Context: an optimization exercise on an open-source flow, tuned for small area. The choices shown serve that exercise and are no tape-out recipe. Where RTL was checked, it was by simulation tests only, not by an equivalence proof against the original. Not every run is shown, and edits may drop behaviour that the tests do not exercise. Only the layout flow was run in runs 2, 3 and 5; the RTL was not checked for function there.

--- flow/constraint.sdc ---
create_clock -name core_clock -period 6.4 [get_ports {clk}]
set_input_delay 1.2800 -clock core_clock [delete_from_list [all_inputs] [get_ports {clk}]]
set_output_delay 1.2800 -clock core_clock [all_outputs]
set_load 0.01 [all_outputs]
--- flow/run.sh ---
#!/bin/bash
# synth_recipe.tcl (not shown) runs the flow's synth.tcl, then flattens the netlist and writes it again
# the make line also repeats each setting of config.mk as NAME=value (left out here)
make -C /OpenROAD-flow-scripts/flow DESIGN_CONFIG=/design/flow/config.mk WORK_HOME=/design/flow/orfs CLKGATE_MAP_FILE= SYNTH_SCRIPT=/design/flow/synth_recipe.tcl finish
--- flow/design.v ---
module gainAvs   
  #( parameter int COEF_WDT = 16 )   
   ( input  logic                      clk,
     input  logic                      reset,     
     input  logic                      avsWr,
     input  logic           [ 31 : 0 ] avsWrData,
     output logic           [ 31 : 0 ] avsRdData,
     output logic [ COEF_WDT - 1 : 0 ] coef );    
   always_ff @( posedge clk, posedge reset )
   if ( reset ) begin
      avsRdData <= '0;
      coef      <= ( COEF_WDT )'( 2 ** ( COEF_WDT / 2 ) );  
   end else begin
      if ( avsWr ) begin
         if ( COEF_WDT == 32 ) begin
            coef <= avsWrData;
         end else begin  
            if ( |avsWrData[ 31 : COEF_WDT ] )  
               coef <= '1;
            else
               coef <= avsWrData[ COEF_WDT - 1 : 0 ];
         end
      end
      avsRdData <= { { 32 - COEF_WDT { 1'b0 } }, coef };
   end
endmodule
module gainMult  
  #( parameter int A_WDT    = 16,
                   COEF_WDT = 16 )   
   ( input  logic                          clk,
     input  logic                          reset,  
     input  logic                          st,     
     input  logic signed [ A_WDT - 1 : 0 ] a,      
     input  logic     [ COEF_WDT - 1 : 0 ] coef,   
     output logic                          rdy,   
     output logic signed [ A_WDT - 1 : 0 ] y );    
   logic                    [ 1 : 0 ] rdyReg;
   logic signed      [ COEF_WDT : 0 ] coefCnv;  
   localparam MULT_WDT = A_WDT + COEF_WDT + 1;
   logic signed  [ MULT_WDT - 1 : 0 ] mult;     
   always @( posedge clk, posedge reset )
   if ( reset ) begin
      y      <= '0;
      rdyReg <= '0;
      mult   <= '0;
   end else begin
      rdyReg <= { rdyReg[ 0 ], st };
      mult <= a * coefCnv;
      if ( ~mult[ MULT_WDT - 1 ] & |mult[ MULT_WDT - 2 : MULT_WDT - COEF_WDT / 2 - 2 ] )       
         y <= { 1'b0, { A_WDT - 1 { 1'b1 } } };     
      else if ( mult[ MULT_WDT - 1 ] & ~&mult[ MULT_WDT - 2 : MULT_WDT - COEF_WDT / 2 - 2 ] )  
         y <= { 1'b1, { A_WDT - 1 { 1'b0 } } };     
      else
         y <= { mult[ MULT_WDT - 1 ], mult[ MULT_WDT - 3 - COEF_WDT / 2 : COEF_WDT / 2 ] };
   end   
   assign coefCnv = { 1'b0, coef };  
   assign rdy = rdyReg[ 1 ];
endmodule
module gain  
  #( parameter int A_WDT    = 16,
                   COEF_WDT = 16 )   
   ( input  logic                          clk,
     input  logic                          reset,  
     input  logic                          avsWr,
     input  logic               [ 31 : 0 ] avsWrData,
     output logic               [ 31 : 0 ] avsRdData,
     input  logic                          st,     
     input  logic signed [ A_WDT - 1 : 0 ] a,     
     output logic                          rdy,
     output logic signed [ A_WDT - 1 : 0 ] y );   
   logic                    [ 1 : 0 ] rdyReg;
   logic signed      [ COEF_WDT : 0 ] coefCnv;  
   localparam MULT_WDT = A_WDT + COEF_WDT + 1;
   logic signed  [ MULT_WDT - 1 : 0 ] mult;     
   initial begin
      if ( ( COEF_WDT > 32 ) || ( COEF_WDT % 2 ) != 0 ) begin  
         $error( "Not correct parameter, COEF_WDT" );
         $stop;
      end
   end
   logic [ COEF_WDT - 1 : 0 ] coef;  
   gainAvs
     #( .COEF_WDT ( COEF_WDT ) )
   gainAvsInst
      ( .clk       ( clk       ),
        .reset     ( reset     ),
        .avsWr     ( avsWr     ),
        .avsWrData ( avsWrData ),
        .avsRdData ( avsRdData ),    
        .coef      ( coef      ) );
   gainMult
     #( .A_WDT    ( A_WDT    ),
        .COEF_WDT ( COEF_WDT ) )
   gainMultInst
      ( .clk   ( clk   ),
        .reset ( reset ),
        .st    ( st    ),
        .a     ( a     ),
        .coef  ( coef  ),      
        .rdy   ( rdy   ),
        .y     ( y     ) );
endmodule
--- flow/config.mk ---
export PLATFORM = sky130hd
export DESIGN_NAME = gain
export DESIGN_NICKNAME = gain
export VERILOG_FILES = /design/flow/design.v
export SDC_FILE = /design/flow/constraint.sdc
export NUM_CORES = 4
export LEC_CHECK = 0
export CAP_MARGIN = 20
export CORE_MARGIN = 2
export CORE_UTILIZATION = 40
export SETUP_SLACK_MARGIN = 0.15
export SLEW_MARGIN = 20
==> impl_metrics.tcl, run 1 <==
set metrics [dict create \
    gp_congestion 0.857 \
    largest_reg_flops 25 \
    synthCells 1219 \
    grt_use_total_pct 22.1 \
    multi_input_cells 834 \
    path_clk_slew_ns 0.07 \
    ys_top_cells_by_count "inv_1 (261), fa_1 (193), nand2_1 (155)" \
    synth_compound_area_share_pct 7.67 \
    grt_pass1_wl_mm 50.0 \
    final_nets 1810 \
    dp.final_hpwl_mm 24.3 \
    regToRegSetupSlack_ns 0.41 \
    min_to "gainMultInst.rdyReg[1]$_DFF_PP0_" \
    top_layer "met4" \
    layout-drive-gt1-share_pct 21.7 \
    dr.pass1.iters 5 \
    cts_buffer_depth 2 \
    initial_core_util_pct 40.7 \
    yosys.area_share.simple_pct 15.1 \
    clock-sinks 75 \
    grt_pass1_vias 9684 \
    ys_seq_elements 75 \
    r2r-start "gainAvsInst.coef[7]$_DFFE_PP0P_" \
    period_share_pct 97.6 \
    vias 8954 \
    die_height_um 172 \
    cp-end-kind "register" \
    fin_util_pct 52.4 \
    synth_ff_type "dfrtp_1" \
    ant_nets 0 \
    top_register "gainMultInst.mult" \
    drt_iter0_markers 375 \
    clock.fmax_mhz 160 \
    nFillCells 2581 \
    worst_pin_slew_ns 0.975 \
    crit_path_frequent_cell "fa_1" \
    inv_count 263 \
    sh_seq_area_pct 12.9 \
    yosys_warnings 3 \
    maxCapViolCount 0 \
    top_level_ports 101 \
    synth.area.top_cells "fa_1 (34%), dfrtp_1 (16%), ha_1 (13%), inv_1 (8.6%), and2_1 (6.3%)" \
    hold-worst-slack_ns 0.352 \
    ys_types 50 \
    slew_viol_final 0 \
    multi_input_area_share_pct 59.6 \
    final_cell_mix "inv_1 (248), fa_1 (181), buf_4 (162), nand2_1 (150), and2_1 (106)" \
    antenna_cells 0 \
    synth_top_family_by_area "adder cells" \
    yosysTopAreaCell "fa_1" \
    num-nonclk-buffers 263 \
    multi_input_area_um2 8690 \
    antenna_found_initial 0 \
    io_buffers 84 \
    root_buffer "clkbuf_16" \
    dr_wl_met3_mm 1.42 \
    dieArea_um2 29700 \
    synthArstFlopShare_pct 100 \
    coreArea_um2 27900 \
    synth_adder_area_share_pct 47.2 \
    cts_buffers 9 \
    setup_viol 0 \
    relSlewSlack_pct 35.0 \
    critical_path_required_ns 6.62 \
    finalHoldViolCount 0 \
    rr_endpoint "gainMultInst.mult[32]$_DFF_PP0_" \
    wl_met1_mm 12.8 \
    fin_crit_ns 6.25 \
    clkbuf_count 9 \
    critical_path.slowest_cell "fa_1" \
    grt_max_degree 73 \
    syn_area_per_cell_um2 9.30 \
    cp_num_buf_inv 4 \
    synth_edf_count 0 \
    hold_start "gainMultInst.rdyReg[0]$_DFF_PP0_" \
    busiest_layer "met2" \
    synth_mux_area_share_pct 0 \
    syn_area_um2 11300 \
    wirelength_mm 30.7 \
    layout.cells.most_common "inv_1" \
    whs_path_depth 0 \
    status "no timing/DRC/antenna violations" \
    viasPerCell 4.90 \
    grtUsageMet3_pct 3.85 \
    reg2reg_depth 19 \
    num_rows 61 \
    clk_share_pct 2.23 \
    gr-usage-met1_pct 27.5 \
    cts_tree "built" \
    bufAreaShareNonClock_pct 15.3 \
    synth_seq_area_share_pct 16.6 \
    arrival_ns 6.47 \
    wire_per_inst_um 16.8 \
    met2_length_mm 15.7 \
    h-tree-depth 3 \
    cpPeakStageDelay_ns 0.55 \
    path_cells "clkbuf_4 > buf_4 > and2_1 > fa_1 > inv_1 > fa_2 > fa_2 > fa_1 > inv_1 > fa_1 > fa_1 > ha_1 > nand4_1 > nor2_4 > a41oi_2 > a31oi_2 > nor2_1 > or4_1" \
]
-- run 1: metrics by stage --
stage          instances  setup TNS (ns)  area [µm²]  setup slack [ns]
4_1_cts             1825               0       14300             0.128
5_1_grt             1829         -0.0237       14600           -0.0237
3_5_place_dp        1783           -9.56       13600            -0.669
2_1_floorplan       1234               0       11500            0.0659
3_3_place_gp        1783           -8.68       13600            -0.634
6_report            1829               0       14600             0.154
-- run 1: how the worst max path moves through the flow --
| stage | to | slack, ns | depth (start not counted) |
|---|---|---|---|
| after CTS | gainMultInst.mult[32]$_DFF_PP0_ | 0.13 | 20 |
| after global routing | gainMultInst.mult[32]$_DFF_PP0_ | -0.02 | 20 |
| final | gainMultInst.mult[32]$_DFF_PP0_ | 0.15 | 18 |
| after floorplan | gainMultInst.mult[32]$_DFF_PP0_ | 0.07 | 20 |
| after global placement | gainMultInst.mult[32]$_DFF_PP0_ | -0.63 | 18 |
| after detailed placement | gainMultInst.mult[32]$_DFF_PP0_ | -0.67 | 21 |
-- run 1: repair_timing --
item                       in CTS  in global routing
pin swaps                      52                 52
hold buffers                    0                  0
buffers inserted               20                  4
resized for setup             130                 72
setup endpoints to repair      20                 16
gates cloned                    6                  0
Figure 1. Cell placement (run 1).
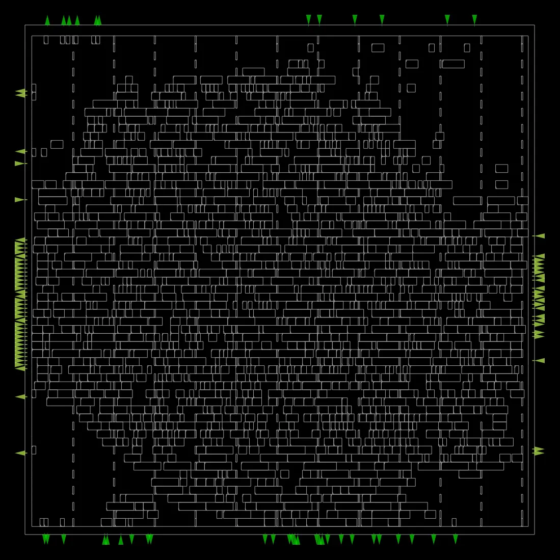
Seq cells: 75
tap cells: 378

Figure 2. Clock network drawn from the DEF (run 1).
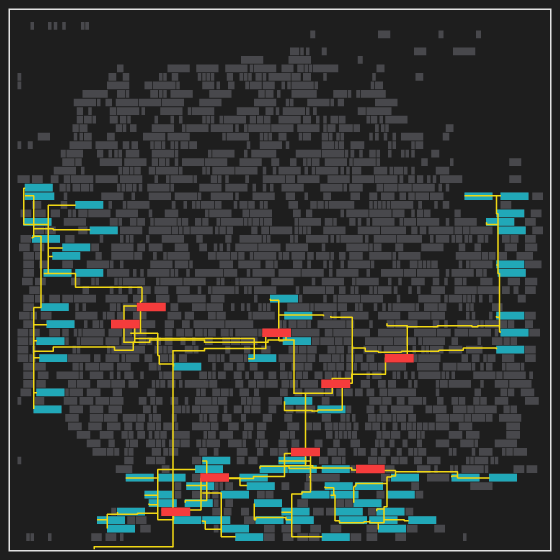
clock wires -> yellow  # length 1,330 µm
clock-net drivers -> red  # count 9
flip-flops -> cyan  # count 75
routed clock nets = 10
clock skew: 0.0167 ns
clk latency of the worst-skew pair: 0.36 ns

Figure 3. Port wiring (run 1).
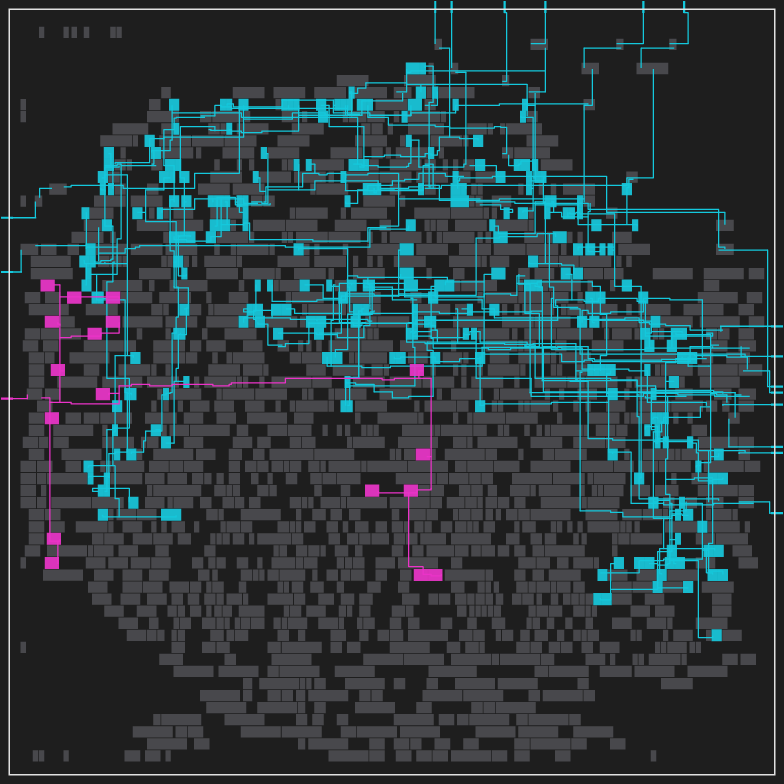
a -> cyan  # direction input, edge 8 right, 6 top, 2 left, end cells 250, buffers 74, wire 5,120 µm
avsWr -> magenta  # direction input, edge left, end cells 17, buffers 1, wire 272 µm

Figure 4. A small window of the routed layout (run 1).
Window x 28 to 58, y 28 to 58 µm. Cells in grey, sequential cells in the stronger grey; small squares are vias.
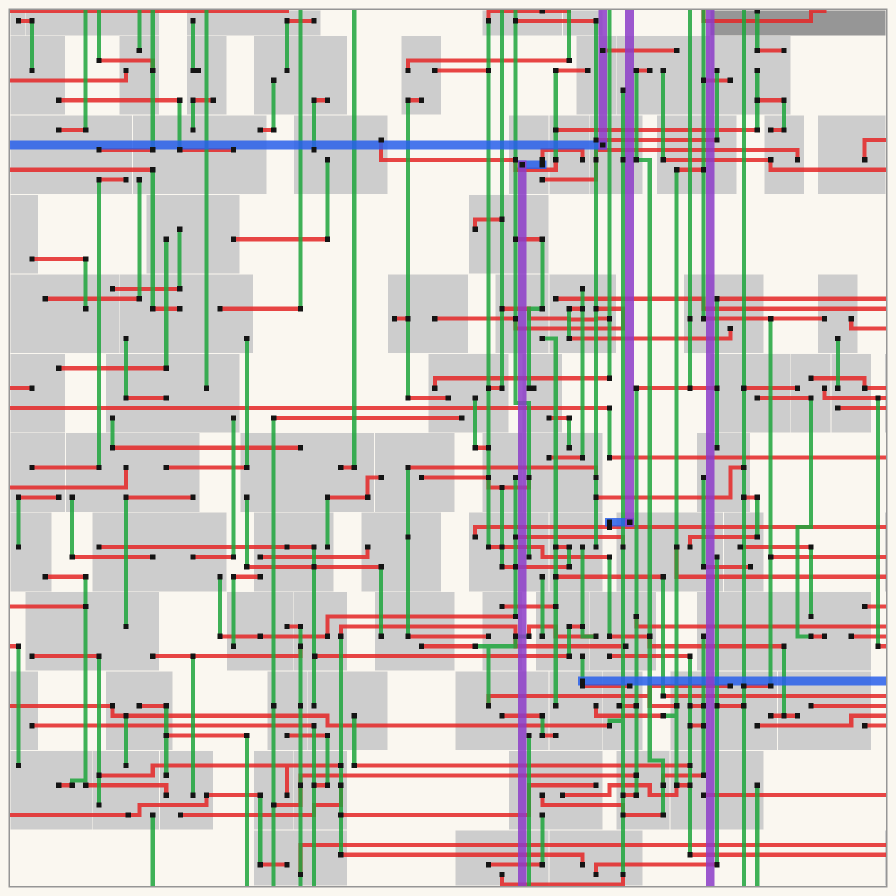

--- run 2 (changed files replaced; the others as in run 1) ---
==> flow/design.v <==
module gainAvs   
  #( parameter int COEF_WDT = 16 )   
   ( input  logic                      clk,
     input  logic                      reset,     
     input  logic                      avsWr,
     input  logic           [ 31 : 0 ] avsWrData,
     output logic           [ 31 : 0 ] avsRdData,
     output logic [ COEF_WDT - 1 : 0 ] coef );    
   always_ff @( posedge clk, posedge reset )
   if ( reset ) begin
      avsRdData <= '0;
      coef      <= ( COEF_WDT )'( 2 ** ( COEF_WDT / 2 ) );  
   end else begin
      if ( avsWr ) begin
         if ( COEF_WDT == 32 ) begin
            coef <= avsWrData;
         end else begin  
            if ( |avsWrData[ 31 : COEF_WDT ] )  
               coef <= '1;
            else
               coef <= avsWrData[ COEF_WDT - 1 : 0 ];
         end
      end
      avsRdData <= { { 32 - COEF_WDT { 1'b0 } }, coef };
   end
endmodule
module gainMult
   ( input  logic                   clk,
     input  logic                   reset,
     input  logic                   st,
     input  logic signed [ 15 : 0 ] a,
     input  logic        [ 15 : 0 ] coef,
     output logic                   rdy,
     output logic signed [ 15 : 0 ] y );
   logic          [ 1 : 0 ] rdyReg;
   logic         [ 15 : 0 ] aReg;
   logic         [ 23 : 0 ] nP;       
   logic         [ 23 : 0 ] P;
   logic         [ 14 : 0 ] aMag;     
   logic         [ 15 : 0 ] cSuf;     
   logic                    big, neg, ovf;
   logic pp1, pp2, pp3, pp4, pp5, pp6, pp7, pp8, pp9, pp10, pp11, pp12, pp13, pp14, pp15, pp16;
   logic pp17, pp18, pp19, pp20, pp21, pp22, pp23, pp24, pp25, pp26, pp27, pp28, pp29, pp30, pp31, pp32;
   logic pp33, pp34, pp35, pp36, pp37, pp38, pp39, pp40, pp41, pp42, pp43, pp44, pp45, pp46, pp47, pp48;
   logic pp49, pp50, pp51, pp52, pp53, pp54, pp55, pp56, pp57, pp58, pp59, pp60, pp61, pp62, pp63, pp64;
   logic pp65, pp66, pp67, pp68, pp69, pp70, pp71, pp72, pp73, pp74, pp75, pp76, pp77, pp78, pp79, pp80;
   logic pp81, pp82, pp83, pp84, pp85, pp86, pp87, pp88, pp89, pp90, pp91, pp92, pp93, pp94, pp95, pp96;
   logic pp97, pp98, pp99, pp100, pp101, pp102, pp103, pp104, pp105, pp106, pp107, pp108, pp109, pp110, pp111, pp112;
   logic pp113, pp114, pp115, pp116, pp117, pp118, pp119, pp120, pp121, pp122, pp123, pp124, pp125, pp126, pp127, pp128;
   logic pp129, pp130, pp131, pp132, pp133, pp134, pp135, pp136, pp137, pp138, pp139, pp140, pp141, pp142, pp143, pp144;
   logic pp145, pp146, pp147, pp148, pp149, pp150, pp151, pp152, pp153, pp154, pp155, pp156, pp157, pp158, pp159, pp160;
   logic pp161, pp162, pp163, pp164, pp165, pp166, pp167, pp168, pp169, pp170, pp171, pp172, pp173, pp174, pp175, pp176;
   logic pp177, pp178, pp179, pp180, pp181, pp182, pp183, pp184, pp185, pp186, pp187, pp188, pp189, pp190, pp191, pp192;
   logic pp193, pp194, pp195, pp196, pp197, pp198, pp199, pp200, pp201, pp202, pp203, pp204, pp205, pp206, pp207, pp208;
   logic pp209, pp210, pp211, pp212, pp213, pp214, pp215, pp216, pp217, pp218, pp219, pp220, pp221, pp222, pp223, pp224;
   logic pp225, pp226, pp227, pp228, s229, c230, s231, c232, s233, c234, s235, c236, s237, c238, s239, c240;
   logic s241, c242, s243, c244, s245, c246, s247, c248, s249, c250, s251, c252, s253, c254, s255, c256;
   logic s257, c258, s259, c260, s261, c262, s263, c264, s265, c266, s267, c268, s269, c270, s271, c272;
   logic s273, c274, s275, c276, s277, c278, s279, c280, s281, c282, s283, c284, s285, c286, s287, c288;
   logic s289, c290, s291, c292, s293, c294, s295, c296, s297, c298, s299, c300, s301, c302, s303, c304;
   logic s305, c306, s307, c308, s309, c310, s311, c312, s313, c314, s315, c316, s317, c318, s319, c320;
   logic s321, c322, s323, c324, s325, c326, s327, c328, s329, c330, s331, c332, s333, c334, s335, c336;
   logic s337, c338, s339, c340, s341, c342, s343, c344, s345, c346, s347, c348, s349, c350, s351, c352;
   logic s353, c354, s355, c356, s357, c358, s359, c360, s361, c362, s363, c364, s365, c366, s367, c368;
   logic s369, c370, s371, c372, s373, c374, s375, c376, s377, c378, s379, c380, s381, c382, s383, c384;
   logic s385, c386, s387, c388, s389, c390, s391, c392, s393, c394, s395, c396, s397, c398, s399, c400;
   logic s401, c402, s403, c404, s405, c406, s407, c408, s409, c410, s411, c412, s413, c414, s415, c416;
   logic s417, c418, s419, c420, s421, c422, s423, c424, s425, c426, s427, c428, s429, c430, s431, c432;
   logic s433, c434, s435, c436, s437, c438, s439, c440, s441, c442, s443, c444, s445, c446, s447, c448;
   logic s449, c450, s451, c452, s453, c454, s455, c456, s457, c458, s459, c460, s461, c462, s463, c464;
   logic s465, c466, s467, c468, s469, c470, s471, c472, s473, c474, s475, c476, s477, c478, s479, c480;
   logic s481, c482, s483, c484, s485, c486, s487, c488, s489, c490, s491, c492, s493, c494, s495, c496;
   logic s497, c498, s499, c500, s501, c502, s503, c504, s505, c506, s507, c508, s509, c510, s511, c512;
   logic s513, c514, s515, c516, s517, c518, s519, c520, s521, c522, s523, c524, s525, c526, s527, c528;
   logic s529, c530, s531, c532, s533, c534, s535, c536, s537, c538, s539, c540, s541, c542, s543, c544;
   logic s545, c546, s547, c548, s549, c550, s551, c552, s553, c554, s555, c556, s557, c558, s559, c560;
   logic s561, c562, s563, c564, s565, c566, s567, c568, s569, c570, s571, c572, s573, c574, s575, c576;
   logic s577, c578, s579, c580, s581, c582, s583, c584, s585, c586, s587, c588, s589, c590, s591, c592;
   logic s593, c594, s595, c596, s597, c598, s599, c600, s601, c602, s603, c604, s605, c606, s607, c608;
   logic s609, c610, s611, c612, s613, c614, s615, c616, s617, c618, s619, c620, s621, c622, s623, c624;
   logic s625, c626, s627, c628, s629, c630, s631, c632, s633, c634, s635, c636, s637, c638, s639, c640;
   logic s641, c642, s643, c644, s645, c646, s647, c648, s649, c650, s651, c652;
   always_ff @( posedge clk )
      aReg <= a;
   assign pp1 = ~( aReg[ 0 ] & coef[ 0 ] );
   assign pp2 = ~( aReg[ 0 ] & coef[ 1 ] );
   assign pp3 = ~( aReg[ 0 ] & coef[ 2 ] );
   assign pp4 = ~( aReg[ 0 ] & coef[ 3 ] );
   assign pp5 = ~( aReg[ 0 ] & coef[ 4 ] );
   assign pp6 = ~( aReg[ 0 ] & coef[ 5 ] );
   assign pp7 = ~( aReg[ 0 ] & coef[ 6 ] );
   assign pp8 = ~( aReg[ 0 ] & coef[ 7 ] );
   assign pp9 = ~( aReg[ 0 ] & coef[ 8 ] );
   assign pp10 = ~( aReg[ 0 ] & coef[ 9 ] );
   assign pp11 = ~( aReg[ 0 ] & coef[ 10 ] );
   assign pp12 = ~( aReg[ 0 ] & coef[ 11 ] );
   assign pp13 = ~( aReg[ 0 ] & coef[ 12 ] );
   assign pp14 = ~( aReg[ 0 ] & coef[ 13 ] );
   assign pp15 = ~( aReg[ 0 ] & coef[ 14 ] );
   assign pp16 = ~( aReg[ 0 ] & coef[ 15 ] );
   assign pp17 = ~( aReg[ 1 ] & coef[ 0 ] );
   assign pp18 = ~( aReg[ 1 ] & coef[ 1 ] );
   assign pp19 = ~( aReg[ 1 ] & coef[ 2 ] );
   assign pp20 = ~( aReg[ 1 ] & coef[ 3 ] );
   assign pp21 = ~( aReg[ 1 ] & coef[ 4 ] );
   assign pp22 = ~( aReg[ 1 ] & coef[ 5 ] );
   assign pp23 = ~( aReg[ 1 ] & coef[ 6 ] );
   assign pp24 = ~( aReg[ 1 ] & coef[ 7 ] );
   assign pp25 = ~( aReg[ 1 ] & coef[ 8 ] );
   assign pp26 = ~( aReg[ 1 ] & coef[ 9 ] );
   assign pp27 = ~( aReg[ 1 ] & coef[ 10 ] );
   assign pp28 = ~( aReg[ 1 ] & coef[ 11 ] );
   assign pp29 = ~( aReg[ 1 ] & coef[ 12 ] );
   assign pp30 = ~( aReg[ 1 ] & coef[ 13 ] );
   assign pp31 = ~( aReg[ 1 ] & coef[ 14 ] );
   assign pp32 = ~( aReg[ 1 ] & coef[ 15 ] );
   assign pp33 = ~( aReg[ 2 ] & coef[ 0 ] );
   assign pp34 = ~( aReg[ 2 ] & coef[ 1 ] );
   assign pp35 = ~( aReg[ 2 ] & coef[ 2 ] );
   assign pp36 = ~( aReg[ 2 ] & coef[ 3 ] );
   assign pp37 = ~( aReg[ 2 ] & coef[ 4 ] );
   assign pp38 = ~( aReg[ 2 ] & coef[ 5 ] );
   assign pp39 = ~( aReg[ 2 ] & coef[ 6 ] );
   assign pp40 = ~( aReg[ 2 ] & coef[ 7 ] );
   assign pp41 = ~( aReg[ 2 ] & coef[ 8 ] );
   assign pp42 = ~( aReg[ 2 ] & coef[ 9 ] );
   assign pp43 = ~( aReg[ 2 ] & coef[ 10 ] );
   assign pp44 = ~( aReg[ 2 ] & coef[ 11 ] );
   assign pp45 = ~( aReg[ 2 ] & coef[ 12 ] );
   assign pp46 = ~( aReg[ 2 ] & coef[ 13 ] );
   assign pp47 = ~( aReg[ 2 ] & coef[ 14 ] );
   assign pp48 = ~( aReg[ 2 ] & coef[ 15 ] );
   assign pp49 = ~( aReg[ 3 ] & coef[ 0 ] );
   assign pp50 = ~( aReg[ 3 ] & coef[ 1 ] );
   assign pp51 = ~( aReg[ 3 ] & coef[ 2 ] );
   assign pp52 = ~( aReg[ 3 ] & coef[ 3 ] );
   assign pp53 = ~( aReg[ 3 ] & coef[ 4 ] );
   assign pp54 = ~( aReg[ 3 ] & coef[ 5 ] );
   assign pp55 = ~( aReg[ 3 ] & coef[ 6 ] );
   assign pp56 = ~( aReg[ 3 ] & coef[ 7 ] );
   assign pp57 = ~( aReg[ 3 ] & coef[ 8 ] );
   assign pp58 = ~( aReg[ 3 ] & coef[ 9 ] );
   assign pp59 = ~( aReg[ 3 ] & coef[ 10 ] );
   assign pp60 = ~( aReg[ 3 ] & coef[ 11 ] );
   assign pp61 = ~( aReg[ 3 ] & coef[ 12 ] );
   assign pp62 = ~( aReg[ 3 ] & coef[ 13 ] );
   assign pp63 = ~( aReg[ 3 ] & coef[ 14 ] );
   assign pp64 = ~( aReg[ 3 ] & coef[ 15 ] );
   assign pp65 = ~( aReg[ 4 ] & coef[ 0 ] );
   assign pp66 = ~( aReg[ 4 ] & coef[ 1 ] );
   assign pp67 = ~( aReg[ 4 ] & coef[ 2 ] );
   assign pp68 = ~( aReg[ 4 ] & coef[ 3 ] );
   assign pp69 = ~( aReg[ 4 ] & coef[ 4 ] );
   assign pp70 = ~( aReg[ 4 ] & coef[ 5 ] );
   assign pp71 = ~( aReg[ 4 ] & coef[ 6 ] );
   assign pp72 = ~( aReg[ 4 ] & coef[ 7 ] );
   assign pp73 = ~( aReg[ 4 ] & coef[ 8 ] );
   assign pp74 = ~( aReg[ 4 ] & coef[ 9 ] );
   assign pp75 = ~( aReg[ 4 ] & coef[ 10 ] );
   assign pp76 = ~( aReg[ 4 ] & coef[ 11 ] );
   assign pp77 = ~( aReg[ 4 ] & coef[ 12 ] );
   assign pp78 = ~( aReg[ 4 ] & coef[ 13 ] );
   assign pp79 = ~( aReg[ 4 ] & coef[ 14 ] );
   assign pp80 = ~( aReg[ 4 ] & coef[ 15 ] );
   assign pp81 = ~( aReg[ 5 ] & coef[ 0 ] );
   assign pp82 = ~( aReg[ 5 ] & coef[ 1 ] );
   assign pp83 = ~( aReg[ 5 ] & coef[ 2 ] );
   assign pp84 = ~( aReg[ 5 ] & coef[ 3 ] );
   assign pp85 = ~( aReg[ 5 ] & coef[ 4 ] );
   assign pp86 = ~( aReg[ 5 ] & coef[ 5 ] );
   assign pp87 = ~( aReg[ 5 ] & coef[ 6 ] );
   assign pp88 = ~( aReg[ 5 ] & coef[ 7 ] );
   assign pp89 = ~( aReg[ 5 ] & coef[ 8 ] );
   assign pp90 = ~( aReg[ 5 ] & coef[ 9 ] );
   assign pp91 = ~( aReg[ 5 ] & coef[ 10 ] );
   assign pp92 = ~( aReg[ 5 ] & coef[ 11 ] );
   assign pp93 = ~( aReg[ 5 ] & coef[ 12 ] );
   assign pp94 = ~( aReg[ 5 ] & coef[ 13 ] );
   assign pp95 = ~( aReg[ 5 ] & coef[ 14 ] );
   assign pp96 = ~( aReg[ 5 ] & coef[ 15 ] );
   assign pp97 = ~( aReg[ 6 ] & coef[ 0 ] );
   assign pp98 = ~( aReg[ 6 ] & coef[ 1 ] );
   assign pp99 = ~( aReg[ 6 ] & coef[ 2 ] );
   assign pp100 = ~( aReg[ 6 ] & coef[ 3 ] );
   assign pp101 = ~( aReg[ 6 ] & coef[ 4 ] );
   assign pp102 = ~( aReg[ 6 ] & coef[ 5 ] );
   assign pp103 = ~( aReg[ 6 ] & coef[ 6 ] );
   assign pp104 = ~( aReg[ 6 ] & coef[ 7 ] );
   assign pp105 = ~( aReg[ 6 ] & coef[ 8 ] );
   assign pp106 = ~( aReg[ 6 ] & coef[ 9 ] );
   assign pp107 = ~( aReg[ 6 ] & coef[ 10 ] );
   assign pp108 = ~( aReg[ 6 ] & coef[ 11 ] );
   assign pp109 = ~( aReg[ 6 ] & coef[ 12 ] );
   assign pp110 = ~( aReg[ 6 ] & coef[ 13 ] );
   assign pp111 = ~( aReg[ 6 ] & coef[ 14 ] );
   assign pp112 = ~( aReg[ 6 ] & coef[ 15 ] );
   assign pp113 = ~( aReg[ 7 ] & coef[ 0 ] );
   assign pp114 = ~( aReg[ 7 ] & coef[ 1 ] );
   assign pp115 = ~( aReg[ 7 ] & coef[ 2 ] );
   assign pp116 = ~( aReg[ 7 ] & coef[ 3 ] );
   assign pp117 = ~( aReg[ 7 ] & coef[ 4 ] );
   assign pp118 = ~( aReg[ 7 ] & coef[ 5 ] );
   assign pp119 = ~( aReg[ 7 ] & coef[ 6 ] );
   assign pp120 = ~( aReg[ 7 ] & coef[ 7 ] );
   assign pp121 = ~( aReg[ 7 ] & coef[ 8 ] );
   assign pp122 = ~( aReg[ 7 ] & coef[ 9 ] );
   assign pp123 = ~( aReg[ 7 ] & coef[ 10 ] );
   assign pp124 = ~( aReg[ 7 ] & coef[ 11 ] );
   assign pp125 = ~( aReg[ 7 ] & coef[ 12 ] );
   assign pp126 = ~( aReg[ 7 ] & coef[ 13 ] );
   assign pp127 = ~( aReg[ 7 ] & coef[ 14 ] );
   assign pp128 = ~( aReg[ 7 ] & coef[ 15 ] );
   assign pp129 = ~( aReg[ 8 ] & coef[ 0 ] );
   assign pp130 = ~( aReg[ 8 ] & coef[ 1 ] );
   assign pp131 = ~( aReg[ 8 ] & coef[ 2 ] );
   assign pp132 = ~( aReg[ 8 ] & coef[ 3 ] );
   assign pp133 = ~( aReg[ 8 ] & coef[ 4 ] );
   assign pp134 = ~( aReg[ 8 ] & coef[ 5 ] );
   assign pp135 = ~( aReg[ 8 ] & coef[ 6 ] );
   assign pp136 = ~( aReg[ 8 ] & coef[ 7 ] );
   assign pp137 = ~( aReg[ 8 ] & coef[ 8 ] );
   assign pp138 = ~( aReg[ 8 ] & coef[ 9 ] );
   assign pp139 = ~( aReg[ 8 ] & coef[ 10 ] );
   assign pp140 = ~( aReg[ 8 ] & coef[ 11 ] );
   assign pp141 = ~( aReg[ 8 ] & coef[ 12 ] );
   assign pp142 = ~( aReg[ 8 ] & coef[ 13 ] );
   assign pp143 = ~( aReg[ 8 ] & coef[ 14 ] );
   assign pp144 = ~( aReg[ 8 ] & coef[ 15 ] );
   assign pp145 = ~( aReg[ 9 ] & coef[ 0 ] );
   assign pp146 = ~( aReg[ 9 ] & coef[ 1 ] );
   assign pp147 = ~( aReg[ 9 ] & coef[ 2 ] );
   assign pp148 = ~( aReg[ 9 ] & coef[ 3 ] );
   assign pp149 = ~( aReg[ 9 ] & coef[ 4 ] );
   assign pp150 = ~( aReg[ 9 ] & coef[ 5 ] );
   assign pp151 = ~( aReg[ 9 ] & coef[ 6 ] );
   assign pp152 = ~( aReg[ 9 ] & coef[ 7 ] );
   assign pp153 = ~( aReg[ 9 ] & coef[ 8 ] );
   assign pp154 = ~( aReg[ 9 ] & coef[ 9 ] );
   assign pp155 = ~( aReg[ 9 ] & coef[ 10 ] );
   assign pp156 = ~( aReg[ 9 ] & coef[ 11 ] );
   assign pp157 = ~( aReg[ 9 ] & coef[ 12 ] );
   assign pp158 = ~( aReg[ 9 ] & coef[ 13 ] );
   assign pp159 = ~( aReg[ 9 ] & coef[ 14 ] );
   assign pp160 = ~( aReg[ 10 ] & coef[ 0 ] );
   assign pp161 = ~( aReg[ 10 ] & coef[ 1 ] );
   assign pp162 = ~( aReg[ 10 ] & coef[ 2 ] );
   assign pp163 = ~( aReg[ 10 ] & coef[ 3 ] );
   assign pp164 = ~( aReg[ 10 ] & coef[ 4 ] );
   assign pp165 = ~( aReg[ 10 ] & coef[ 5 ] );
   assign pp166 = ~( aReg[ 10 ] & coef[ 6 ] );
   assign pp167 = ~( aReg[ 10 ] & coef[ 7 ] );
   assign pp168 = ~( aReg[ 10 ] & coef[ 8 ] );
   assign pp169 = ~( aReg[ 10 ] & coef[ 9 ] );
   assign pp170 = ~( aReg[ 10 ] & coef[ 10 ] );
   assign pp171 = ~( aReg[ 10 ] & coef[ 11 ] );
   assign pp172 = ~( aReg[ 10 ] & coef[ 12 ] );
   assign pp173 = ~( aReg[ 10 ] & coef[ 13 ] );
   assign pp174 = ~( aReg[ 11 ] & coef[ 0 ] );
   assign pp175 = ~( aReg[ 11 ] & coef[ 1 ] );
   assign pp176 = ~( aReg[ 11 ] & coef[ 2 ] );
   assign pp177 = ~( aReg[ 11 ] & coef[ 3 ] );
   assign pp178 = ~( aReg[ 11 ] & coef[ 4 ] );
   assign pp179 = ~( aReg[ 11 ] & coef[ 5 ] );
   assign pp180 = ~( aReg[ 11 ] & coef[ 6 ] );
   assign pp181 = ~( aReg[ 11 ] & coef[ 7 ] );
   assign pp182 = ~( aReg[ 11 ] & coef[ 8 ] );
   assign pp183 = ~( aReg[ 11 ] & coef[ 9 ] );
   assign pp184 = ~( aReg[ 11 ] & coef[ 10 ] );
   assign pp185 = ~( aReg[ 11 ] & coef[ 11 ] );
   assign pp186 = ~( aReg[ 11 ] & coef[ 12 ] );
   assign pp187 = ~( aReg[ 12 ] & coef[ 0 ] );
   assign pp188 = ~( aReg[ 12 ] & coef[ 1 ] );
   assign pp189 = ~( aReg[ 12 ] & coef[ 2 ] );
   assign pp190 = ~( aReg[ 12 ] & coef[ 3 ] );
   assign pp191 = ~( aReg[ 12 ] & coef[ 4 ] );
   assign pp192 = ~( aReg[ 12 ] & coef[ 5 ] );
   assign pp193 = ~( aReg[ 12 ] & coef[ 6 ] );
   assign pp194 = ~( aReg[ 12 ] & coef[ 7 ] );
   assign pp195 = ~( aReg[ 12 ] & coef[ 8 ] );
   assign pp196 = ~( aReg[ 12 ] & coef[ 9 ] );
   assign pp197 = ~( aReg[ 12 ] & coef[ 10 ] );
   assign pp198 = ~( aReg[ 12 ] & coef[ 11 ] );
   assign pp199 = ~( aReg[ 13 ] & coef[ 0 ] );
   assign pp200 = ~( aReg[ 13 ] & coef[ 1 ] );
   assign pp201 = ~( aReg[ 13 ] & coef[ 2 ] );
   assign pp202 = ~( aReg[ 13 ] & coef[ 3 ] );
   assign pp203 = ~( aReg[ 13 ] & coef[ 4 ] );
   assign pp204 = ~( aReg[ 13 ] & coef[ 5 ] );
   assign pp205 = ~( aReg[ 13 ] & coef[ 6 ] );
   assign pp206 = ~( aReg[ 13 ] & coef[ 7 ] );
   assign pp207 = ~( aReg[ 13 ] & coef[ 8 ] );
   assign pp208 = ~( aReg[ 13 ] & coef[ 9 ] );
   assign pp209 = ~( aReg[ 13 ] & coef[ 10 ] );
   assign pp210 = ~( aReg[ 14 ] & coef[ 0 ] );
   assign pp211 = ~( aReg[ 14 ] & coef[ 1 ] );
   assign pp212 = ~( aReg[ 14 ] & coef[ 2 ] );
   assign pp213 = ~( aReg[ 14 ] & coef[ 3 ] );
   assign pp214 = ~( aReg[ 14 ] & coef[ 4 ] );
   assign pp215 = ~( aReg[ 14 ] & coef[ 5 ] );
   assign pp216 = ~( aReg[ 14 ] & coef[ 6 ] );
   assign pp217 = ~( aReg[ 14 ] & coef[ 7 ] );
   assign pp218 = ~( aReg[ 14 ] & coef[ 8 ] );
   assign pp219 = ~( aReg[ 14 ] & coef[ 9 ] );
   assign pp220 = aReg[ 15 ] & coef[ 0 ];
   assign pp221 = aReg[ 15 ] & coef[ 1 ];
   assign pp222 = aReg[ 15 ] & coef[ 2 ];
   assign pp223 = aReg[ 15 ] & coef[ 3 ];
   assign pp224 = aReg[ 15 ] & coef[ 4 ];
   assign pp225 = aReg[ 15 ] & coef[ 5 ];
   assign pp226 = aReg[ 15 ] & coef[ 6 ];
   assign pp227 = aReg[ 15 ] & coef[ 7 ];
   assign pp228 = aReg[ 15 ] & coef[ 8 ];
   gainFa fa230 ( 1'b1, pp2, pp17, s229, c230 );
   gainFa fa232 ( 1'b1, pp3, pp18, s231, c232 );
   gainFa fa234 ( pp33, c230, s231, s233, c234 );
   gainFa fa236 ( 1'b1, pp4, pp19, s235, c236 );
   gainFa fa238 ( pp34, pp49, c232, s237, c238 );
   gainFa fa240 ( s235, s237, c234, s239, c240 );
   gainFa fa242 ( 1'b1, pp5, pp20, s241, c242 );
   gainFa fa244 ( pp35, pp50, pp65, s243, c244 );
   gainFa fa246 ( c236, s241, s243, s245, c246 );
   gainFa fa248 ( c238, s245, c240, s247, c248 );
   gainFa fa250 ( 1'b1, pp6, pp21, s249, c250 );
   gainFa fa252 ( pp36, pp51, pp66, s251, c252 );
   gainFa fa254 ( pp81, c242, c244, s253, c254 );
   gainFa fa256 ( s249, s251, s253, s255, c256 );
   gainFa fa258 ( c246, s255, c248, s257, c258 );
   gainFa fa260 ( 1'b1, pp7, pp22, s259, c260 );
   gainFa fa262 ( pp37, pp52, pp67, s261, c262 );
   gainFa fa264 ( pp82, pp97, c250, s263, c264 );
   gainFa fa266 ( c252, s259, s261, s265, c266 );
   gainFa fa268 ( c254, s263, s265, s267, c268 );
   gainFa fa270 ( c256, s267, c258, s269, c270 );
   gainFa fa272 ( 1'b1, pp8, pp23, s271, c272 );
   gainFa fa274 ( pp38, pp53, pp68, s273, c274 );
   gainFa fa276 ( pp83, pp98, pp113, s275, c276 );
   gainFa fa278 ( c260, c262, s271, s277, c278 );
   gainFa fa280 ( s273, s275, c264, s279, c280 );
   gainFa fa282 ( c266, s277, s279, s281, c282 );
   gainFa fa284 ( c268, s281, c270, s283, c284 );
   gainFa fa286 ( 1'b1, pp9, pp24, s285, c286 );
   gainFa fa288 ( pp39, pp54, pp69, s287, c288 );
   gainFa fa290 ( pp84, pp99, pp114, s289, c290 );
   gainFa fa292 ( pp129, c272, c274, s291, c292 );
   gainFa fa294 ( c276, s285, s287, s293, c294 );
   gainFa fa296 ( s289, s291, c278, s295, c296 );
   gainFa fa298 ( s293, c280, s295, s297, c298 );
   gainFa fa300 ( c282, s297, c284, s299, c300 );
   gainFa fa302 ( 1'b1, pp10, pp25, s301, c302 );
   gainFa fa304 ( pp40, pp55, pp70, s303, c304 );
   gainFa fa306 ( pp85, pp100, pp115, s305, c306 );
   gainFa fa308 ( pp130, pp145, c286, s307, c308 );
   gainFa fa310 ( c288, c290, s301, s309, c310 );
   gainFa fa312 ( s303, s305, c292, s311, c312 );
   gainFa fa314 ( s307, c294, s309, s313, c314 );
   gainFa fa316 ( c296, s311, s313, s315, c316 );
   gainFa fa318 ( c298, s315, c300, s317, c318 );
   gainFa fa320 ( 1'b1, pp11, pp26, s319, c320 );
   gainFa fa322 ( pp41, pp56, pp71, s321, c322 );
   gainFa fa324 ( pp86, pp101, pp116, s323, c324 );
   gainFa fa326 ( pp131, pp146, pp160, s325, c326 );
   gainFa fa328 ( c302, c304, c306, s327, c328 );
   gainFa fa330 ( s319, s321, s323, s329, c330 );
   gainFa fa332 ( s325, c308, s327, s331, c332 );
   gainFa fa334 ( c310, s329, c312, s333, c334 );
   gainFa fa336 ( c314, s331, s333, s335, c336 );
   gainFa fa338 ( c316, s335, c318, s337, c338 );
   gainFa fa340 ( 1'b1, pp12, pp27, s339, c340 );
   gainFa fa342 ( pp42, pp57, pp72, s341, c342 );
   gainFa fa344 ( pp87, pp102, pp117, s343, c344 );
   gainFa fa346 ( pp132, pp147, pp161, s345, c346 );
   gainFa fa348 ( pp174, c320, c322, s347, c348 );
   gainFa fa350 ( c324, c326, s339, s349, c350 );
   gainFa fa352 ( s341, s343, s345, s351, c352 );
   gainFa fa354 ( c328, s347, c330, s353, c354 );
   gainFa fa356 ( s349, s351, c332, s355, c356 );
   gainFa fa358 ( s353, c334, s355, s357, c358 );
   gainFa fa360 ( c336, s357, c338, s359, c360 );
   gainFa fa362 ( 1'b1, pp13, pp28, s361, c362 );
   gainFa fa364 ( pp43, pp58, pp73, s363, c364 );
   gainFa fa366 ( pp88, pp103, pp118, s365, c366 );
   gainFa fa368 ( pp133, pp148, pp162, s367, c368 );
   gainFa fa370 ( pp175, pp187, c340, s369, c370 );
   gainFa fa372 ( c342, c344, c346, s371, c372 );
   gainFa fa374 ( s361, s363, s365, s373, c374 );
   gainFa fa376 ( s367, c348, s369, s375, c376 );
   gainFa fa378 ( s371, c350, c352, s377, c378 );
   gainFa fa380 ( s373, c354, s375, s379, c380 );
   gainFa fa382 ( s377, c356, s379, s381, c382 );
   gainFa fa384 ( c358, s381, c360, s383, c384 );
   gainFa fa386 ( 1'b1, pp14, pp29, s385, c386 );
   gainFa fa388 ( pp44, pp59, pp74, s387, c388 );
   gainFa fa390 ( pp89, pp104, pp119, s389, c390 );
   gainFa fa392 ( pp134, pp149, pp163, s391, c392 );
   gainFa fa394 ( pp176, pp188, pp199, s393, c394 );
   gainFa fa396 ( c362, c364, c366, s395, c396 );
   gainFa fa398 ( c368, s385, s387, s397, c398 );
   gainFa fa400 ( s389, s391, s393, s399, c400 );
   gainFa fa402 ( c370, c372, s395, s401, c402 );
   gainFa fa404 ( c374, s397, s399, s403, c404 );
   gainFa fa406 ( c376, c378, s401, s405, c406 );
   gainFa fa408 ( s403, c380, s405, s407, c408 );
   gainFa fa410 ( c382, s407, c384, s409, c410 );
   gainFa fa412 ( 1'b1, pp15, pp30, s411, c412 );
   gainFa fa414 ( pp45, pp60, pp75, s413, c414 );
   gainFa fa416 ( pp90, pp105, pp120, s415, c416 );
   gainFa fa418 ( pp135, pp150, pp164, s417, c418 );
   gainFa fa420 ( pp177, pp189, pp200, s419, c420 );
   gainFa fa422 ( pp210, c386, c388, s421, c422 );
   gainFa fa424 ( c390, c392, c394, s423, c424 );
   gainFa fa426 ( s411, s413, s415, s425, c426 );
   gainFa fa428 ( s417, s419, c396, s427, c428 );
   gainFa fa430 ( s421, s423, c398, s429, c430 );
   gainFa fa432 ( c400, s425, c402, s431, c432 );
   gainFa fa434 ( s427, c404, s429, s433, c434 );
   gainFa fa436 ( c406, s431, s433, s435, c436 );
   gainFa fa438 ( c408, s435, c410, s437, c438 );
   gainFa fa440 ( pp16, pp31, pp46, s439, c440 );
   gainFa fa442 ( pp61, pp76, pp91, s441, c442 );
   gainFa fa444 ( pp106, pp121, pp136, s443, c444 );
   gainFa fa446 ( pp151, pp165, pp178, s445, c446 );
   gainFa fa448 ( pp190, pp201, pp211, s447, c448 );
   gainFa fa450 ( pp220, c412, c414, s449, c450 );
   gainFa fa452 ( c416, c418, c420, s451, c452 );
   gainFa fa454 ( s439, s441, s443, s453, c454 );
   gainFa fa456 ( s445, s447, c422, s455, c456 );
   gainFa fa458 ( c424, s449, s451, s457, c458 );
   gainFa fa460 ( c426, s453, c428, s459, c460 );
   gainFa fa462 ( c430, s455, s457, s461, c462 );
   gainFa fa464 ( c432, s459, c434, s463, c464 );
   gainFa fa466 ( s461, c436, s463, s465, c466 );
   gainHa ha468 ( s465, c438, s467, c468 );
   gainFa fa470 ( 1'b1, pp32, pp47, s469, c470 );
   gainFa fa472 ( pp62, pp77, pp92, s471, c472 );
   gainFa fa474 ( pp107, pp122, pp137, s473, c474 );
   gainFa fa476 ( pp152, pp166, pp179, s475, c476 );
   gainFa fa478 ( pp191, pp202, pp212, s477, c478 );
   gainFa fa480 ( pp221, c440, c442, s479, c480 );
   gainFa fa482 ( c444, c446, c448, s481, c482 );
   gainFa fa484 ( s469, s471, s473, s483, c484 );
   gainFa fa486 ( s475, s477, c450, s485, c486 );
   gainFa fa488 ( c452, s479, s481, s487, c488 );
   gainFa fa490 ( c454, s483, c456, s489, c490 );
   gainFa fa492 ( c458, s485, s487, s491, c492 );
   gainFa fa494 ( c460, s489, c462, s493, c494 );
   gainFa fa496 ( s491, c464, s493, s495, c496 );
   gainFa fa498 ( c466, s495, c468, s497, c498 );
   gainFa fa500 ( pp48, pp63, pp78, s499, c500 );
   gainFa fa502 ( pp93, pp108, pp123, s501, c502 );
   gainFa fa504 ( pp138, pp153, pp167, s503, c504 );
   gainFa fa506 ( pp180, pp192, pp203, s505, c506 );
   gainFa fa508 ( pp213, pp222, c470, s507, c508 );
   gainFa fa510 ( c472, c474, c476, s509, c510 );
   gainFa fa512 ( c478, s499, s501, s511, c512 );
   gainFa fa514 ( s503, s505, c480, s513, c514 );
   gainFa fa516 ( c482, s507, s509, s515, c516 );
   gainFa fa518 ( c484, s511, c486, s517, c518 );
   gainFa fa520 ( c488, s513, s515, s519, c520 );
   gainFa fa522 ( c490, s517, c492, s521, c522 );
   gainFa fa524 ( s519, c494, s521, s523, c524 );
   gainFa fa526 ( c496, s523, c498, s525, c526 );
   gainFa fa528 ( pp64, pp79, pp94, s527, c528 );
   gainFa fa530 ( pp109, pp124, pp139, s529, c530 );
   gainFa fa532 ( pp154, pp168, pp181, s531, c532 );
   gainFa fa534 ( pp193, pp204, pp214, s533, c534 );
   gainFa fa536 ( pp223, c500, c502, s535, c536 );
   gainFa fa538 ( c504, c506, s527, s537, c538 );
   gainFa fa540 ( s529, s531, s533, s539, c540 );
   gainFa fa542 ( c508, c510, s535, s541, c542 );
   gainFa fa544 ( c512, s537, s539, s543, c544 );
   gainFa fa546 ( c514, c516, s541, s545, c546 );
   gainFa fa548 ( s543, c518, c520, s547, c548 );
   gainFa fa550 ( s545, c522, s547, s549, c550 );
   gainFa fa552 ( c524, s549, c526, s551, c552 );
   gainFa fa554 ( pp80, pp95, pp110, s553, c554 );
   gainFa fa556 ( pp125, pp140, pp155, s555, c556 );
   gainFa fa558 ( pp169, pp182, pp194, s557, c558 );
   gainFa fa560 ( pp205, pp215, pp224, s559, c560 );
   gainFa fa562 ( c528, c530, c532, s561, c562 );
   gainFa fa564 ( c534, s553, s555, s563, c564 );
   gainFa fa566 ( s557, s559, c536, s565, c566 );
   gainFa fa568 ( s561, c538, c540, s567, c568 );
   gainFa fa570 ( s563, c542, s565, s569, c570 );
   gainFa fa572 ( c544, s567, c546, s571, c572 );
   gainFa fa574 ( s569, c548, s571, s573, c574 );
   gainFa fa576 ( c550, s573, c552, s575, c576 );
   gainFa fa578 ( pp96, pp111, pp126, s577, c578 );
   gainFa fa580 ( pp141, pp156, pp170, s579, c580 );
   gainFa fa582 ( pp183, pp195, pp206, s581, c582 );
   gainFa fa584 ( pp216, pp225, c554, s583, c584 );
   gainFa fa586 ( c556, c558, c560, s585, c586 );
   gainFa fa588 ( s577, s579, s581, s587, c588 );
   gainFa fa590 ( c562, s583, s585, s589, c590 );
   gainFa fa592 ( c564, s587, c566, s591, c592 );
   gainFa fa594 ( c568, s589, c570, s593, c594 );
   gainFa fa596 ( s591, c572, s593, s595, c596 );
   gainFa fa598 ( c574, s595, c576, s597, c598 );
   gainFa fa600 ( pp112, pp127, pp142, s599, c600 );
   gainFa fa602 ( pp157, pp171, pp184, s601, c602 );
   gainFa fa604 ( pp196, pp207, pp217, s603, c604 );
   gainFa fa606 ( pp226, c578, c580, s605, c606 );
   gainFa fa608 ( c582, s599, s601, s607, c608 );
   gainFa fa610 ( s603, c584, c586, s609, c610 );
   gainFa fa612 ( s605, c588, s607, s611, c612 );
   gainFa fa614 ( c590, s609, s611, s613, c614 );
   gainFa fa616 ( c592, s613, c594, s615, c616 );
   gainFa fa618 ( c596, s615, c598, s617, c618 );
   gainFa fa620 ( pp128, pp143, pp158, s619, c620 );
   gainFa fa622 ( pp172, pp185, pp197, s621, c622 );
   gainFa fa624 ( pp208, pp218, pp227, s623, c624 );
   gainFa fa626 ( c600, c602, c604, s625, c626 );
   gainFa fa628 ( s619, s621, s623, s627, c628 );
   gainFa fa630 ( c606, s625, c608, s629, c630 );
   gainFa fa632 ( s627, c610, c612, s631, c632 );
   gainFa fa634 ( s629, s631, c614, s633, c634 );
   gainFa fa636 ( s633, c616, c618, s635, c636 );
   gainFa fa638 ( pp144, pp159, pp173, s637, c638 );
   gainFa fa640 ( pp186, pp198, pp209, s639, c640 );
   gainFa fa642 ( pp219, pp228, c620, s641, c642 );
   gainFa fa644 ( c622, c624, s637, s643, c644 );
   gainFa fa646 ( s639, c626, s641, s645, c646 );
   gainFa fa648 ( c628, s643, c630, s647, c648 );
   gainFa fa650 ( s645, c632, s647, s649, c650 );
   gainFa fa652 ( c634, s649, c636, s651, c652 );
   assign nP = { s651, s635, s617, s597, s575, s551, s525, s497, s467, s437, s409, s383, s359, s337, s317, s299, s283, s269, s257, s247, s239, s233, s229, pp1 };
   assign P = ~nP;
   assign aMag = aReg[ 14 : 0 ] ^ { 15{ aReg[ 15 ] } };
   always_comb begin
      cSuf[ 15 ] = coef[ 15 ];
      for ( int k = 14; k >= 0; k-- )
         cSuf[ k ] = cSuf[ k + 1 ] | coef[ k ];
   end
   always_comb begin
      big = 1'b0;
      for ( int i = 8; i <= 14; i++ )
         big = big | ( aMag[ i ] & cSuf[ 23 - i ] );
   end
   assign neg = aReg[ 15 ] & cSuf[ 0 ];
   assign ovf = big | ( P[ 23 ] ^ neg );
   always_ff @( posedge clk, posedge reset )
   if ( reset ) begin
      y      <= '0;
      rdyReg <= '0;
   end else begin
      rdyReg <= { rdyReg[ 0 ], st };
      if ( ovf )
         y <= { neg, { 15{ ~neg } } };
      else
         y <= P[ 23 : 8 ];
   end
   assign rdy = rdyReg[ 1 ];
endmodule
module gainFa
   ( input  logic a, b, ci,
     output logic s, co );
   assign s  = a ^ b ^ ci;
   assign co = ( a & b ) | ( a & ci ) | ( b & ci );
endmodule
module gainHa
   ( input  logic a, b,
     output logic s, co );
   assign s  = a ^ b;
   assign co = a & b;
endmodule
module gain
   ( input  logic                 clk,
     input  logic                 reset,
     input  logic                 avsWr,
     input  logic        [ 31 : 0 ] avsWrData,
     output logic        [ 31 : 0 ] avsRdData,
     input  logic                 st,
     input  logic signed [ 15 : 0 ] a,
     output logic                 rdy,
     output logic signed [ 15 : 0 ] y );
   logic [ 15 : 0 ] coef;
   gainAvs #( .COEF_WDT ( 16 ) ) gainAvsInst
      ( .clk       ( clk       ),
        .reset     ( reset     ),
        .avsWr     ( avsWr     ),
        .avsWrData ( avsWrData ),
        .avsRdData ( avsRdData ),
        .coef      ( coef      ) );
   gainMult gainMultInst
      ( .clk   ( clk                ),
        .reset ( reset              ),
        .st    ( st                 ),
        .a     ( a                  ),
        .coef  ( avsRdData[ 15 : 0 ] ),
        .rdy   ( rdy                ),
        .y     ( y                  ) );
endmodule
==> flow/config.mk <==
export PLATFORM = sky130hd
export DESIGN_NAME = gain
export DESIGN_NICKNAME = gain
export VERILOG_FILES = /design/flow/design.v
export SDC_FILE = /design/flow/constraint.sdc
export NUM_CORES = 4
export LEC_CHECK = 0
export CAP_MARGIN = 20
export CORE_MARGIN = 2
export CORE_UTILIZATION = 40
export SETUP_SLACK_MARGIN = 0.15
export SLEW_MARGIN = 20
export SYNTH_HIERARCHICAL = 1
export SYNTH_MINIMUM_KEEP_SIZE = 0
Figure 5. A small window of the routed layout (run 2).
Window x 21 to 51, y 21 to 51 µm. Cells in grey, sequential cells in the stronger grey; small squares are vias.
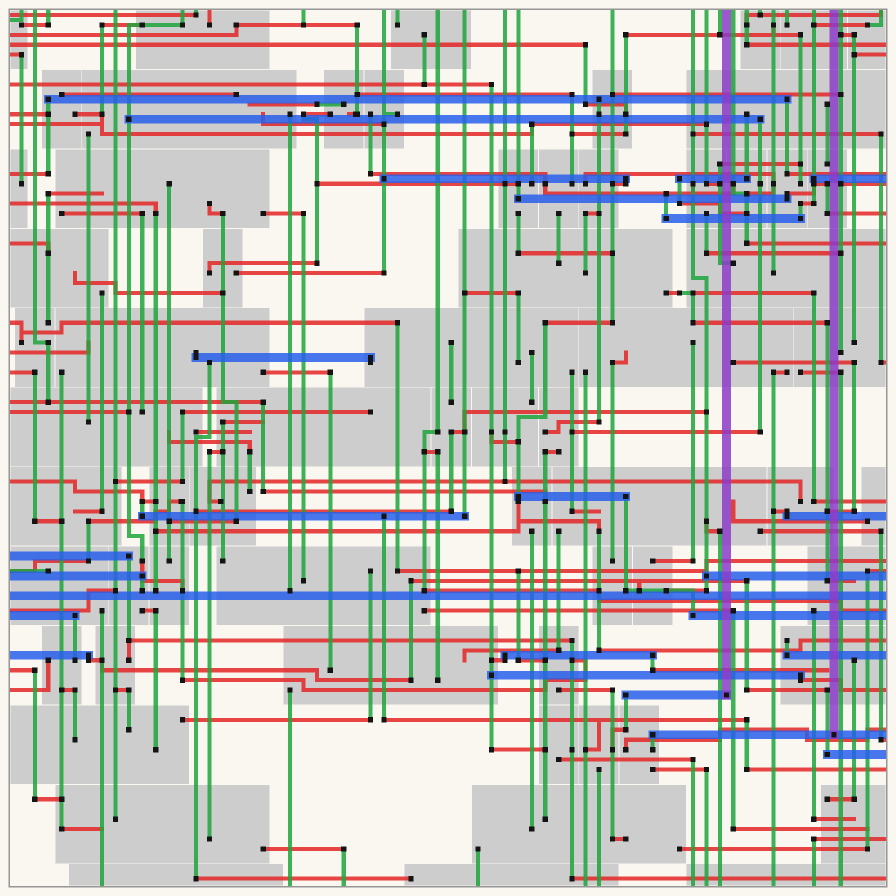
M4 -> purple
M2 -> green
M1 -> red
M3 -> blue
sequential cells in the window = 0
cells with their middle in the window = 51
most frequent = nand2_1 (28), fa_1 (17), and2_1 (4)

Figure 6. Port wiring (run 2).
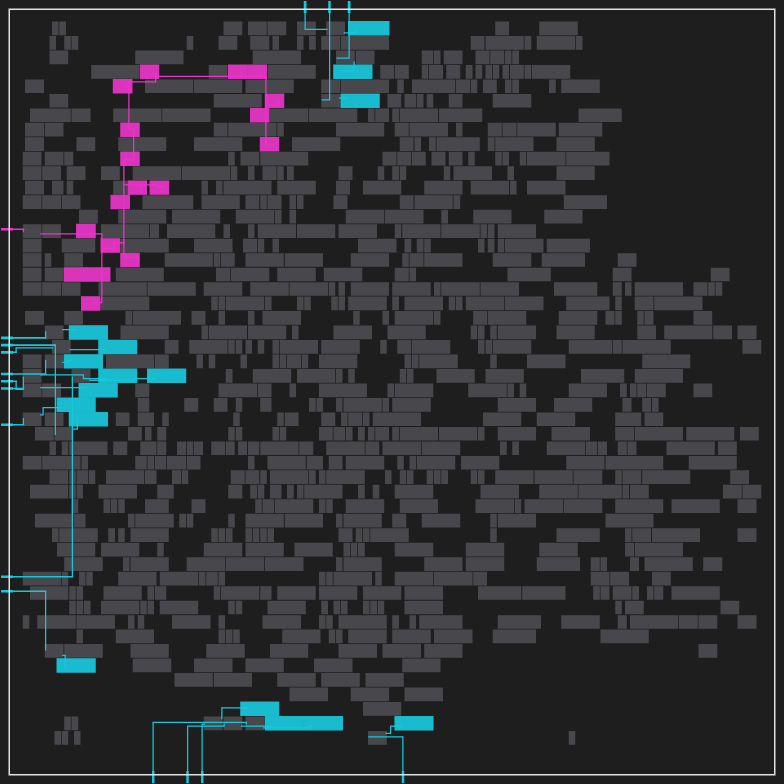
avsWr -> magenta  # direction input, edge left, end cells 17, buffers 1, wire 130 µm
a -> cyan  # direction input, edge 9 left, 4 bottom, 3 top, end cells 16, buffers 16, wire 321 µm
Port-buffer cells: 84
Top Ports: 101

==> run 2 against run 1 <==
- now fails the layout checks on negative setup slack
- maximum frequency down 33%
- global-route usage up 0.83 points
- flip-flop and latch count down 9
- non-clock buffer count down 109
- clock skew down 0.00072 ns
- final cell count down 42%
- critical path depth up 9
==> impl_metrics.tcl, run 2 <==
set metrics [dict create \
    cts_tree "built" \
    synth_ff_type "dfrtp_1" \
    clock_latency_ns 0.36 \
    grt_use_total_pct 22.9 \
    ys_seq_elements 66 \
    top_layer "met4" \
    ant_nets 0 \
    hold_buffers 0 \
    grt_pass1_wl_mm 34.7 \
    arrival_ns 9.51 \
    place_ws_ns -2.93 \
    worst_pin_slew_ns 0.959 \
    ys_types 36 \
    crit_path_end "gainMultInst.y[0]$_DFF_PP0_" \
    maxCapViolCount 0 \
    final.setup.worst_slack_ns -2.88 \
    clock-sinks 66 \
    fin_area_um2 9640 \
    reg2reg_depth 27 \
    whs_path_depth 0 \
    hold_start "gainMultInst.rdyReg[0]$_DFF_PP0_" \
    post_cts_buffers 1 \
    layout-drive-gt1-share_pct 14.3 \
    slew_viol_final 0 \
    nFillCells 1747 \
    dp.final_hpwl_mm 17.5 \
    vias 5562 \
    period_share_pct 145 \
    dr.pass1.iters 7 \
    synth_seq_area_share_pct 20.2 \
    status "failed layout checks" \
    path_clk_slew_ns 0.05 \
    relSlewSlack_pct 35.6 \
    violatedChecks "negative setup slack" \
    final.setup.tns_ns -42.87 \
    clock.fmax_mhz 108 \
    coreArea_um2 19300 \
    syn_area_um2 7790 \
    wirelength_mm 22.3 \
    critical_path.slowest_cell "fa_2" \
    root_buffer "clkbuf_16" \
    num_rows 51 \
    grt_max_degree 33 \
    rr_endpoint "gainMultInst.y[0]$_DFF_PP0_" \
    setup_viol 15 \
    final_cell_mix "nand2_1 (235), fa_1 (189), clkdlybuf4s50_1 (84), buf_4 (64), dfrtp_1 (49)" \
    cts_buffer_depth 2 \
    wire_per_inst_um 20.9 \
    ctsResizeCount 2 \
    antenna_found_initial 0 \
    fin_cells 1069 \
    layout.cells.most_common "nand2_1" \
    ys_top_cells_by_count "nand2_1 (237), fa_1 (211), clkbuf_1 (56)" \
    dr_wl_met3_mm 2.47 \
    final_nets 1063 \
    synthCells 685 \
    synth.area.top_cells "fa_1 (54%), dfrtp_1 (16%), nand2_1 (11%), dfxtp_1 (4.1%), clkbuf_1 (2.7%)" \
    finalHoldViolCount 0 \
    fin_crit_ns 9.28 \
    cpPeakStageDelay_ns 0.57 \
    min_to "gainMultInst.rdyReg[1]$_DFF_PP0_" \
    met2_length_mm 10.1 \
    grt_pass1_vias 6262 \
    cp-end-kind "register" \
    antenna_cells 0 \
    cp_num_buf_inv 1 \
    synth_edf_count 0 \
    synthArstFlopShare_pct 75.8 \
]
Figure 7. Clock network drawn from the DEF (run 2).
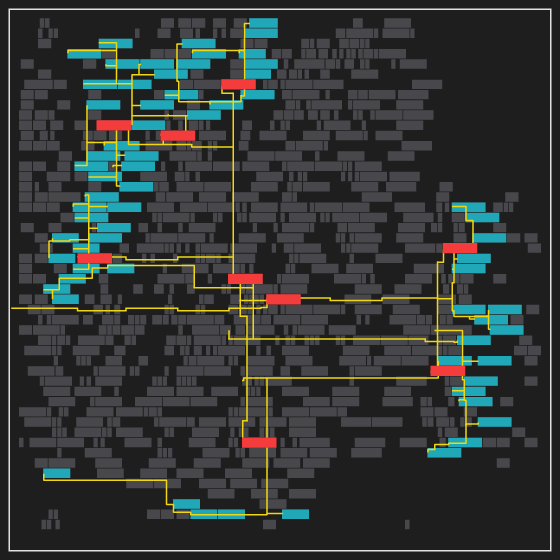
clock wires -> yellow  # length 1,090 µm
clock-net drivers -> red  # count 9
flip-flops -> cyan  # count 66
routed clock nets = 10
flops lie = widely spread
clock skew: 0.0160 ns

Figure 8. Where the registers sit (run 2).
The bar under the picture is 50 µm long. Other sequential cells in the stronger grey, the rest of the logic in the fainter grey.
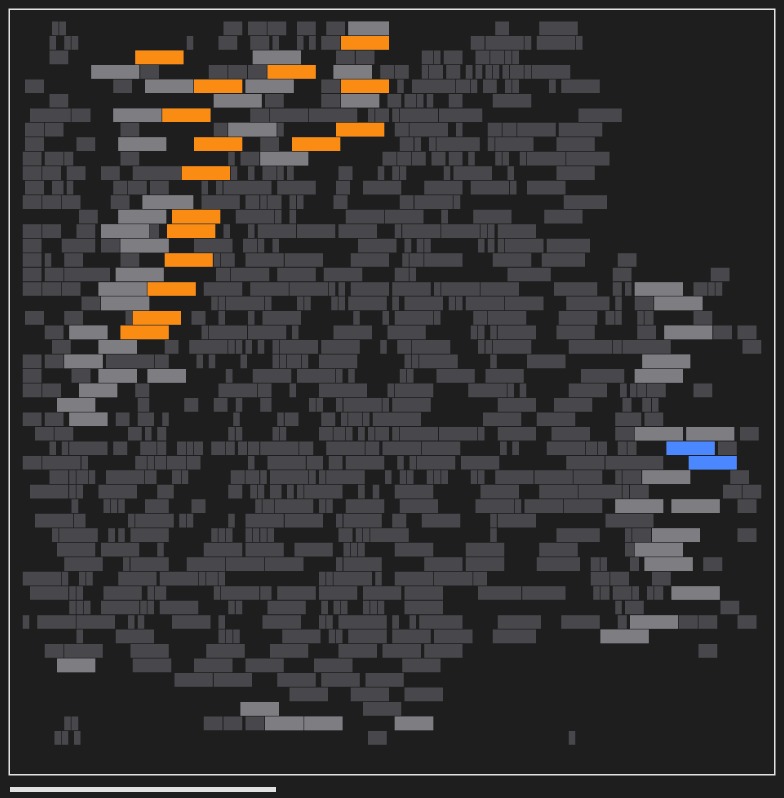
gainAvsInst.avsRdData -> orange  # sequential cells 16, where upper left
gainMultInst.rdyReg -> blue  # sequential cells 2
not coloured = 48
Layout Utilization: 50.0%
fraction of area in registers: 16.3%
register area: 1570 µm²

==> run 2: changes by cell type in the layout (fill, tap and decap cells not counted), moves of 25 or more <==
| cell | previous run | this run |
|---|---|---|
| and2_1 | 106 | 10 |
| buf_4 | 162 | 64 |
| dfrtp_1 | 74 | 49 |
| ha_1 | 105 | 0 |
| inv_1 | 248 | 2 |
| nand2_1 | 150 | 235 |
==> run 2: layout make-up <==
type                       instances  area (µm²)  share of cell area, %
clock buffer                      12         246                   2.56
timing repair buffer             154        1440                   15.0
multi-input combinational        566        5980                   62.1
tap                              265         332                   3.44
inverter                           2        7.51                 0.0779
sequential                        66        1570                   16.3
clock inverter                     4        51.3                  0.532
==> run 2: cells by family after synthesis <==
group | Yosys count | share of synthesized area, %
simple gates | 265 | 14.1
fa+ha+maj | 212 | 54.4
buf+inv | 82 | 5.16
flops | 66 | 20.2
compound gates | 56 | 5.82
xor+xnor | 2 | 0.225
other cells | 2 | 0.0964
==> run 2: per-layer routing <==
layer	track usage (%)	vias to the layer above
li1	-	2291
met4	7.43	0
met1	31.1	2869
met2	34.6	350
met3	8.10	52
met5	0	-
Figure 9. Cell placement (run 2).
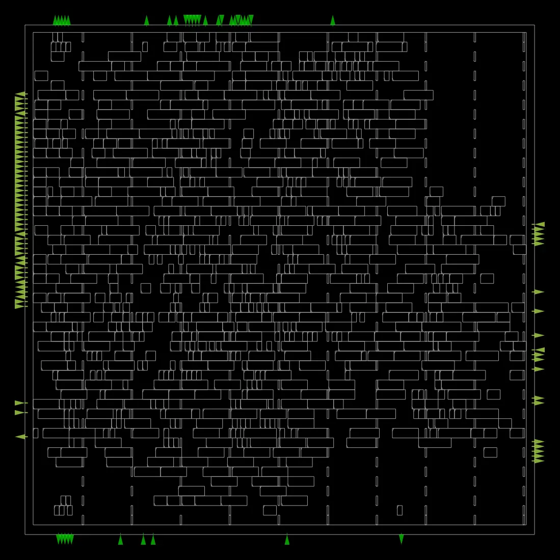

==> run 3: changes to the inputs <==
--- a/flow/design.v
+++ b/flow/design.v
@@ -41,2 +41,3 @@
    logic                    big, neg, ovf;
+   logic [ 20 : 0 ] ra, rb, rs;
    logic pp1, pp2, pp3, pp4, pp5, pp6, pp7, pp8, pp9, pp10, pp11, pp12, pp13, pp14, pp15, pp16;
@@ -80,4 +81,3 @@
    logic s609, c610, s611, c612, s613, c614, s615, c616, s617, c618, s619, c620, s621, c622, s623, c624;
-   logic s625, c626, s627, c628, s629, c630, s631, c632, s633, c634, s635, c636, s637, c638, s639, c640;
-   logic s641, c642, s643, c644, s645, c646, s647, c648, s649, c650, s651, c652;
+   logic s625, c626, s627, c628, s629, c630, s631, c632, s633, c634, c635, s636, c637, s638, c639;
    always_ff @( posedge clk )
@@ -312,8 +312,8 @@
    assign pp228 = aReg[ 15 ] & coef[ 8 ];
-   gainFa fa230 ( 1'b1, pp2, pp17, s229, c230 );
+   gainHa ha230 ( 1'b1, pp2, s229, c230 );
    gainFa fa232 ( 1'b1, pp3, pp18, s231, c232 );
-   gainFa fa234 ( pp33, c230, s231, s233, c234 );
+   gainHa ha234 ( pp33, c230, s233, c234 );
    gainFa fa236 ( 1'b1, pp4, pp19, s235, c236 );
    gainFa fa238 ( pp34, pp49, c232, s237, c238 );
-   gainFa fa240 ( s235, s237, c234, s239, c240 );
+   gainHa ha240 ( s235, c234, s239, c240 );
    gainFa fa242 ( 1'b1, pp5, pp20, s241, c242 );
@@ -321,3 +321,3 @@
    gainFa fa246 ( c236, s241, s243, s245, c246 );
-   gainFa fa248 ( c238, s245, c240, s247, c248 );
+   gainHa ha248 ( c240, c238, s247, c248 );
    gainFa fa250 ( 1'b1, pp6, pp21, s249, c250 );
@@ -326,3 +326,3 @@
    gainFa fa256 ( s249, s251, s253, s255, c256 );
-   gainFa fa258 ( c246, s255, c248, s257, c258 );
+   gainHa ha258 ( c246, c248, s257, c258 );
    gainFa fa260 ( 1'b1, pp7, pp22, s259, c260 );
@@ -332,3 +332,3 @@
    gainFa fa268 ( c254, s263, s265, s267, c268 );
-   gainFa fa270 ( c256, s267, c258, s269, c270 );
+   gainHa ha270 ( c256, c258, s269, c270 );
    gainFa fa272 ( 1'b1, pp8, pp23, s271, c272 );
@@ -339,3 +339,3 @@
    gainFa fa282 ( c266, s277, s279, s281, c282 );
-   gainFa fa284 ( c268, s281, c270, s283, c284 );
+   gainHa ha284 ( c268, c270, s283, c284 );
    gainFa fa286 ( 1'b1, pp9, pp24, s285, c286 );
@@ -347,3 +347,3 @@
    gainFa fa298 ( s293, c280, s295, s297, c298 );
-   gainFa fa300 ( c282, s297, c284, s299, c300 );
+   gainHa ha300 ( c282, s297, s299, c300 );
    gainFa fa302 ( 1'b1, pp10, pp25, s301, c302 );
@@ -356,3 +356,3 @@
    gainFa fa316 ( c296, s311, s313, s315, c316 );
-   gainFa fa318 ( c298, s315, c300, s317, c318 );
+   gainHa ha318 ( c298, s315, s317, c318 );
    gainFa fa320 ( 1'b1, pp11, pp26, s319, c320 );
@@ -366,3 +366,3 @@
    gainFa fa336 ( c314, s331, s333, s335, c336 );
-   gainFa fa338 ( c316, s335, c318, s337, c338 );
+   gainHa ha338 ( c316, c318, s337, c338 );
    gainFa fa340 ( 1'b1, pp12, pp27, s339, c340 );
@@ -377,3 +377,3 @@
    gainFa fa358 ( s353, c334, s355, s357, c358 );
-   gainFa fa360 ( c336, s357, c338, s359, c360 );
+   gainHa ha360 ( c336, s357, s359, c360 );
    gainFa fa362 ( 1'b1, pp13, pp28, s361, c362 );
@@ -389,3 +389,3 @@
    gainFa fa382 ( s377, c356, s379, s381, c382 );
-   gainFa fa384 ( c358, s381, c360, s383, c384 );
+   gainHa ha384 ( c358, s381, s383, c384 );
    gainFa fa386 ( 1'b1, pp14, pp29, s385, c386 );
@@ -402,3 +402,3 @@
    gainFa fa408 ( s403, c380, s405, s407, c408 );
-   gainFa fa410 ( c382, s407, c384, s409, c410 );
+   gainHa ha410 ( c382, s407, s409, c410 );
    gainFa fa412 ( 1'b1, pp15, pp30, s411, c412 );
@@ -416,3 +416,3 @@
    gainFa fa436 ( c406, s431, s433, s435, c436 );
-   gainFa fa438 ( c408, s435, c410, s437, c438 );
+   gainHa ha438 ( c408, s435, s437, c438 );
    gainFa fa440 ( pp16, pp31, pp46, s439, c440 );
@@ -431,108 +431,100 @@
    gainFa fa466 ( s461, c436, s463, s465, c466 );
-   gainHa ha468 ( s465, c438, s467, c468 );
-   gainFa fa470 ( 1'b1, pp32, pp47, s469, c470 );
-   gainFa fa472 ( pp62, pp77, pp92, s471, c472 );
-   gainFa fa474 ( pp107, pp122, pp137, s473, c474 );
-   gainFa fa476 ( pp152, pp166, pp179, s475, c476 );
-   gainFa fa478 ( pp191, pp202, pp212, s477, c478 );
-   gainFa fa480 ( pp221, c440, c442, s479, c480 );
-   gainFa fa482 ( c444, c446, c448, s481, c482 );
-   gainFa fa484 ( s469, s471, s473, s483, c484 );
-   gainFa fa486 ( s475, s477, c450, s485, c486 );
-   gainFa fa488 ( c452, s479, s481, s487, c488 );
-   gainFa fa490 ( c454, s483, c456, s489, c490 );
-   gainFa fa492 ( c458, s485, s487, s491, c492 );
-   gainFa fa494 ( c460, s489, c462, s493, c494 );
-   gainFa fa496 ( s491, c464, s493, s495, c496 );
-   gainFa fa498 ( c466, s495, c468, s497, c498 );
-   gainFa fa500 ( pp48, pp63, pp78, s499, c500 );
-   gainFa fa502 ( pp93, pp108, pp123, s501, c502 );
-   gainFa fa504 ( pp138, pp153, pp167, s503, c504 );
-   gainFa fa506 ( pp180, pp192, pp203, s505, c506 );
-   gainFa fa508 ( pp213, pp222, c470, s507, c508 );
-   gainFa fa510 ( c472, c474, c476, s509, c510 );
-   gainFa fa512 ( c478, s499, s501, s511, c512 );
-   gainFa fa514 ( s503, s505, c480, s513, c514 );
-   gainFa fa516 ( c482, s507, s509, s515, c516 );
-   gainFa fa518 ( c484, s511, c486, s517, c518 );
-   gainFa fa520 ( c488, s513, s515, s519, c520 );
-   gainFa fa522 ( c490, s517, c492, s521, c522 );
-   gainFa fa524 ( s519, c494, s521, s523, c524 );
-   gainFa fa526 ( c496, s523, c498, s525, c526 );
-   gainFa fa528 ( pp64, pp79, pp94, s527, c528 );
-   gainFa fa530 ( pp109, pp124, pp139, s529, c530 );
-   gainFa fa532 ( pp154, pp168, pp181, s531, c532 );
-   gainFa fa534 ( pp193, pp204, pp214, s533, c534 );
-   gainFa fa536 ( pp223, c500, c502, s535, c536 );
-   gainFa fa538 ( c504, c506, s527, s537, c538 );
-   gainFa fa540 ( s529, s531, s533, s539, c540 );
-   gainFa fa542 ( c508, c510, s535, s541, c542 );
-   gainFa fa544 ( c512, s537, s539, s543, c544 );
-   gainFa fa546 ( c514, c516, s541, s545, c546 );
-   gainFa fa548 ( s543, c518, c520, s547, c548 );
-   gainFa fa550 ( s545, c522, s547, s549, c550 );
-   gainFa fa552 ( c524, s549, c526, s551, c552 );
-   gainFa fa554 ( pp80, pp95, pp110, s553, c554 );
-   gainFa fa556 ( pp125, pp140, pp155, s555, c556 );
-   gainFa fa558 ( pp169, pp182, pp194, s557, c558 );
-   gainFa fa560 ( pp205, pp215, pp224, s559, c560 );
-   gainFa fa562 ( c528, c530, c532, s561, c562 );
-   gainFa fa564 ( c534, s553, s555, s563, c564 );
-   gainFa fa566 ( s557, s559, c536, s565, c566 );
-   gainFa fa568 ( s561, c538, c540, s567, c568 );
-   gainFa fa570 ( s563, c542, s565, s569, c570 );
-   gainFa fa572 ( c544, s567, c546, s571, c572 );
-   gainFa fa574 ( s569, c548, s571, s573, c574 );
-   gainFa fa576 ( c550, s573, c552, s575, c576 );
-   gainFa fa578 ( pp96, pp111, pp126, s577, c578 );
-   gainFa fa580 ( pp141, pp156, pp170, s579, c580 );
-   gainFa fa582 ( pp183, pp195, pp206, s581, c582 );
-   gainFa fa584 ( pp216, pp225, c554, s583, c584 );
-   gainFa fa586 ( c556, c558, c560, s585, c586 );
-   gainFa fa588 ( s577, s579, s581, s587, c588 );
-   gainFa fa590 ( c562, s583, s585, s589, c590 );
-   gainFa fa592 ( c564, s587, c566, s591, c592 );
-   gainFa fa594 ( c568, s589, c570, s593, c594 );
-   gainFa fa596 ( s591, c572, s593, s595, c596 );
-   gainFa fa598 ( c574, s595, c576, s597, c598 );
-   gainFa fa600 ( pp112, pp127, pp142, s599, c600 );
-   gainFa fa602 ( pp157, pp171, pp184, s601, c602 );
-   gainFa fa604 ( pp196, pp207, pp217, s603, c604 );
-   gainFa fa606 ( pp226, c578, c580, s605, c606 );
-   gainFa fa608 ( c582, s599, s601, s607, c608 );
-   gainFa fa610 ( s603, c584, c586, s609, c610 );
-   gainFa fa612 ( s605, c588, s607, s611, c612 );
-   gainFa fa614 ( c590, s609, s611, s613, c614 );
-   gainFa fa616 ( c592, s613, c594, s615, c616 );
-   gainFa fa618 ( c596, s615, c598, s617, c618 );
-   gainFa fa620 ( pp128, pp143, pp158, s619, c620 );
-   gainFa fa622 ( pp172, pp185, pp197, s621, c622 );
-   gainFa fa624 ( pp208, pp218, pp227, s623, c624 );
-   gainFa fa626 ( c600, c602, c604, s625, c626 );
-   gainFa fa628 ( s619, s621, s623, s627, c628 );
-   gainFa fa630 ( c606, s625, c608, s629, c630 );
-   gainFa fa632 ( s627, c610, c612, s631, c632 );
-   gainFa fa634 ( s629, s631, c614, s633, c634 );
-   gainFa fa636 ( s633, c616, c618, s635, c636 );
-   gainFa fa638 ( pp144, pp159, pp173, s637, c638 );
-   gainFa fa640 ( pp186, pp198, pp209, s639, c640 );
-   gainFa fa642 ( pp219, pp228, c620, s641, c642 );
-   gainFa fa644 ( c622, c624, s637, s643, c644 );
-   gainFa fa646 ( s639, c626, s641, s645, c646 );
-   gainFa fa648 ( c628, s643, c630, s647, c648 );
-   gainFa fa650 ( s645, c632, s647, s649, c650 );
-   gainFa fa652 ( c634, s649, c636, s651, c652 );
-   assign nP = { s651, s635, s617, s597, s575, s551, s525, s497, s467, s437, s409, s383, s359, s337, s317, s299, s283, s269, s257, s247, s239, s233, s229, pp1 };
+   gainFa fa468 ( 1'b1, pp32, pp47, s467, c468 );
+   gainFa fa470 ( pp62, pp77, pp92, s469, c470 );
+   gainFa fa472 ( pp107, pp122, pp137, s471, c472 );
+   gainFa fa474 ( pp152, pp166, pp179, s473, c474 );
+   gainFa fa476 ( pp191, pp202, pp212, s475, c476 );
+   gainFa fa478 ( pp221, c440, c442, s477, c478 );
+   gainFa fa480 ( c444, c446, c448, s479, c480 );
+   gainFa fa482 ( s467, s469, s471, s481, c482 );
+   gainFa fa484 ( s473, s475, c450, s483, c484 );
+   gainFa fa486 ( c452, s477, s479, s485, c486 );
+   gainFa fa488 ( c454, s481, c456, s487, c488 );
+   gainFa fa490 ( c458, s483, s485, s489, c490 );
+   gainFa fa492 ( c460, s487, c462, s491, c492 );
+   gainFa fa494 ( s489, c464, s491, s493, c494 );
+   gainFa fa496 ( pp48, pp63, pp78, s495, c496 );
+   gainFa fa498 ( pp93, pp108, pp123, s497, c498 );
+   gainFa fa500 ( pp138, pp153, pp167, s499, c500 );
+   gainFa fa502 ( pp180, pp192, pp203, s501, c502 );
+   gainFa fa504 ( pp213, pp222, c468, s503, c504 );
+   gainFa fa506 ( c470, c472, c474, s505, c506 );
+   gainFa fa508 ( c476, s495, s497, s507, c508 );
+   gainFa fa510 ( s499, s501, c478, s509, c510 );
+   gainFa fa512 ( c480, s503, s505, s511, c512 );
+   gainFa fa514 ( c482, s507, c484, s513, c514 );
+   gainFa fa516 ( c486, s509, s511, s515, c516 );
+   gainFa fa518 ( c488, s513, c490, s517, c518 );
+   gainFa fa520 ( s515, c492, s517, s519, c520 );
+   gainFa fa522 ( pp64, pp79, pp94, s521, c522 );
+   gainFa fa524 ( pp109, pp124, pp139, s523, c524 );
+   gainFa fa526 ( pp154, pp168, pp181, s525, c526 );
+   gainFa fa528 ( pp193, pp204, pp214, s527, c528 );
+   gainFa fa530 ( pp223, c496, c498, s529, c530 );
+   gainFa fa532 ( c500, c502, s521, s531, c532 );
+   gainFa fa534 ( s523, s525, s527, s533, c534 );
+   gainFa fa536 ( c504, c506, s529, s535, c536 );
+   gainFa fa538 ( c508, s531, s533, s537, c538 );
+   gainFa fa540 ( c510, c512, s535, s539, c540 );
+   gainFa fa542 ( s537, c514, c516, s541, c542 );
+   gainFa fa544 ( s539, c518, s541, s543, c544 );
+   gainFa fa546 ( pp80, pp95, pp110, s545, c546 );
+   gainFa fa548 ( pp125, pp140, pp155, s547, c548 );
+   gainFa fa550 ( pp169, pp182, pp194, s549, c550 );
+   gainFa fa552 ( pp205, pp215, pp224, s551, c552 );
+   gainFa fa554 ( c522, c524, c526, s553, c554 );
+   gainFa fa556 ( c528, s545, s547, s555, c556 );
+   gainFa fa558 ( s549, s551, c530, s557, c558 );
+   gainFa fa560 ( s553, c532, c534, s559, c560 );
+   gainFa fa562 ( s555, c536, s557, s561, c562 );
+   gainFa fa564 ( c538, s559, c540, s563, c564 );
+   gainFa fa566 ( s561, c542, s563, s565, c566 );
+   gainFa fa568 ( pp96, pp111, pp126, s567, c568 );
+   gainFa fa570 ( pp141, pp156, pp170, s569, c570 );
+   gainFa fa572 ( pp183, pp195, pp206, s571, c572 );
+   gainFa fa574 ( pp216, pp225, c546, s573, c574 );
+   gainFa fa576 ( c548, c550, c552, s575, c576 );
+   gainFa fa578 ( s567, s569, s571, s577, c578 );
+   gainFa fa580 ( c554, s573, s575, s579, c580 );
+   gainFa fa582 ( c556, s577, c558, s581, c582 );
+   gainFa fa584 ( c560, s579, c562, s583, c584 );
+   gainFa fa586 ( s581, c564, s583, s585, c586 );
+   gainFa fa588 ( pp112, pp127, pp142, s587, c588 );
+   gainFa fa590 ( pp157, pp171, pp184, s589, c590 );
+   gainFa fa592 ( pp196, pp207, pp217, s591, c592 );
+   gainFa fa594 ( pp226, c568, c570, s593, c594 );
+   gainFa fa596 ( c572, s587, s589, s595, c596 );
+   gainFa fa598 ( s591, c574, c576, s597, c598 );
+   gainFa fa600 ( s593, c578, s595, s599, c600 );
+   gainFa fa602 ( c580, s597, s599, s601, c602 );
+   gainFa fa604 ( c582, s601, c584, s603, c604 );
+   gainFa fa606 ( pp128, pp143, pp158, s605, c606 );
+   gainFa fa608 ( pp172, pp185, pp197, s607, c608 );
+   gainFa fa610 ( pp208, pp218, pp227, s609, c610 );
+   gainFa fa612 ( c588, c590, c592, s611, c612 );
+   gainFa fa614 ( s605, s607, s609, s613, c614 );
+   gainFa fa616 ( c594, s611, c596, s615, c616 );
+   gainFa fa618 ( s613, c598, c600, s617, c618 );
+   gainFa fa620 ( s615, s617, c602, s619, c620 );
+   gainFa fa622 ( pp144, pp159, pp173, s621, c622 );
+   gainFa fa624 ( pp186, pp198, pp209, s623, c624 );
+   gainFa fa626 ( pp219, pp228, c606, s625, c626 );
+   gainFa fa628 ( c608, c610, s621, s627, c628 );
+   gainFa fa630 ( s623, c612, s625, s629, c630 );
+   gainFa fa632 ( c614, s627, c616, s631, c632 );
+   gainFa fa634 ( s629, c618, s631, s633, c634 );
+   assign c635 = pp17 & s229;
+   gainFa fa637 ( s231, s233, c635, s636, c637 );
+   gainFa fa639 ( s237, s239, c637, s638, c639 );
+   assign ra = { c620, c604, c586, c566, c544, c520, c494, c466, c438, c410, c384, c360, c338, s335, c300, c284, s281, s267, s255, s245, 1'b1 };
+   assign rb = { s633, s619, s603, s585, s565, s543, s519, s493, s465, s437, s409, s383, s359, s337, s317, s299, s283, s269, s257, s247, c639 };
+   assign rs = ra + rb;
+   assign nP[ 23 : 4 ] = rs[ 20 : 1 ];
    assign P = ~nP;
    assign aMag = aReg[ 14 : 0 ] ^ { 15{ aReg[ 15 ] } };
-   always_comb begin
-      cSuf[ 15 ] = coef[ 15 ];
-      for ( int k = 14; k >= 0; k-- )
-         cSuf[ k ] = cSuf[ k + 1 ] | coef[ k ];
-   end
-   always_comb begin
-      big = 1'b0;
-      for ( int i = 8; i <= 14; i++ )
-         big = big | ( aMag[ i ] & cSuf[ 23 - i ] );
+   assign cSuf[ 15 ] = coef[ 15 ];
+   for ( genvar k = 14; k >= 0; k-- ) begin : gSuf
+      assign cSuf[ k ] = cSuf[ k + 1 ] | coef[ k ];
    end
+   assign big = |( aMag[ 14 : 8 ] & { cSuf[ 9 ], cSuf[ 10 ], cSuf[ 11 ], cSuf[ 12 ], cSuf[ 13 ], cSuf[ 14 ], cSuf[ 15 ] } );
    assign neg = aReg[ 15 ] & cSuf[ 0 ];
--- a/flow/config.mk
+++ b/flow/config.mk
@@ -10,3 +10,3 @@
 export CORE_UTILIZATION = 40
-export SETUP_SLACK_MARGIN = 0.15
+export SETUP_SLACK_MARGIN = 0.05
 export SLEW_MARGIN = 20
Figure 10. Cell placement (run 3).
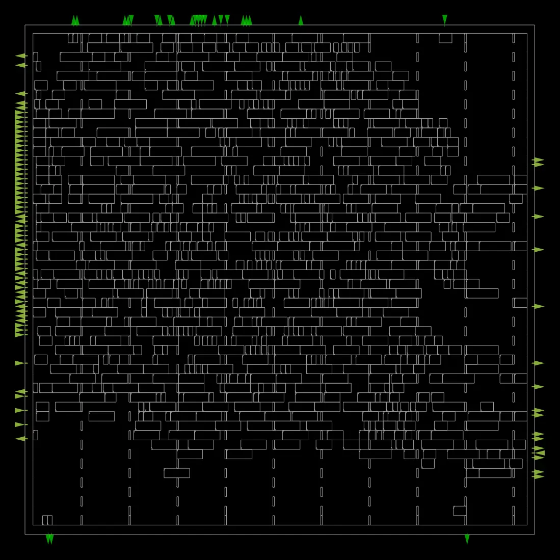
fraction of area in registers: 16.4%
row count: 52
fillcell total: 1,877

Figure 11. Where the registers sit (run 3).
The bar under the picture is 50 µm long. Other sequential cells in the stronger grey, the rest of the logic in the fainter grey.
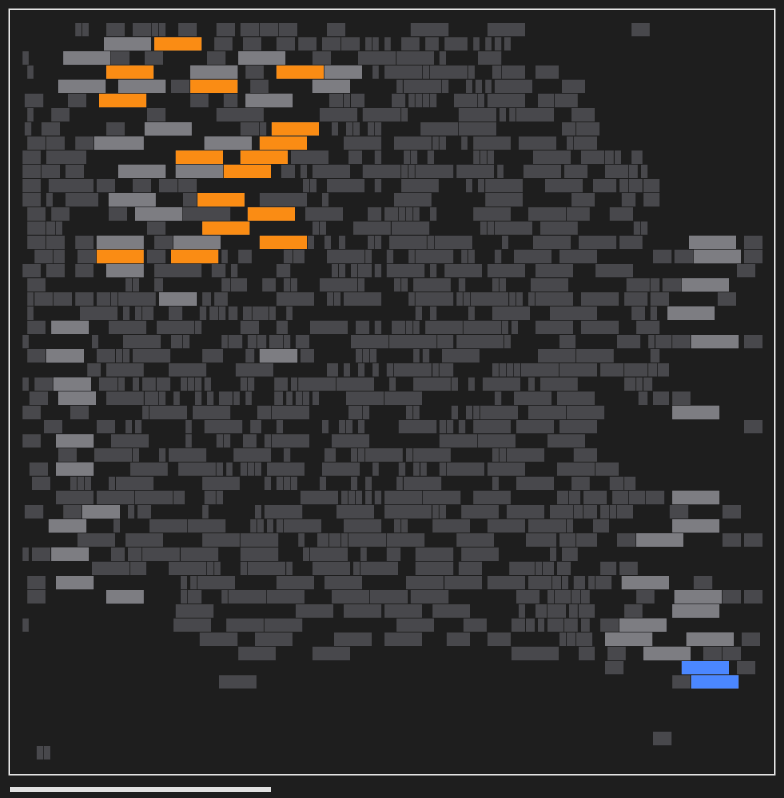
gainAvsInst.avsRdData -> orange  # sequential cells 16, where upper left
gainMultInst.rdyReg -> blue  # sequential cells 2
register area: 1570 µm²
Layout Utilization: 47.6%

Figure 12. A small window of the routed layout (run 3).
Window x 22 to 52, y 22 to 52 µm. Cells in grey, sequential cells in the stronger grey; small squares are vias.
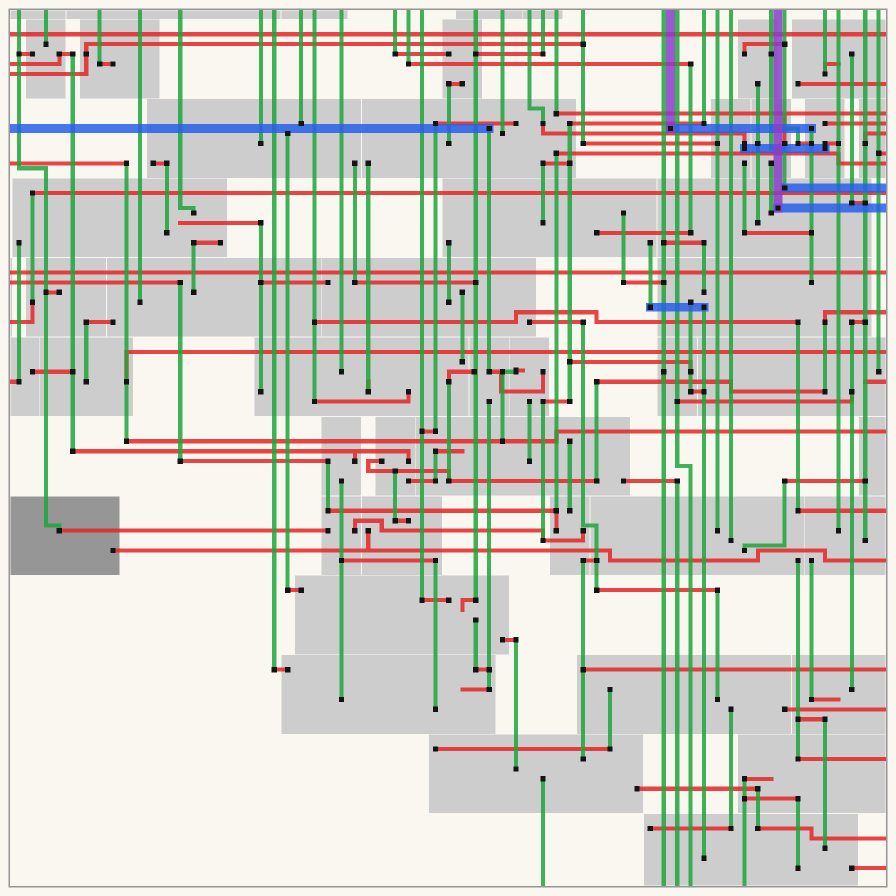
M4 -> purple
M2 -> green
M1 -> red
M3 -> blue
netlist names of flops here include = gainMultInst.aReg (1)
cells with their middle in the window = 37
sequential cells in the window = 1
most frequent = fa_1 (18), nand2_1 (14), buf_4 (3)

Figure 13. Port wiring (run 3).
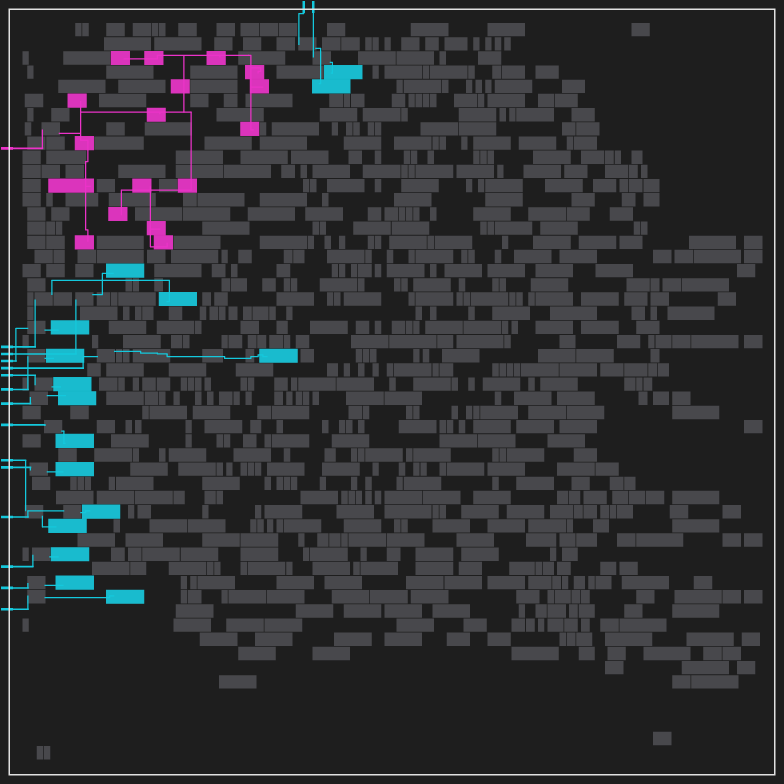
a -> cyan  # direction input, edge 14 left, 2 top, end cells 16, buffers 16, wire 270 µm
avsWr -> magenta  # direction input, edge left, end cells 17, buffers 1, wire 172 µm

==> run 3 against run 2 <==
- the run now finishes clean
- via count rose by 1.0%
- setup slack improved by 3.4 ns
- synthesized cell count increased by 7.6%
- first-iteration DRC count is 21% lower
- non-clock buffer count is 38 lower
- largest cell class unchanged
- highest routed layer unchanged
==> impl_metrics.tcl, run 3 <==
set metrics [dict create \
    status "no timing/DRC/antenna violations" \
    cp.depth 15 \
    path_cells "nand2_1 > fa_1 > fa_1 > fa_1 > fa_1 > fa_1 > fa_1 > ha_1 > a21o_1 > a221o_1 > a31oi_1 > o2111ai_1 > a211oi_1 > o32ai_1 > mux2i_1" \
    critical_path_required_ns 6.65 \
    final_nets 1096 \
    synth_mux_area_share_pct 1.85 \
    syn_area_per_cell_um2 11.0 \
    top_level_ports 101 \
    clock-sinks 66 \
    dr_wl_met3_mm 1.85 \
    final.setup.tns_ns 0 \
    ctsResizeCount 0 \
    r2r-start "gainAvsInst.avsRdData[8]$_DFF_PP0_" \
    cp_num_buf_inv 0 \
    io_buffers 84 \
    grt_pass1_wl_mm 33.6 \
    syn_area_um2 8130 \
    yosys.area_share.simple_pct 14.6 \
    die_height_um 147 \
    critical_path.slowest_cell "dfrtp_1" \
    layout-drive-gt1-share_pct 6.79 \
    hold_start "gainMultInst.rdyReg[0]$_DFF_PP0_" \
    synth_edf_count 0 \
    yosysTopAreaCell "fa_1" \
    whs_path_depth 0 \
    wire_per_inst_um 18.9 \
    period_share_pct 91.6 \
    clock.fmax_mhz 171 \
    relSlewSlack_pct 50.2 \
    h-tree-depth 3 \
    clock_latency_ns 0.35 \
    synth_ff_type "dfrtp_1" \
    gr-usage-met1_pct 28.4 \
    busiest_layer "met2" \
    setup_viol 0 \
    cts_buffer_depth 2 \
    min_to "gainMultInst.rdyReg[1]$_DFF_PP0_" \
    hold_buffers 0 \
    slew_viol_final 0 \
    yosys_warnings 16 \
    cts_tree "built" \
    fin_worst_skew_ns 0.0158 \
    viasPerCell 5.13 \
    final_cell_mix "nand2_1 (227), fa_1 (191), clkdlybuf4s50_1 (84), dfrtp_1 (49), ha_1 (33)" \
    root_buffer "clkbuf_16" \
    wl_met1_mm 8.70 \
    coreArea_um2 20100 \
    synth_adder_area_share_pct 52.1 \
    maxCapViolCount 0 \
    ant_nets 0 \
    cp-end-kind "register" \
    top_layer "met4" \
    path_clk_slew_ns 0.06 \
    rr_endpoint "gainMultInst.y[14]$_DFF_PP0_" \
    grt_max_degree 33 \
    synth_seq_area_share_pct 19.3 \
    use_met2_pct 32.5 \
    initial_core_util_pct 40.4 \
    synth.area.top_cells "fa_1 (47%), dfrtp_1 (15%), nand2_1 (10%), ha_1 (5.1%), dfxtp_1 (3.9%)" \
    synth_compound_area_share_pct 5.45 \
    gp_congestion 0.881 \
    cts_buffers 9 \
    dr.pass1.iters 5 \
    dieArea_um2 21500 \
    post_cts_buffers 0 \
    synth-xor-area-share_pct 1.71 \
    ys_top_cells_by_count "nand2_1 (227), fa_1 (191), clkbuf_1 (52)" \
    vias 5619 \
    synthCells 737 \
    drt_iter0_markers 396 \
    worst_pin_slew_ns 0.747 \
    finalHoldViolCount 0 \
    ys_seq_elements 66 \
]
==> run 3: cell types whose count changed in the layout (fill, tap and decap cells not counted), moves of 15 or more <==
cell,change
mux2i_1,+15
ha_1,+33
fa_2,-22
buf_4,-32
o211a_1,-15
==> run 3: layout make-up <==
cell class | count | area share [%]
Tap cell | 270 | 3.53
Sequential cell | 66 | 16.4
Clock buffer | 11 | 2.54
Clock inverter | 5 | 0.392
Inverter | 7 | 0.275
Multi-Input combinational cell | 620 | 65.5
Timing Repair Buffer | 116 | 11.3
==> run 3: modules after synthesis (local to each module, per instance), excerpt <==
module	flip-flops and latches	cells inside
gainMult	34	455
gainFa	0	1
gainHa	0	1
==> run 3: stage by stage <==
stage	setup WS, ns	util (%)	hold WS, ns	instance area [µm²]
after floorplan	0.798	-	0.331	8240
after global placement	0.669	46.2	0.340	9290
after detailed placement	0.591	46.2	0.341	9290
after CTS	0.579	47.6	0.359	9570
after global routing	0.257	47.6	0.359	9570
final	0.540	47.6	0.355	9570
==> run 4: changes to the inputs <==
--- a/flow/design.v
+++ b/flow/design.v
@@ -36,4 +36,4 @@
    logic         [ 15 : 0 ] aReg;
-   logic         [ 23 : 0 ] nP;       
-   logic         [ 23 : 0 ] P;
+   logic         [ 23 : 8 ] nP;       
+   logic         [ 23 : 8 ] P;
    logic         [ 14 : 0 ] aMag;     
@@ -521,3 +521,3 @@
    assign rs = ra + rb;
-   assign nP[ 23 : 4 ] = rs[ 20 : 1 ];
+   assign nP[ 23 : 8 ] = rs[ 20 : 5 ];
    assign P = ~nP;
Figure 14. Clock network drawn from the DEF (run 4).
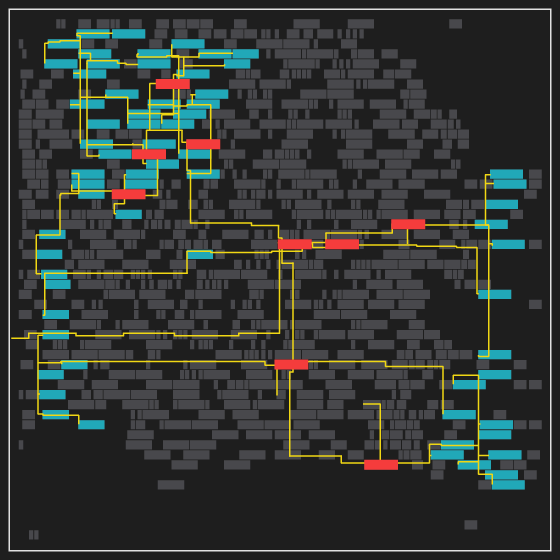
clock-net drivers -> red  # count 9
flip-flops -> cyan  # count 66
clock wires -> yellow  # length 1,240 µm
routed clock nets = 10
flops lie = widely spread

==> run 4 against run 3 <==
- final cell count unchanged
- die area unchanged
- worst hold slack unchanged
- clock skew unchanged
- flip-flop and latch count unchanged
- register-to-register slack about the same
- synthesized cell count unchanged
- count of clock-buffer cells in the layout unchanged
- still clean
- via count unchanged
==> impl_metrics.tcl, run 4 <==
set metrics [dict create \
    status "no timing/DRC/antenna violations" \
    grt_use_total_pct 20.3 \
    cp_num_buf_inv 0 \
    synth-xor-area-share_pct 1.71 \
    rr_endpoint "gainMultInst.y[14]$_DFF_PP0_" \
    yosys_warnings 8 \
    drt_iter0_markers 396 \
    period_share_pct 91.6 \
    initial_core_util_pct 40.4 \
    fin_worst_skew_ns 0.0158 \
    cts_buffers 9 \
    ant_nets 0 \
    yosys.area_share.simple_pct 14.6 \
    fin_crit_ns 5.86 \
    dp.final_hpwl_mm 16.6 \
    synth_ff_type "dfrtp_1" \
    grt_max_degree 33 \
    path_cells "nand2_1 > fa_1 > fa_1 > fa_1 > fa_1 > fa_1 > fa_1 > ha_1 > a21o_1 > a221o_1 > a31oi_1 > o2111ai_1 > a211oi_1 > o32ai_1 > mux2i_1" \
    layout-drive-gt1-share_pct 6.79 \
    dr.pass1.iters 5 \
    crit_path_end "gainMultInst.y[14]$_DFF_PP0_" \
    antenna_found_initial 0 \
    synthArstFlopShare_pct 75.8 \
    yosysTopAreaCell "fa_1" \
    final.setup.tns_ns 0 \
    path_clk_slew_ns 0.06 \
    syn_area_per_cell_um2 11.0 \
    relSlewSlack_pct 50.2 \
    num_rows 52 \
    register_area_um2 1570 \
    synth_compound_area_share_pct 5.45 \
    cp.depth 15 \
    clock.fmax_mhz 171 \
    coreArea_um2 20100 \
    cp-end-kind "register" \
    worst_pin_slew_ns 0.747 \
    critical_path.slowest_cell "dfrtp_1" \
    synth_top_family_by_area "adder cells" \
    finalHoldViolCount 0 \
    arrival_ns 6.11 \
    clock-sinks 66 \
    r2r-start "gainAvsInst.avsRdData[8]$_DFF_PP0_" \
    ys_types 52 \
    grt_pass1_vias 6194 \
    regToRegSetupSlack_ns 0.54 \
    ys_seq_elements 66 \
    synthCells 737 \
    maxCapViolCount 0 \
    nFillCells 1877 \
    top_level_ports 101 \
    synth_mux_area_share_pct 1.85 \
    dp_cells 1079 \
    dieArea_um2 21500 \
    hold_buffers 0 \
    whs_path_depth 0 \
]
run 4: through the flow:
step | hold slack, ns | instance area, µm² | setup slack (ns) | utilization (%)
6_report | 0.355 | 9570 | 0.540 | 47.6
5_1_grt | 0.359 | 9570 | 0.257 | 47.6
3_5_place_dp | 0.341 | 9290 | 0.591 | 46.2
2_1_floorplan | 0.331 | 8240 | 0.798 | -
3_3_place_gp | 0.340 | 9290 | 0.669 | 46.2
4_1_cts | 0.359 | 9570 | 0.579 | 47.6
run 4: layer usage:
metal | GRT usage [%] | up-vias | part of all wire [%]
met1 | 28.4 | 2861 | 42
met4 | 4.51 | 0 | 1.4
met3 | 4.97 | 29 | 9.0
met5 | 0 | - | 0
li1 | - | 2461 | -
met2 | 32.5 | 268 | 48
run 4: Yosys stat by module (local to each module, per instance), a selection:
module / area, µm² / times used
gainMult: 2930 / 1
gainHa: 12.5 / 14
gainFa: 20.0 / 191
run 4: final cells by class:
type	count	share of cell area, %
flip-flops and latches	66	16.4
multi-input cells	620	65.5
well taps	270	3.53
inverters	7	0.275
clock buffers	11	2.54
clock inverters	5	0.392
repair buffers	116	11.3
## Run 5: large edit since run 4, in outline
flow/design.v: 583 -> 791 lines; modules unchanged: 2
  gainMult: edited, 518 -> 738 lines
  removed: gainFa, gainHa
--- a/flow/config.mk
+++ b/flow/config.mk
@@ -9,6 +9,4 @@
 export CORE_MARGIN = 2
 export CORE_UTILIZATION = 40
-export SETUP_SLACK_MARGIN = 0.05
+export SETUP_SLACK_MARGIN = 0.15
 export SLEW_MARGIN = 20
-export SYNTH_HIERARCHICAL = 1
-export SYNTH_MINIMUM_KEEP_SIZE = 0
Figure 15. Clock network drawn from the DEF (run 5).
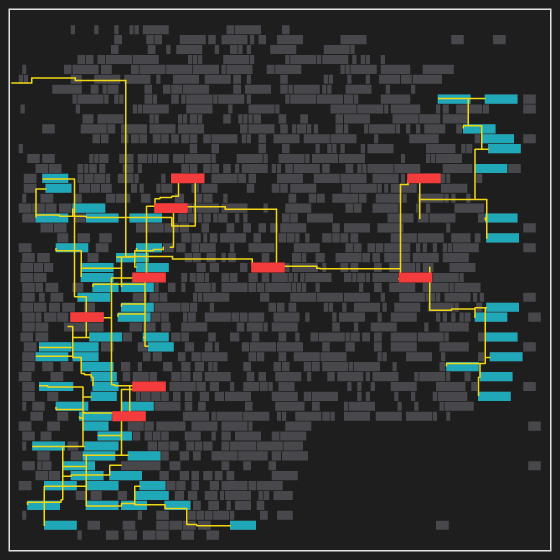
clock-net drivers -> red  # count 9
clock wires -> yellow  # length 1,050 µm
flip-flops -> cyan  # count 66
routed clock nets = 10
clk latency of the worst-skew pair: 0.34 ns
clock skew: 0.0118 ns

Figure 16. A small window of the routed layout (run 5).
Window x 22 to 52, y 22 to 52 µm. Cells in grey, sequential cells in the stronger grey; small squares are vias.
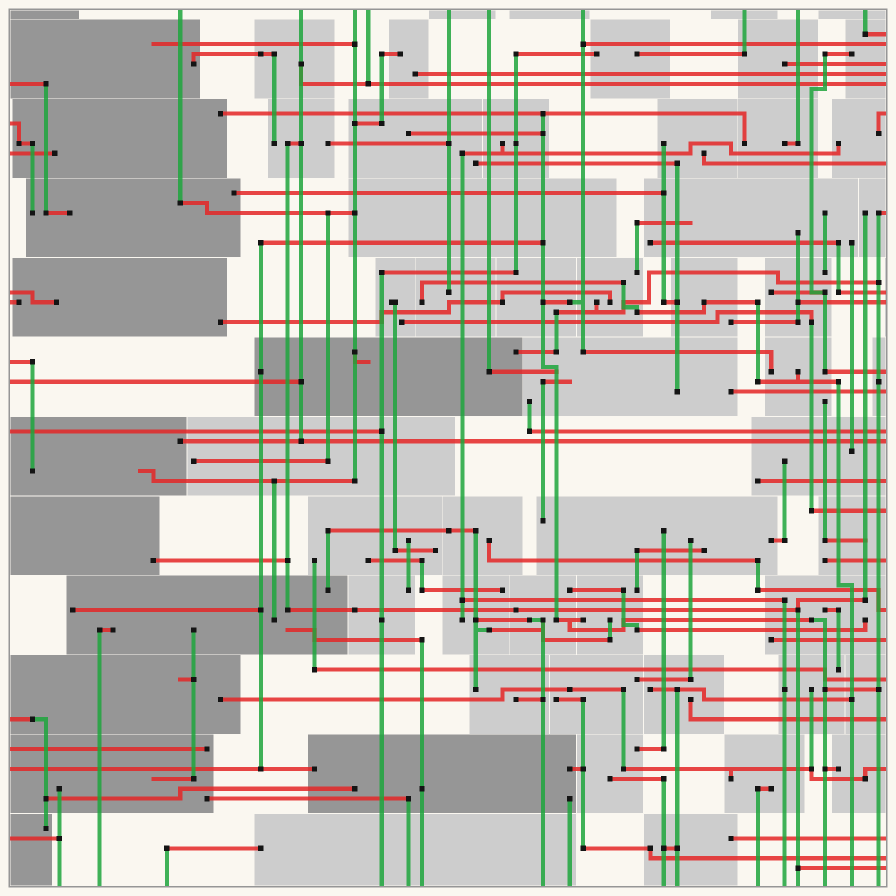
M1 -> red
M2 -> green
cells with their middle in the window = 52
sequential cells in the window = 11
netlist names of flops here include = gainAvsInst.avsRdData (6), gainMultInst.aReg (4)
most frequent = and2_1 (14), buf_4 (13), dfrtp_1 (5)

==> run 5 against run 4 <==
- the layout now fails its checks (negative setup slack)
- via count shrank 1.5%
- synthesized cell count rose by 8.1%
- setup slack worse by 2.8 ns
- clock skew shrank 0.0041 ns
- first-iteration DRC count decreased by 8.1%
- register-to-register slack worse by 2.8 ns
- utilization is 2.7 points higher
- worst hold slack worse by 0.0040 ns
- maximum frequency fell by 32%
==> impl_metrics.tcl, run 5 <==
set metrics [dict create \
    status "failed layout checks" \
    violatedChecks "negative setup slack" \
    path_clk_slew_ns 0.06 \
    vias 5536 \
    critical_path.slowest_cell "fa_1" \
    hold_buffers 0 \
    worst_pin_slew_ns 0.905 \
    cp.depth 31 \
    gp_congestion 0.868 \
    gr-usage-met1_pct 30.5 \
    dr.pass1.iters 4 \
    wirelength_mm 20.8 \
    cp_num_buf_inv 5 \
    grt_pass1_wl_mm 34.1 \
    post_dp_cell_area_um2 9830 \
    top_layer "met4" \
    wl_met1_mm 9.84 \
    final_nets 1167 \
    antenna_found_initial 0 \
    antenna_cells 0 \
    root_buffer "clkbuf_16" \
    maxCapViolCount 0 \
    grt_max_degree 51 \
    use_met2_pct 30.6 \
    period_share_pct 135 \
    synth_edf_count 0 \
    syn_area_um2 8320 \
    synth_seq_area_share_pct 18.9 \
    layout-drive-gt1-share_pct 12.9 \
    dp.final_hpwl_mm 17.0 \
    crit_path_frequent_cell "fa_2" \
    min_to "gainMultInst.rdyReg[1]$_DFF_PP0_" \
    fp.dieW_um 148 \
    io_buffers 84 \
    grt_use_total_pct 20.4 \
    slew_viol_final 0 \
    grt_pass1_vias 6168 \
    hold_start "gainMultInst.rdyReg[0]$_DFF_PP0_" \
    final.setup.tns_ns -33.86 \
    hold-worst-slack_ns 0.351 \
    ys_seq_elements 66 \
    viasPerCell 4.64 \
    rr_endpoint "gainMultInst.y[3]$_DFF_PP0_" \
    cts_buffer_depth 2 \
    hold_class "register to register" \
    syn_area_per_cell_um2 10.4 \
    num_rows 52 \
    setup_viol 15 \
    final_cell_mix "and2_1 (182), fa_1 (167), inv_1 (165), clkdlybuf4s50_1 (84), buf_4 (63)" \
    die_height_um 148 \
    top_level_ports 101 \
    final.setup.worst_slack_ns -2.26 \
    layout.cells.most_common "and2_1" \
    yosysTopAreaCell "fa_1" \
    arrival_ns 8.88 \
    wire_per_inst_um 17.4 \
    cts_tree "built" \
    cpPeakStageDelay_ns 0.54 \
    whs_path_depth 0 \
    ys_top_cells_by_count "and2_1 (184), fa_1 (182), inv_1 (168)" \
    ant_nets 0 \
    relSlewSlack_pct 39.4 \
    h-tree-depth 3 \
    met2_length_mm 9.00 \
    critical_path_required_ns 6.62 \
    crit_start "gainAvsInst.avsRdData[4]$_DFF_PP0_" \
    cp-end-kind "register" \
    cts_buffers 9 \
    synth.area.top_cells "fa_1 (44%), dfrtp_1 (15%), and2_1 (14%), inv_1 (7.6%), dfxtp_1 (3.9%)" \
    grtUsageMet3_pct 4.97 \
    clock.fmax_mhz 115 \
    fin_crit_ns 8.66 \
    dr_wl_met3_mm 1.70 \
    crit_path_end "gainMultInst.y[3]$_DFF_PP0_" \
    busiest_layer "met2" \
    fin_area_um2 10200 \
    clock-sinks 66 \
    synth_ff_type "dfrtp_1" \
    synthArstFlopShare_pct 75.8 \
    coreArea_um2 20300 \
    reg2reg_depth 31 \
    yosys_warnings 2 \
    finalHoldViolCount 0 \
    initial_core_util_pct 41.0 \
    synthCells 797 \
    ys_types 45 \
    drt_iter0_markers 364 \
]
Figure 17. Port wiring (run 5).
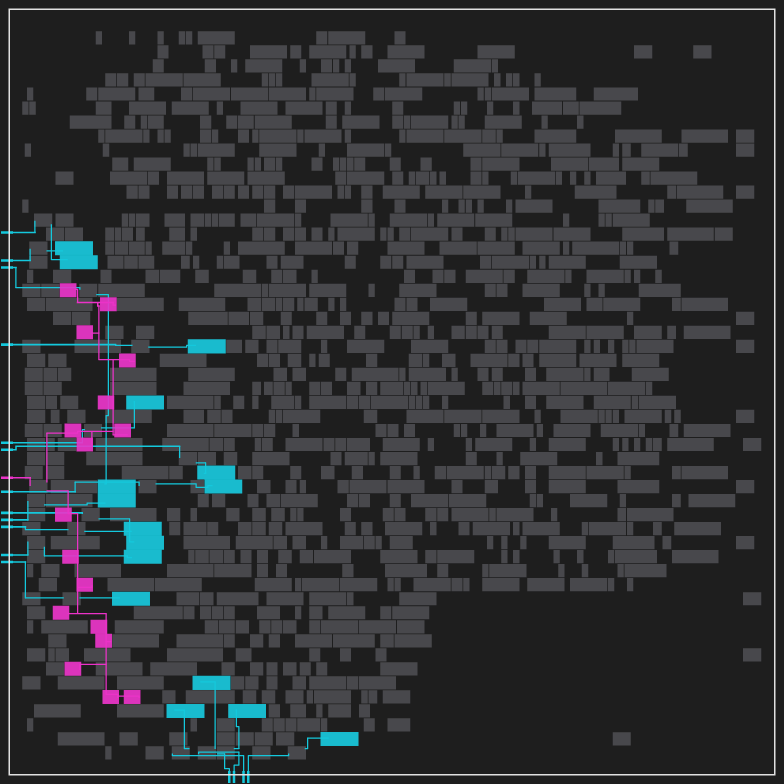
avsWr -> magenta  # direction input, edge left, end cells 17, buffers 1, wire 149 µm
a -> cyan  # direction input, edge 12 left, 4 bottom, end cells 16, buffers 16, wire 424 µm

Figure 18. Cell placement (run 5).
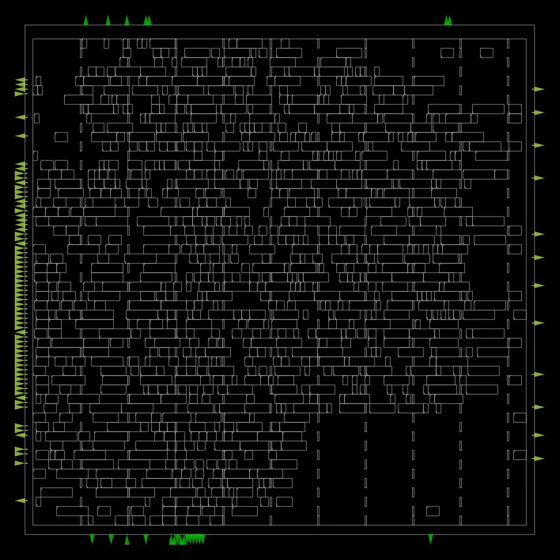
Seq cells: 66
non-filler cells, final: 1,193
Layout Utilization: 50.3%

-- run 5: area by class of cell --
cell class / count / area [µm²]
Timing Repair Buffer: 149 / 1350
Clock inverter: 7 / 109
Sequential cell: 66 / 1580
Tap cell: 270 / 338
Fill cell: 1912 / 10100
Inverter: 168 / 631
Clock buffer: 9 / 225
Multi-Input combinational cell: 524 / 5970
-- run 5: cell families (layout without fill, tap and decap cells) --
| logic type | after synthesis | after routing | share of synthesized area [%] |
|---|---|---|---|
| AOI/OAI and AO/OA | 53 | 53 | 4.96 |
| xor gates and xnor gates | 13 | 13 | 1.86 |
| adders and majority gates | 197 | 197 | 46.1 |
| buffers and inverters | 222 | 333 | 11.0 |
| DFF | 66 | 66 | 18.9 |
| other | 1 | 16 | 0.0451 |
| and+or+nand+nor | 245 | 245 | 17.2 |
-- run 5: stage by stage --
step	std cells	worst slack (ns)	util, %
after floorplan	812	-2.23	-
after global placement	1176	-2.25	48.4
after detailed placement	1176	-2.31	48.4
after CTS	1193	-2.30	50.1
after global routing	1193	-2.53	50.3
final	1193	-2.26	50.3
-- run 5: what timing repair did --
action                                  CTS  global route
pin swaps                                 1             1
gates resized for setup                   2             5
setup buffers                             1             0
endpoints found under the setup margin   15            15
Figure 19. Where the registers sit (run 5).
The bar under the picture is 50 µm long. Other sequential cells in the stronger grey, the rest of the logic in the fainter grey.
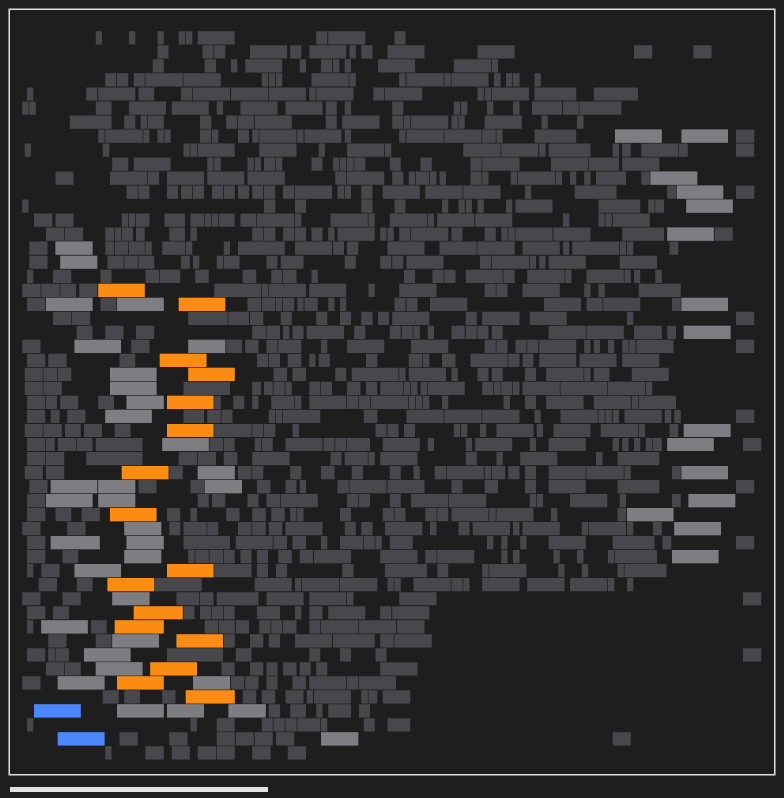

## Run 6: large edit since run 5, in outline
flow/design.v: 791 -> 499 lines; modules unchanged: 2
  gainMult: edited, 738 -> 434 lines
  gainFa: new, 6 lines
  gainHa: new, 6 lines
==> module gainHa as of run 6 <==
module gainHa
   ( input  logic a, b,
     output logic s, co );
   assign s  = a ^ b;
   assign co = a & b;
endmodule
==> module gainFa as of run 6 <==
module gainFa
   ( input  logic a, b, ci,
     output logic s, co );
   assign s  = a ^ b ^ ci;
   assign co = ( a & b ) | ( a & ci ) | ( b & ci );
endmodule
--- a/flow/config.mk
+++ b/flow/config.mk
@@ -6,7 +6,11 @@
 export NUM_CORES = 4
 export LEC_CHECK = 0
+export ABC_AREA = 1
 export CAP_MARGIN = 20
 export CORE_MARGIN = 2
-export CORE_UTILIZATION = 40
-export SETUP_SLACK_MARGIN = 0.15
+export CORE_UTILIZATION = 65
+export CTS_BUF_LIST = sky130_fd_sc_hd__clkbuf_4
+export SETUP_SLACK_MARGIN = 0.05
 export SLEW_MARGIN = 20
+export SYNTH_HIERARCHICAL = 1
+export SYNTH_MINIMUM_KEEP_SIZE = 0
Figure 20. Where the registers sit (run 6).
The bar under the picture is 20 µm long. Other sequential cells in the stronger grey, the rest of the logic in the fainter grey.
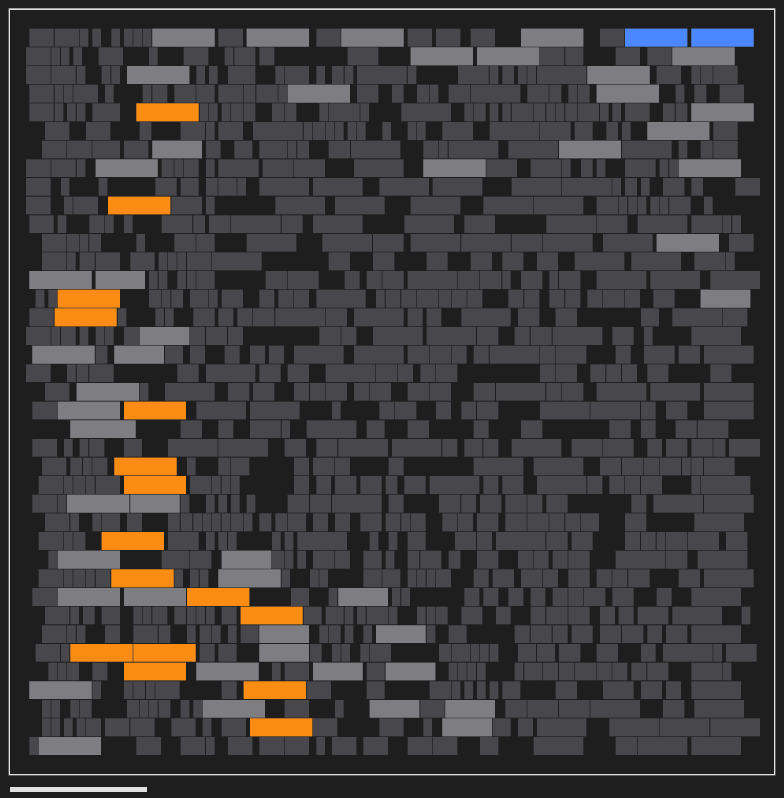
gainMultInst.rdyReg -> blue  # sequential cells 2
gainAvsInst.avsRdData -> orange  # sequential cells 16

Figure 21. Clock network drawn from the DEF (run 6).
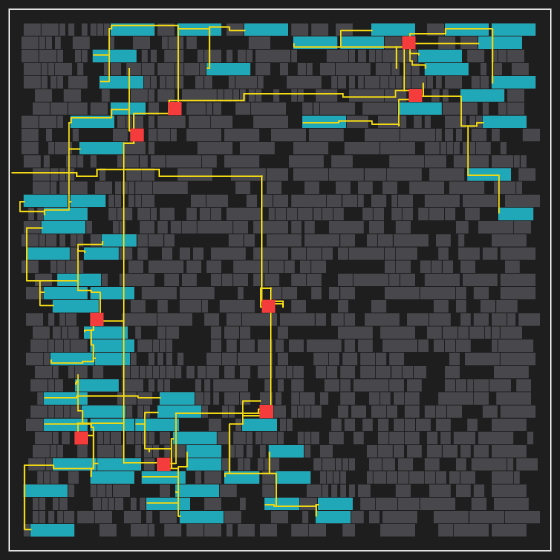
clock wires -> yellow  # length 941 µm
flip-flops -> cyan  # count 66
clock-net drivers -> red  # count 9
routed clock nets = 10

Figure 22. Cell placement (run 6).
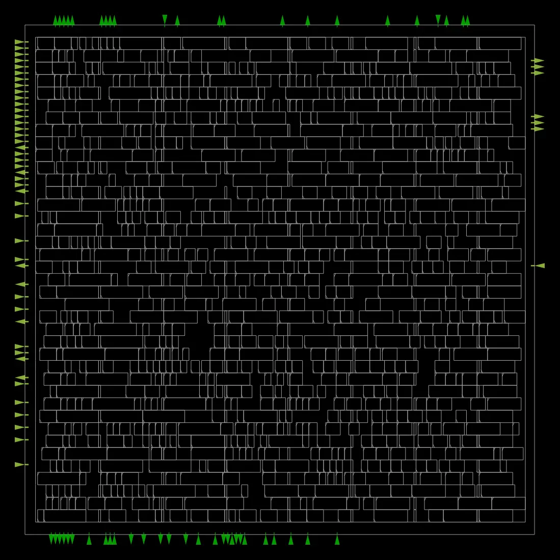
total core area: 11,400 µm²
row count: 39
fraction of area in registers: 18.4%

Figure 23. A small window of the routed layout (run 6).
Window x 13 to 43, y 13 to 43 µm. Cells in grey, sequential cells in the stronger grey; small squares are vias.
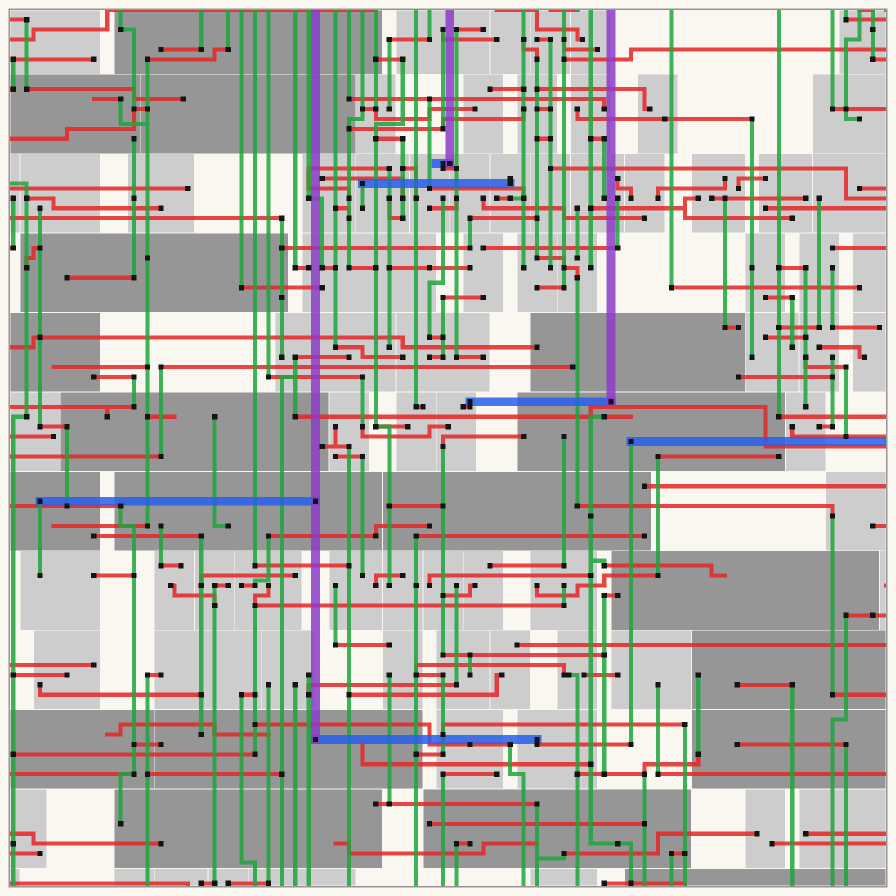
M4 -> purple
M2 -> green
M1 -> red
M3 -> blue
netlist names of flops here include = gainAvsInst.avsRdData (8), gainMultInst.aReg (4), gainAvsInst.coef (3)
most frequent = nand2_1 (14), inv_1 (11), dfrtp_1 (11)
cells with their middle in the window = 79
sequential cells in the window = 15

==> run 6 against run 5 <==
- count of clock-buffer cells in the layout rose by 1
- flip-flop and latch count did not move
- critical path type unchanged
- synthesized area fell by 9.7%
- cell area fell by 16%
- via count rose by 8.2%
- first-iteration DRC count rose by 12%
- non-clock buffer count fell by 39
- wire length fell by 14%
- global-route usage rose by 10 points
- the run now finishes clean
- maximum frequency rose by 51%
==> impl_metrics.tcl, run 6 <==
set metrics [dict create \
    multi_input_area_um2 5360 \
    grt_use_total_pct 30.6 \
    synth-xor-area-share_pct 14.6 \
    final.setup.tns_ns 0 \
    register_area_um2 1570 \
    slew_viol_final 0 \
    vias 5989 \
    drt_iter0_markers 407 \
    fp.dieW_um 111 \
    yosys.area_share.simple_pct 12.6 \
    critical_path.slowest_cell "fa_1" \
    grt_pass1_vias 6239 \
    path_cells "buf_4 > nand2_1 > o22ai_1 > xor2_1 > ha_1 > fa_1 > fa_1 > fa_1 > fa_1 > fa_1 > fa_1 > inv_1 > fa_1 > inv_1 > nand3_1 > nand2_1 > nand2_1 > a21oi_1 > or2_2 > a31o_2 > fa_1 > xor2_1 > nand3_1 > nand2_1" \
    io_buffers 84 \
    fin_area_um2 8540 \
    hold_buffers 0 \
    top_level_ports 101 \
    status "no timing/DRC/antenna violations" \
    hold_class "register to register" \
    synth_compound_area_share_pct 11.0 \
]
## run 6: area by class of cell
class,count,area share (%)
well taps,143,2.10
inverters,71,3.12
multi-input cells,621,62.8
flip-flops and latches,66,18.4
clock inverters,6,0.513
repair buffers,110,12.1
clock buffers,10,0.880
## run 6: worst paths after layout
kind,end,slack [ns],depth (start not counted)
setup / recovery,gainMultInst.y[14]$_DFF_PP0_,0.67,24
hold / removal,gainMultInst.rdyReg[1]$_DFF_PP0_,0.36,0
setup reg to reg,gainMultInst.y[14]$_DFF_PP0_,0.67,24
hold reg to reg,gainMultInst.rdyReg[1]$_DFF_PP0_,0.36,0
max in group asynchronous,gainMultInst.y[10]$_DFF_PP0_,4.70,2
min in group asynchronous,gainAvsInst.coef[9]$_DFFE_PP0P_,1.21,3
## run 6: metal layers
metal	wire [µm]	global-route usage (%)	share of wire [%]	up-vias
li1	-	-	-	2750
met1	7070	37.5	40	2950
met2	9070	52.4	51	237
met3	1040	5.77	5.8	52
met4	708	14.4	4.0	0
met5	0	0	0	-
## run 6: per-module statistics from Yosys, one instance, submodules excluded, a selection
module	flops+latches	area [µm²]	times used	cells
gainHa	0	12.5	18	1
gainFa	0	20.0	91	1
gainMult	34	4070	1	549

==> what the ideal ports hide <==
In the flow no input, the clock included, has a driving cell. The finished layouts below were timed again as built, in two steps.
Step 1 sets driving cells, clkbuf_16 on the clock port and buf_2 on the other inputs (assumed; they add their load-dependent delay and slew).
Step 2 adds t to the input delays and takes it off the output delays; t is the mean of the earliest and latest rising clock arrival at the registers after step 1. Input paths then give back, and output paths get back, about the clock's delay inside the block.
a / b / c = ideal / step 1 / step 2; a / b = the first two.
run	shift t [ns]	setup WS [ns]	hold slack, ns	slew at the worst register clock pin (ns)	worst slew at a driven data input, ns
run 1	0.390	0.154 / 0.169 / -0.221	0.352 / 0.352 / 0.352	0.08 / 0.08	0.06
run 2	0.385	-2.881 / -2.881 / -2.881	0.348 / 0.348 / 0.348	0.07 / 0.07	0.05
run 3	0.381	0.540 / 0.540 / 0.540	0.355 / 0.355 / 0.355	0.07 / 0.07	0.06
run 4	0.381	0.540 / 0.540 / 0.540	0.355 / 0.355 / 0.355	0.07 / 0.07	0.06
run 5	0.382	-2.262 / -2.262 / -2.262	0.351 / 0.351 / 0.351	0.06 / 0.06	0.05
run 6	0.487	0.668 / 0.668 / 0.668	0.363 / 0.363 / 0.363	0.12 / 0.12	0.04
With both steps, setup timing fails in run 1, where it was met with ideal ports. For run 1, which loses most, drivers alone change the setup slack by +0.015 ns; drivers and shift together by -0.375 ns.
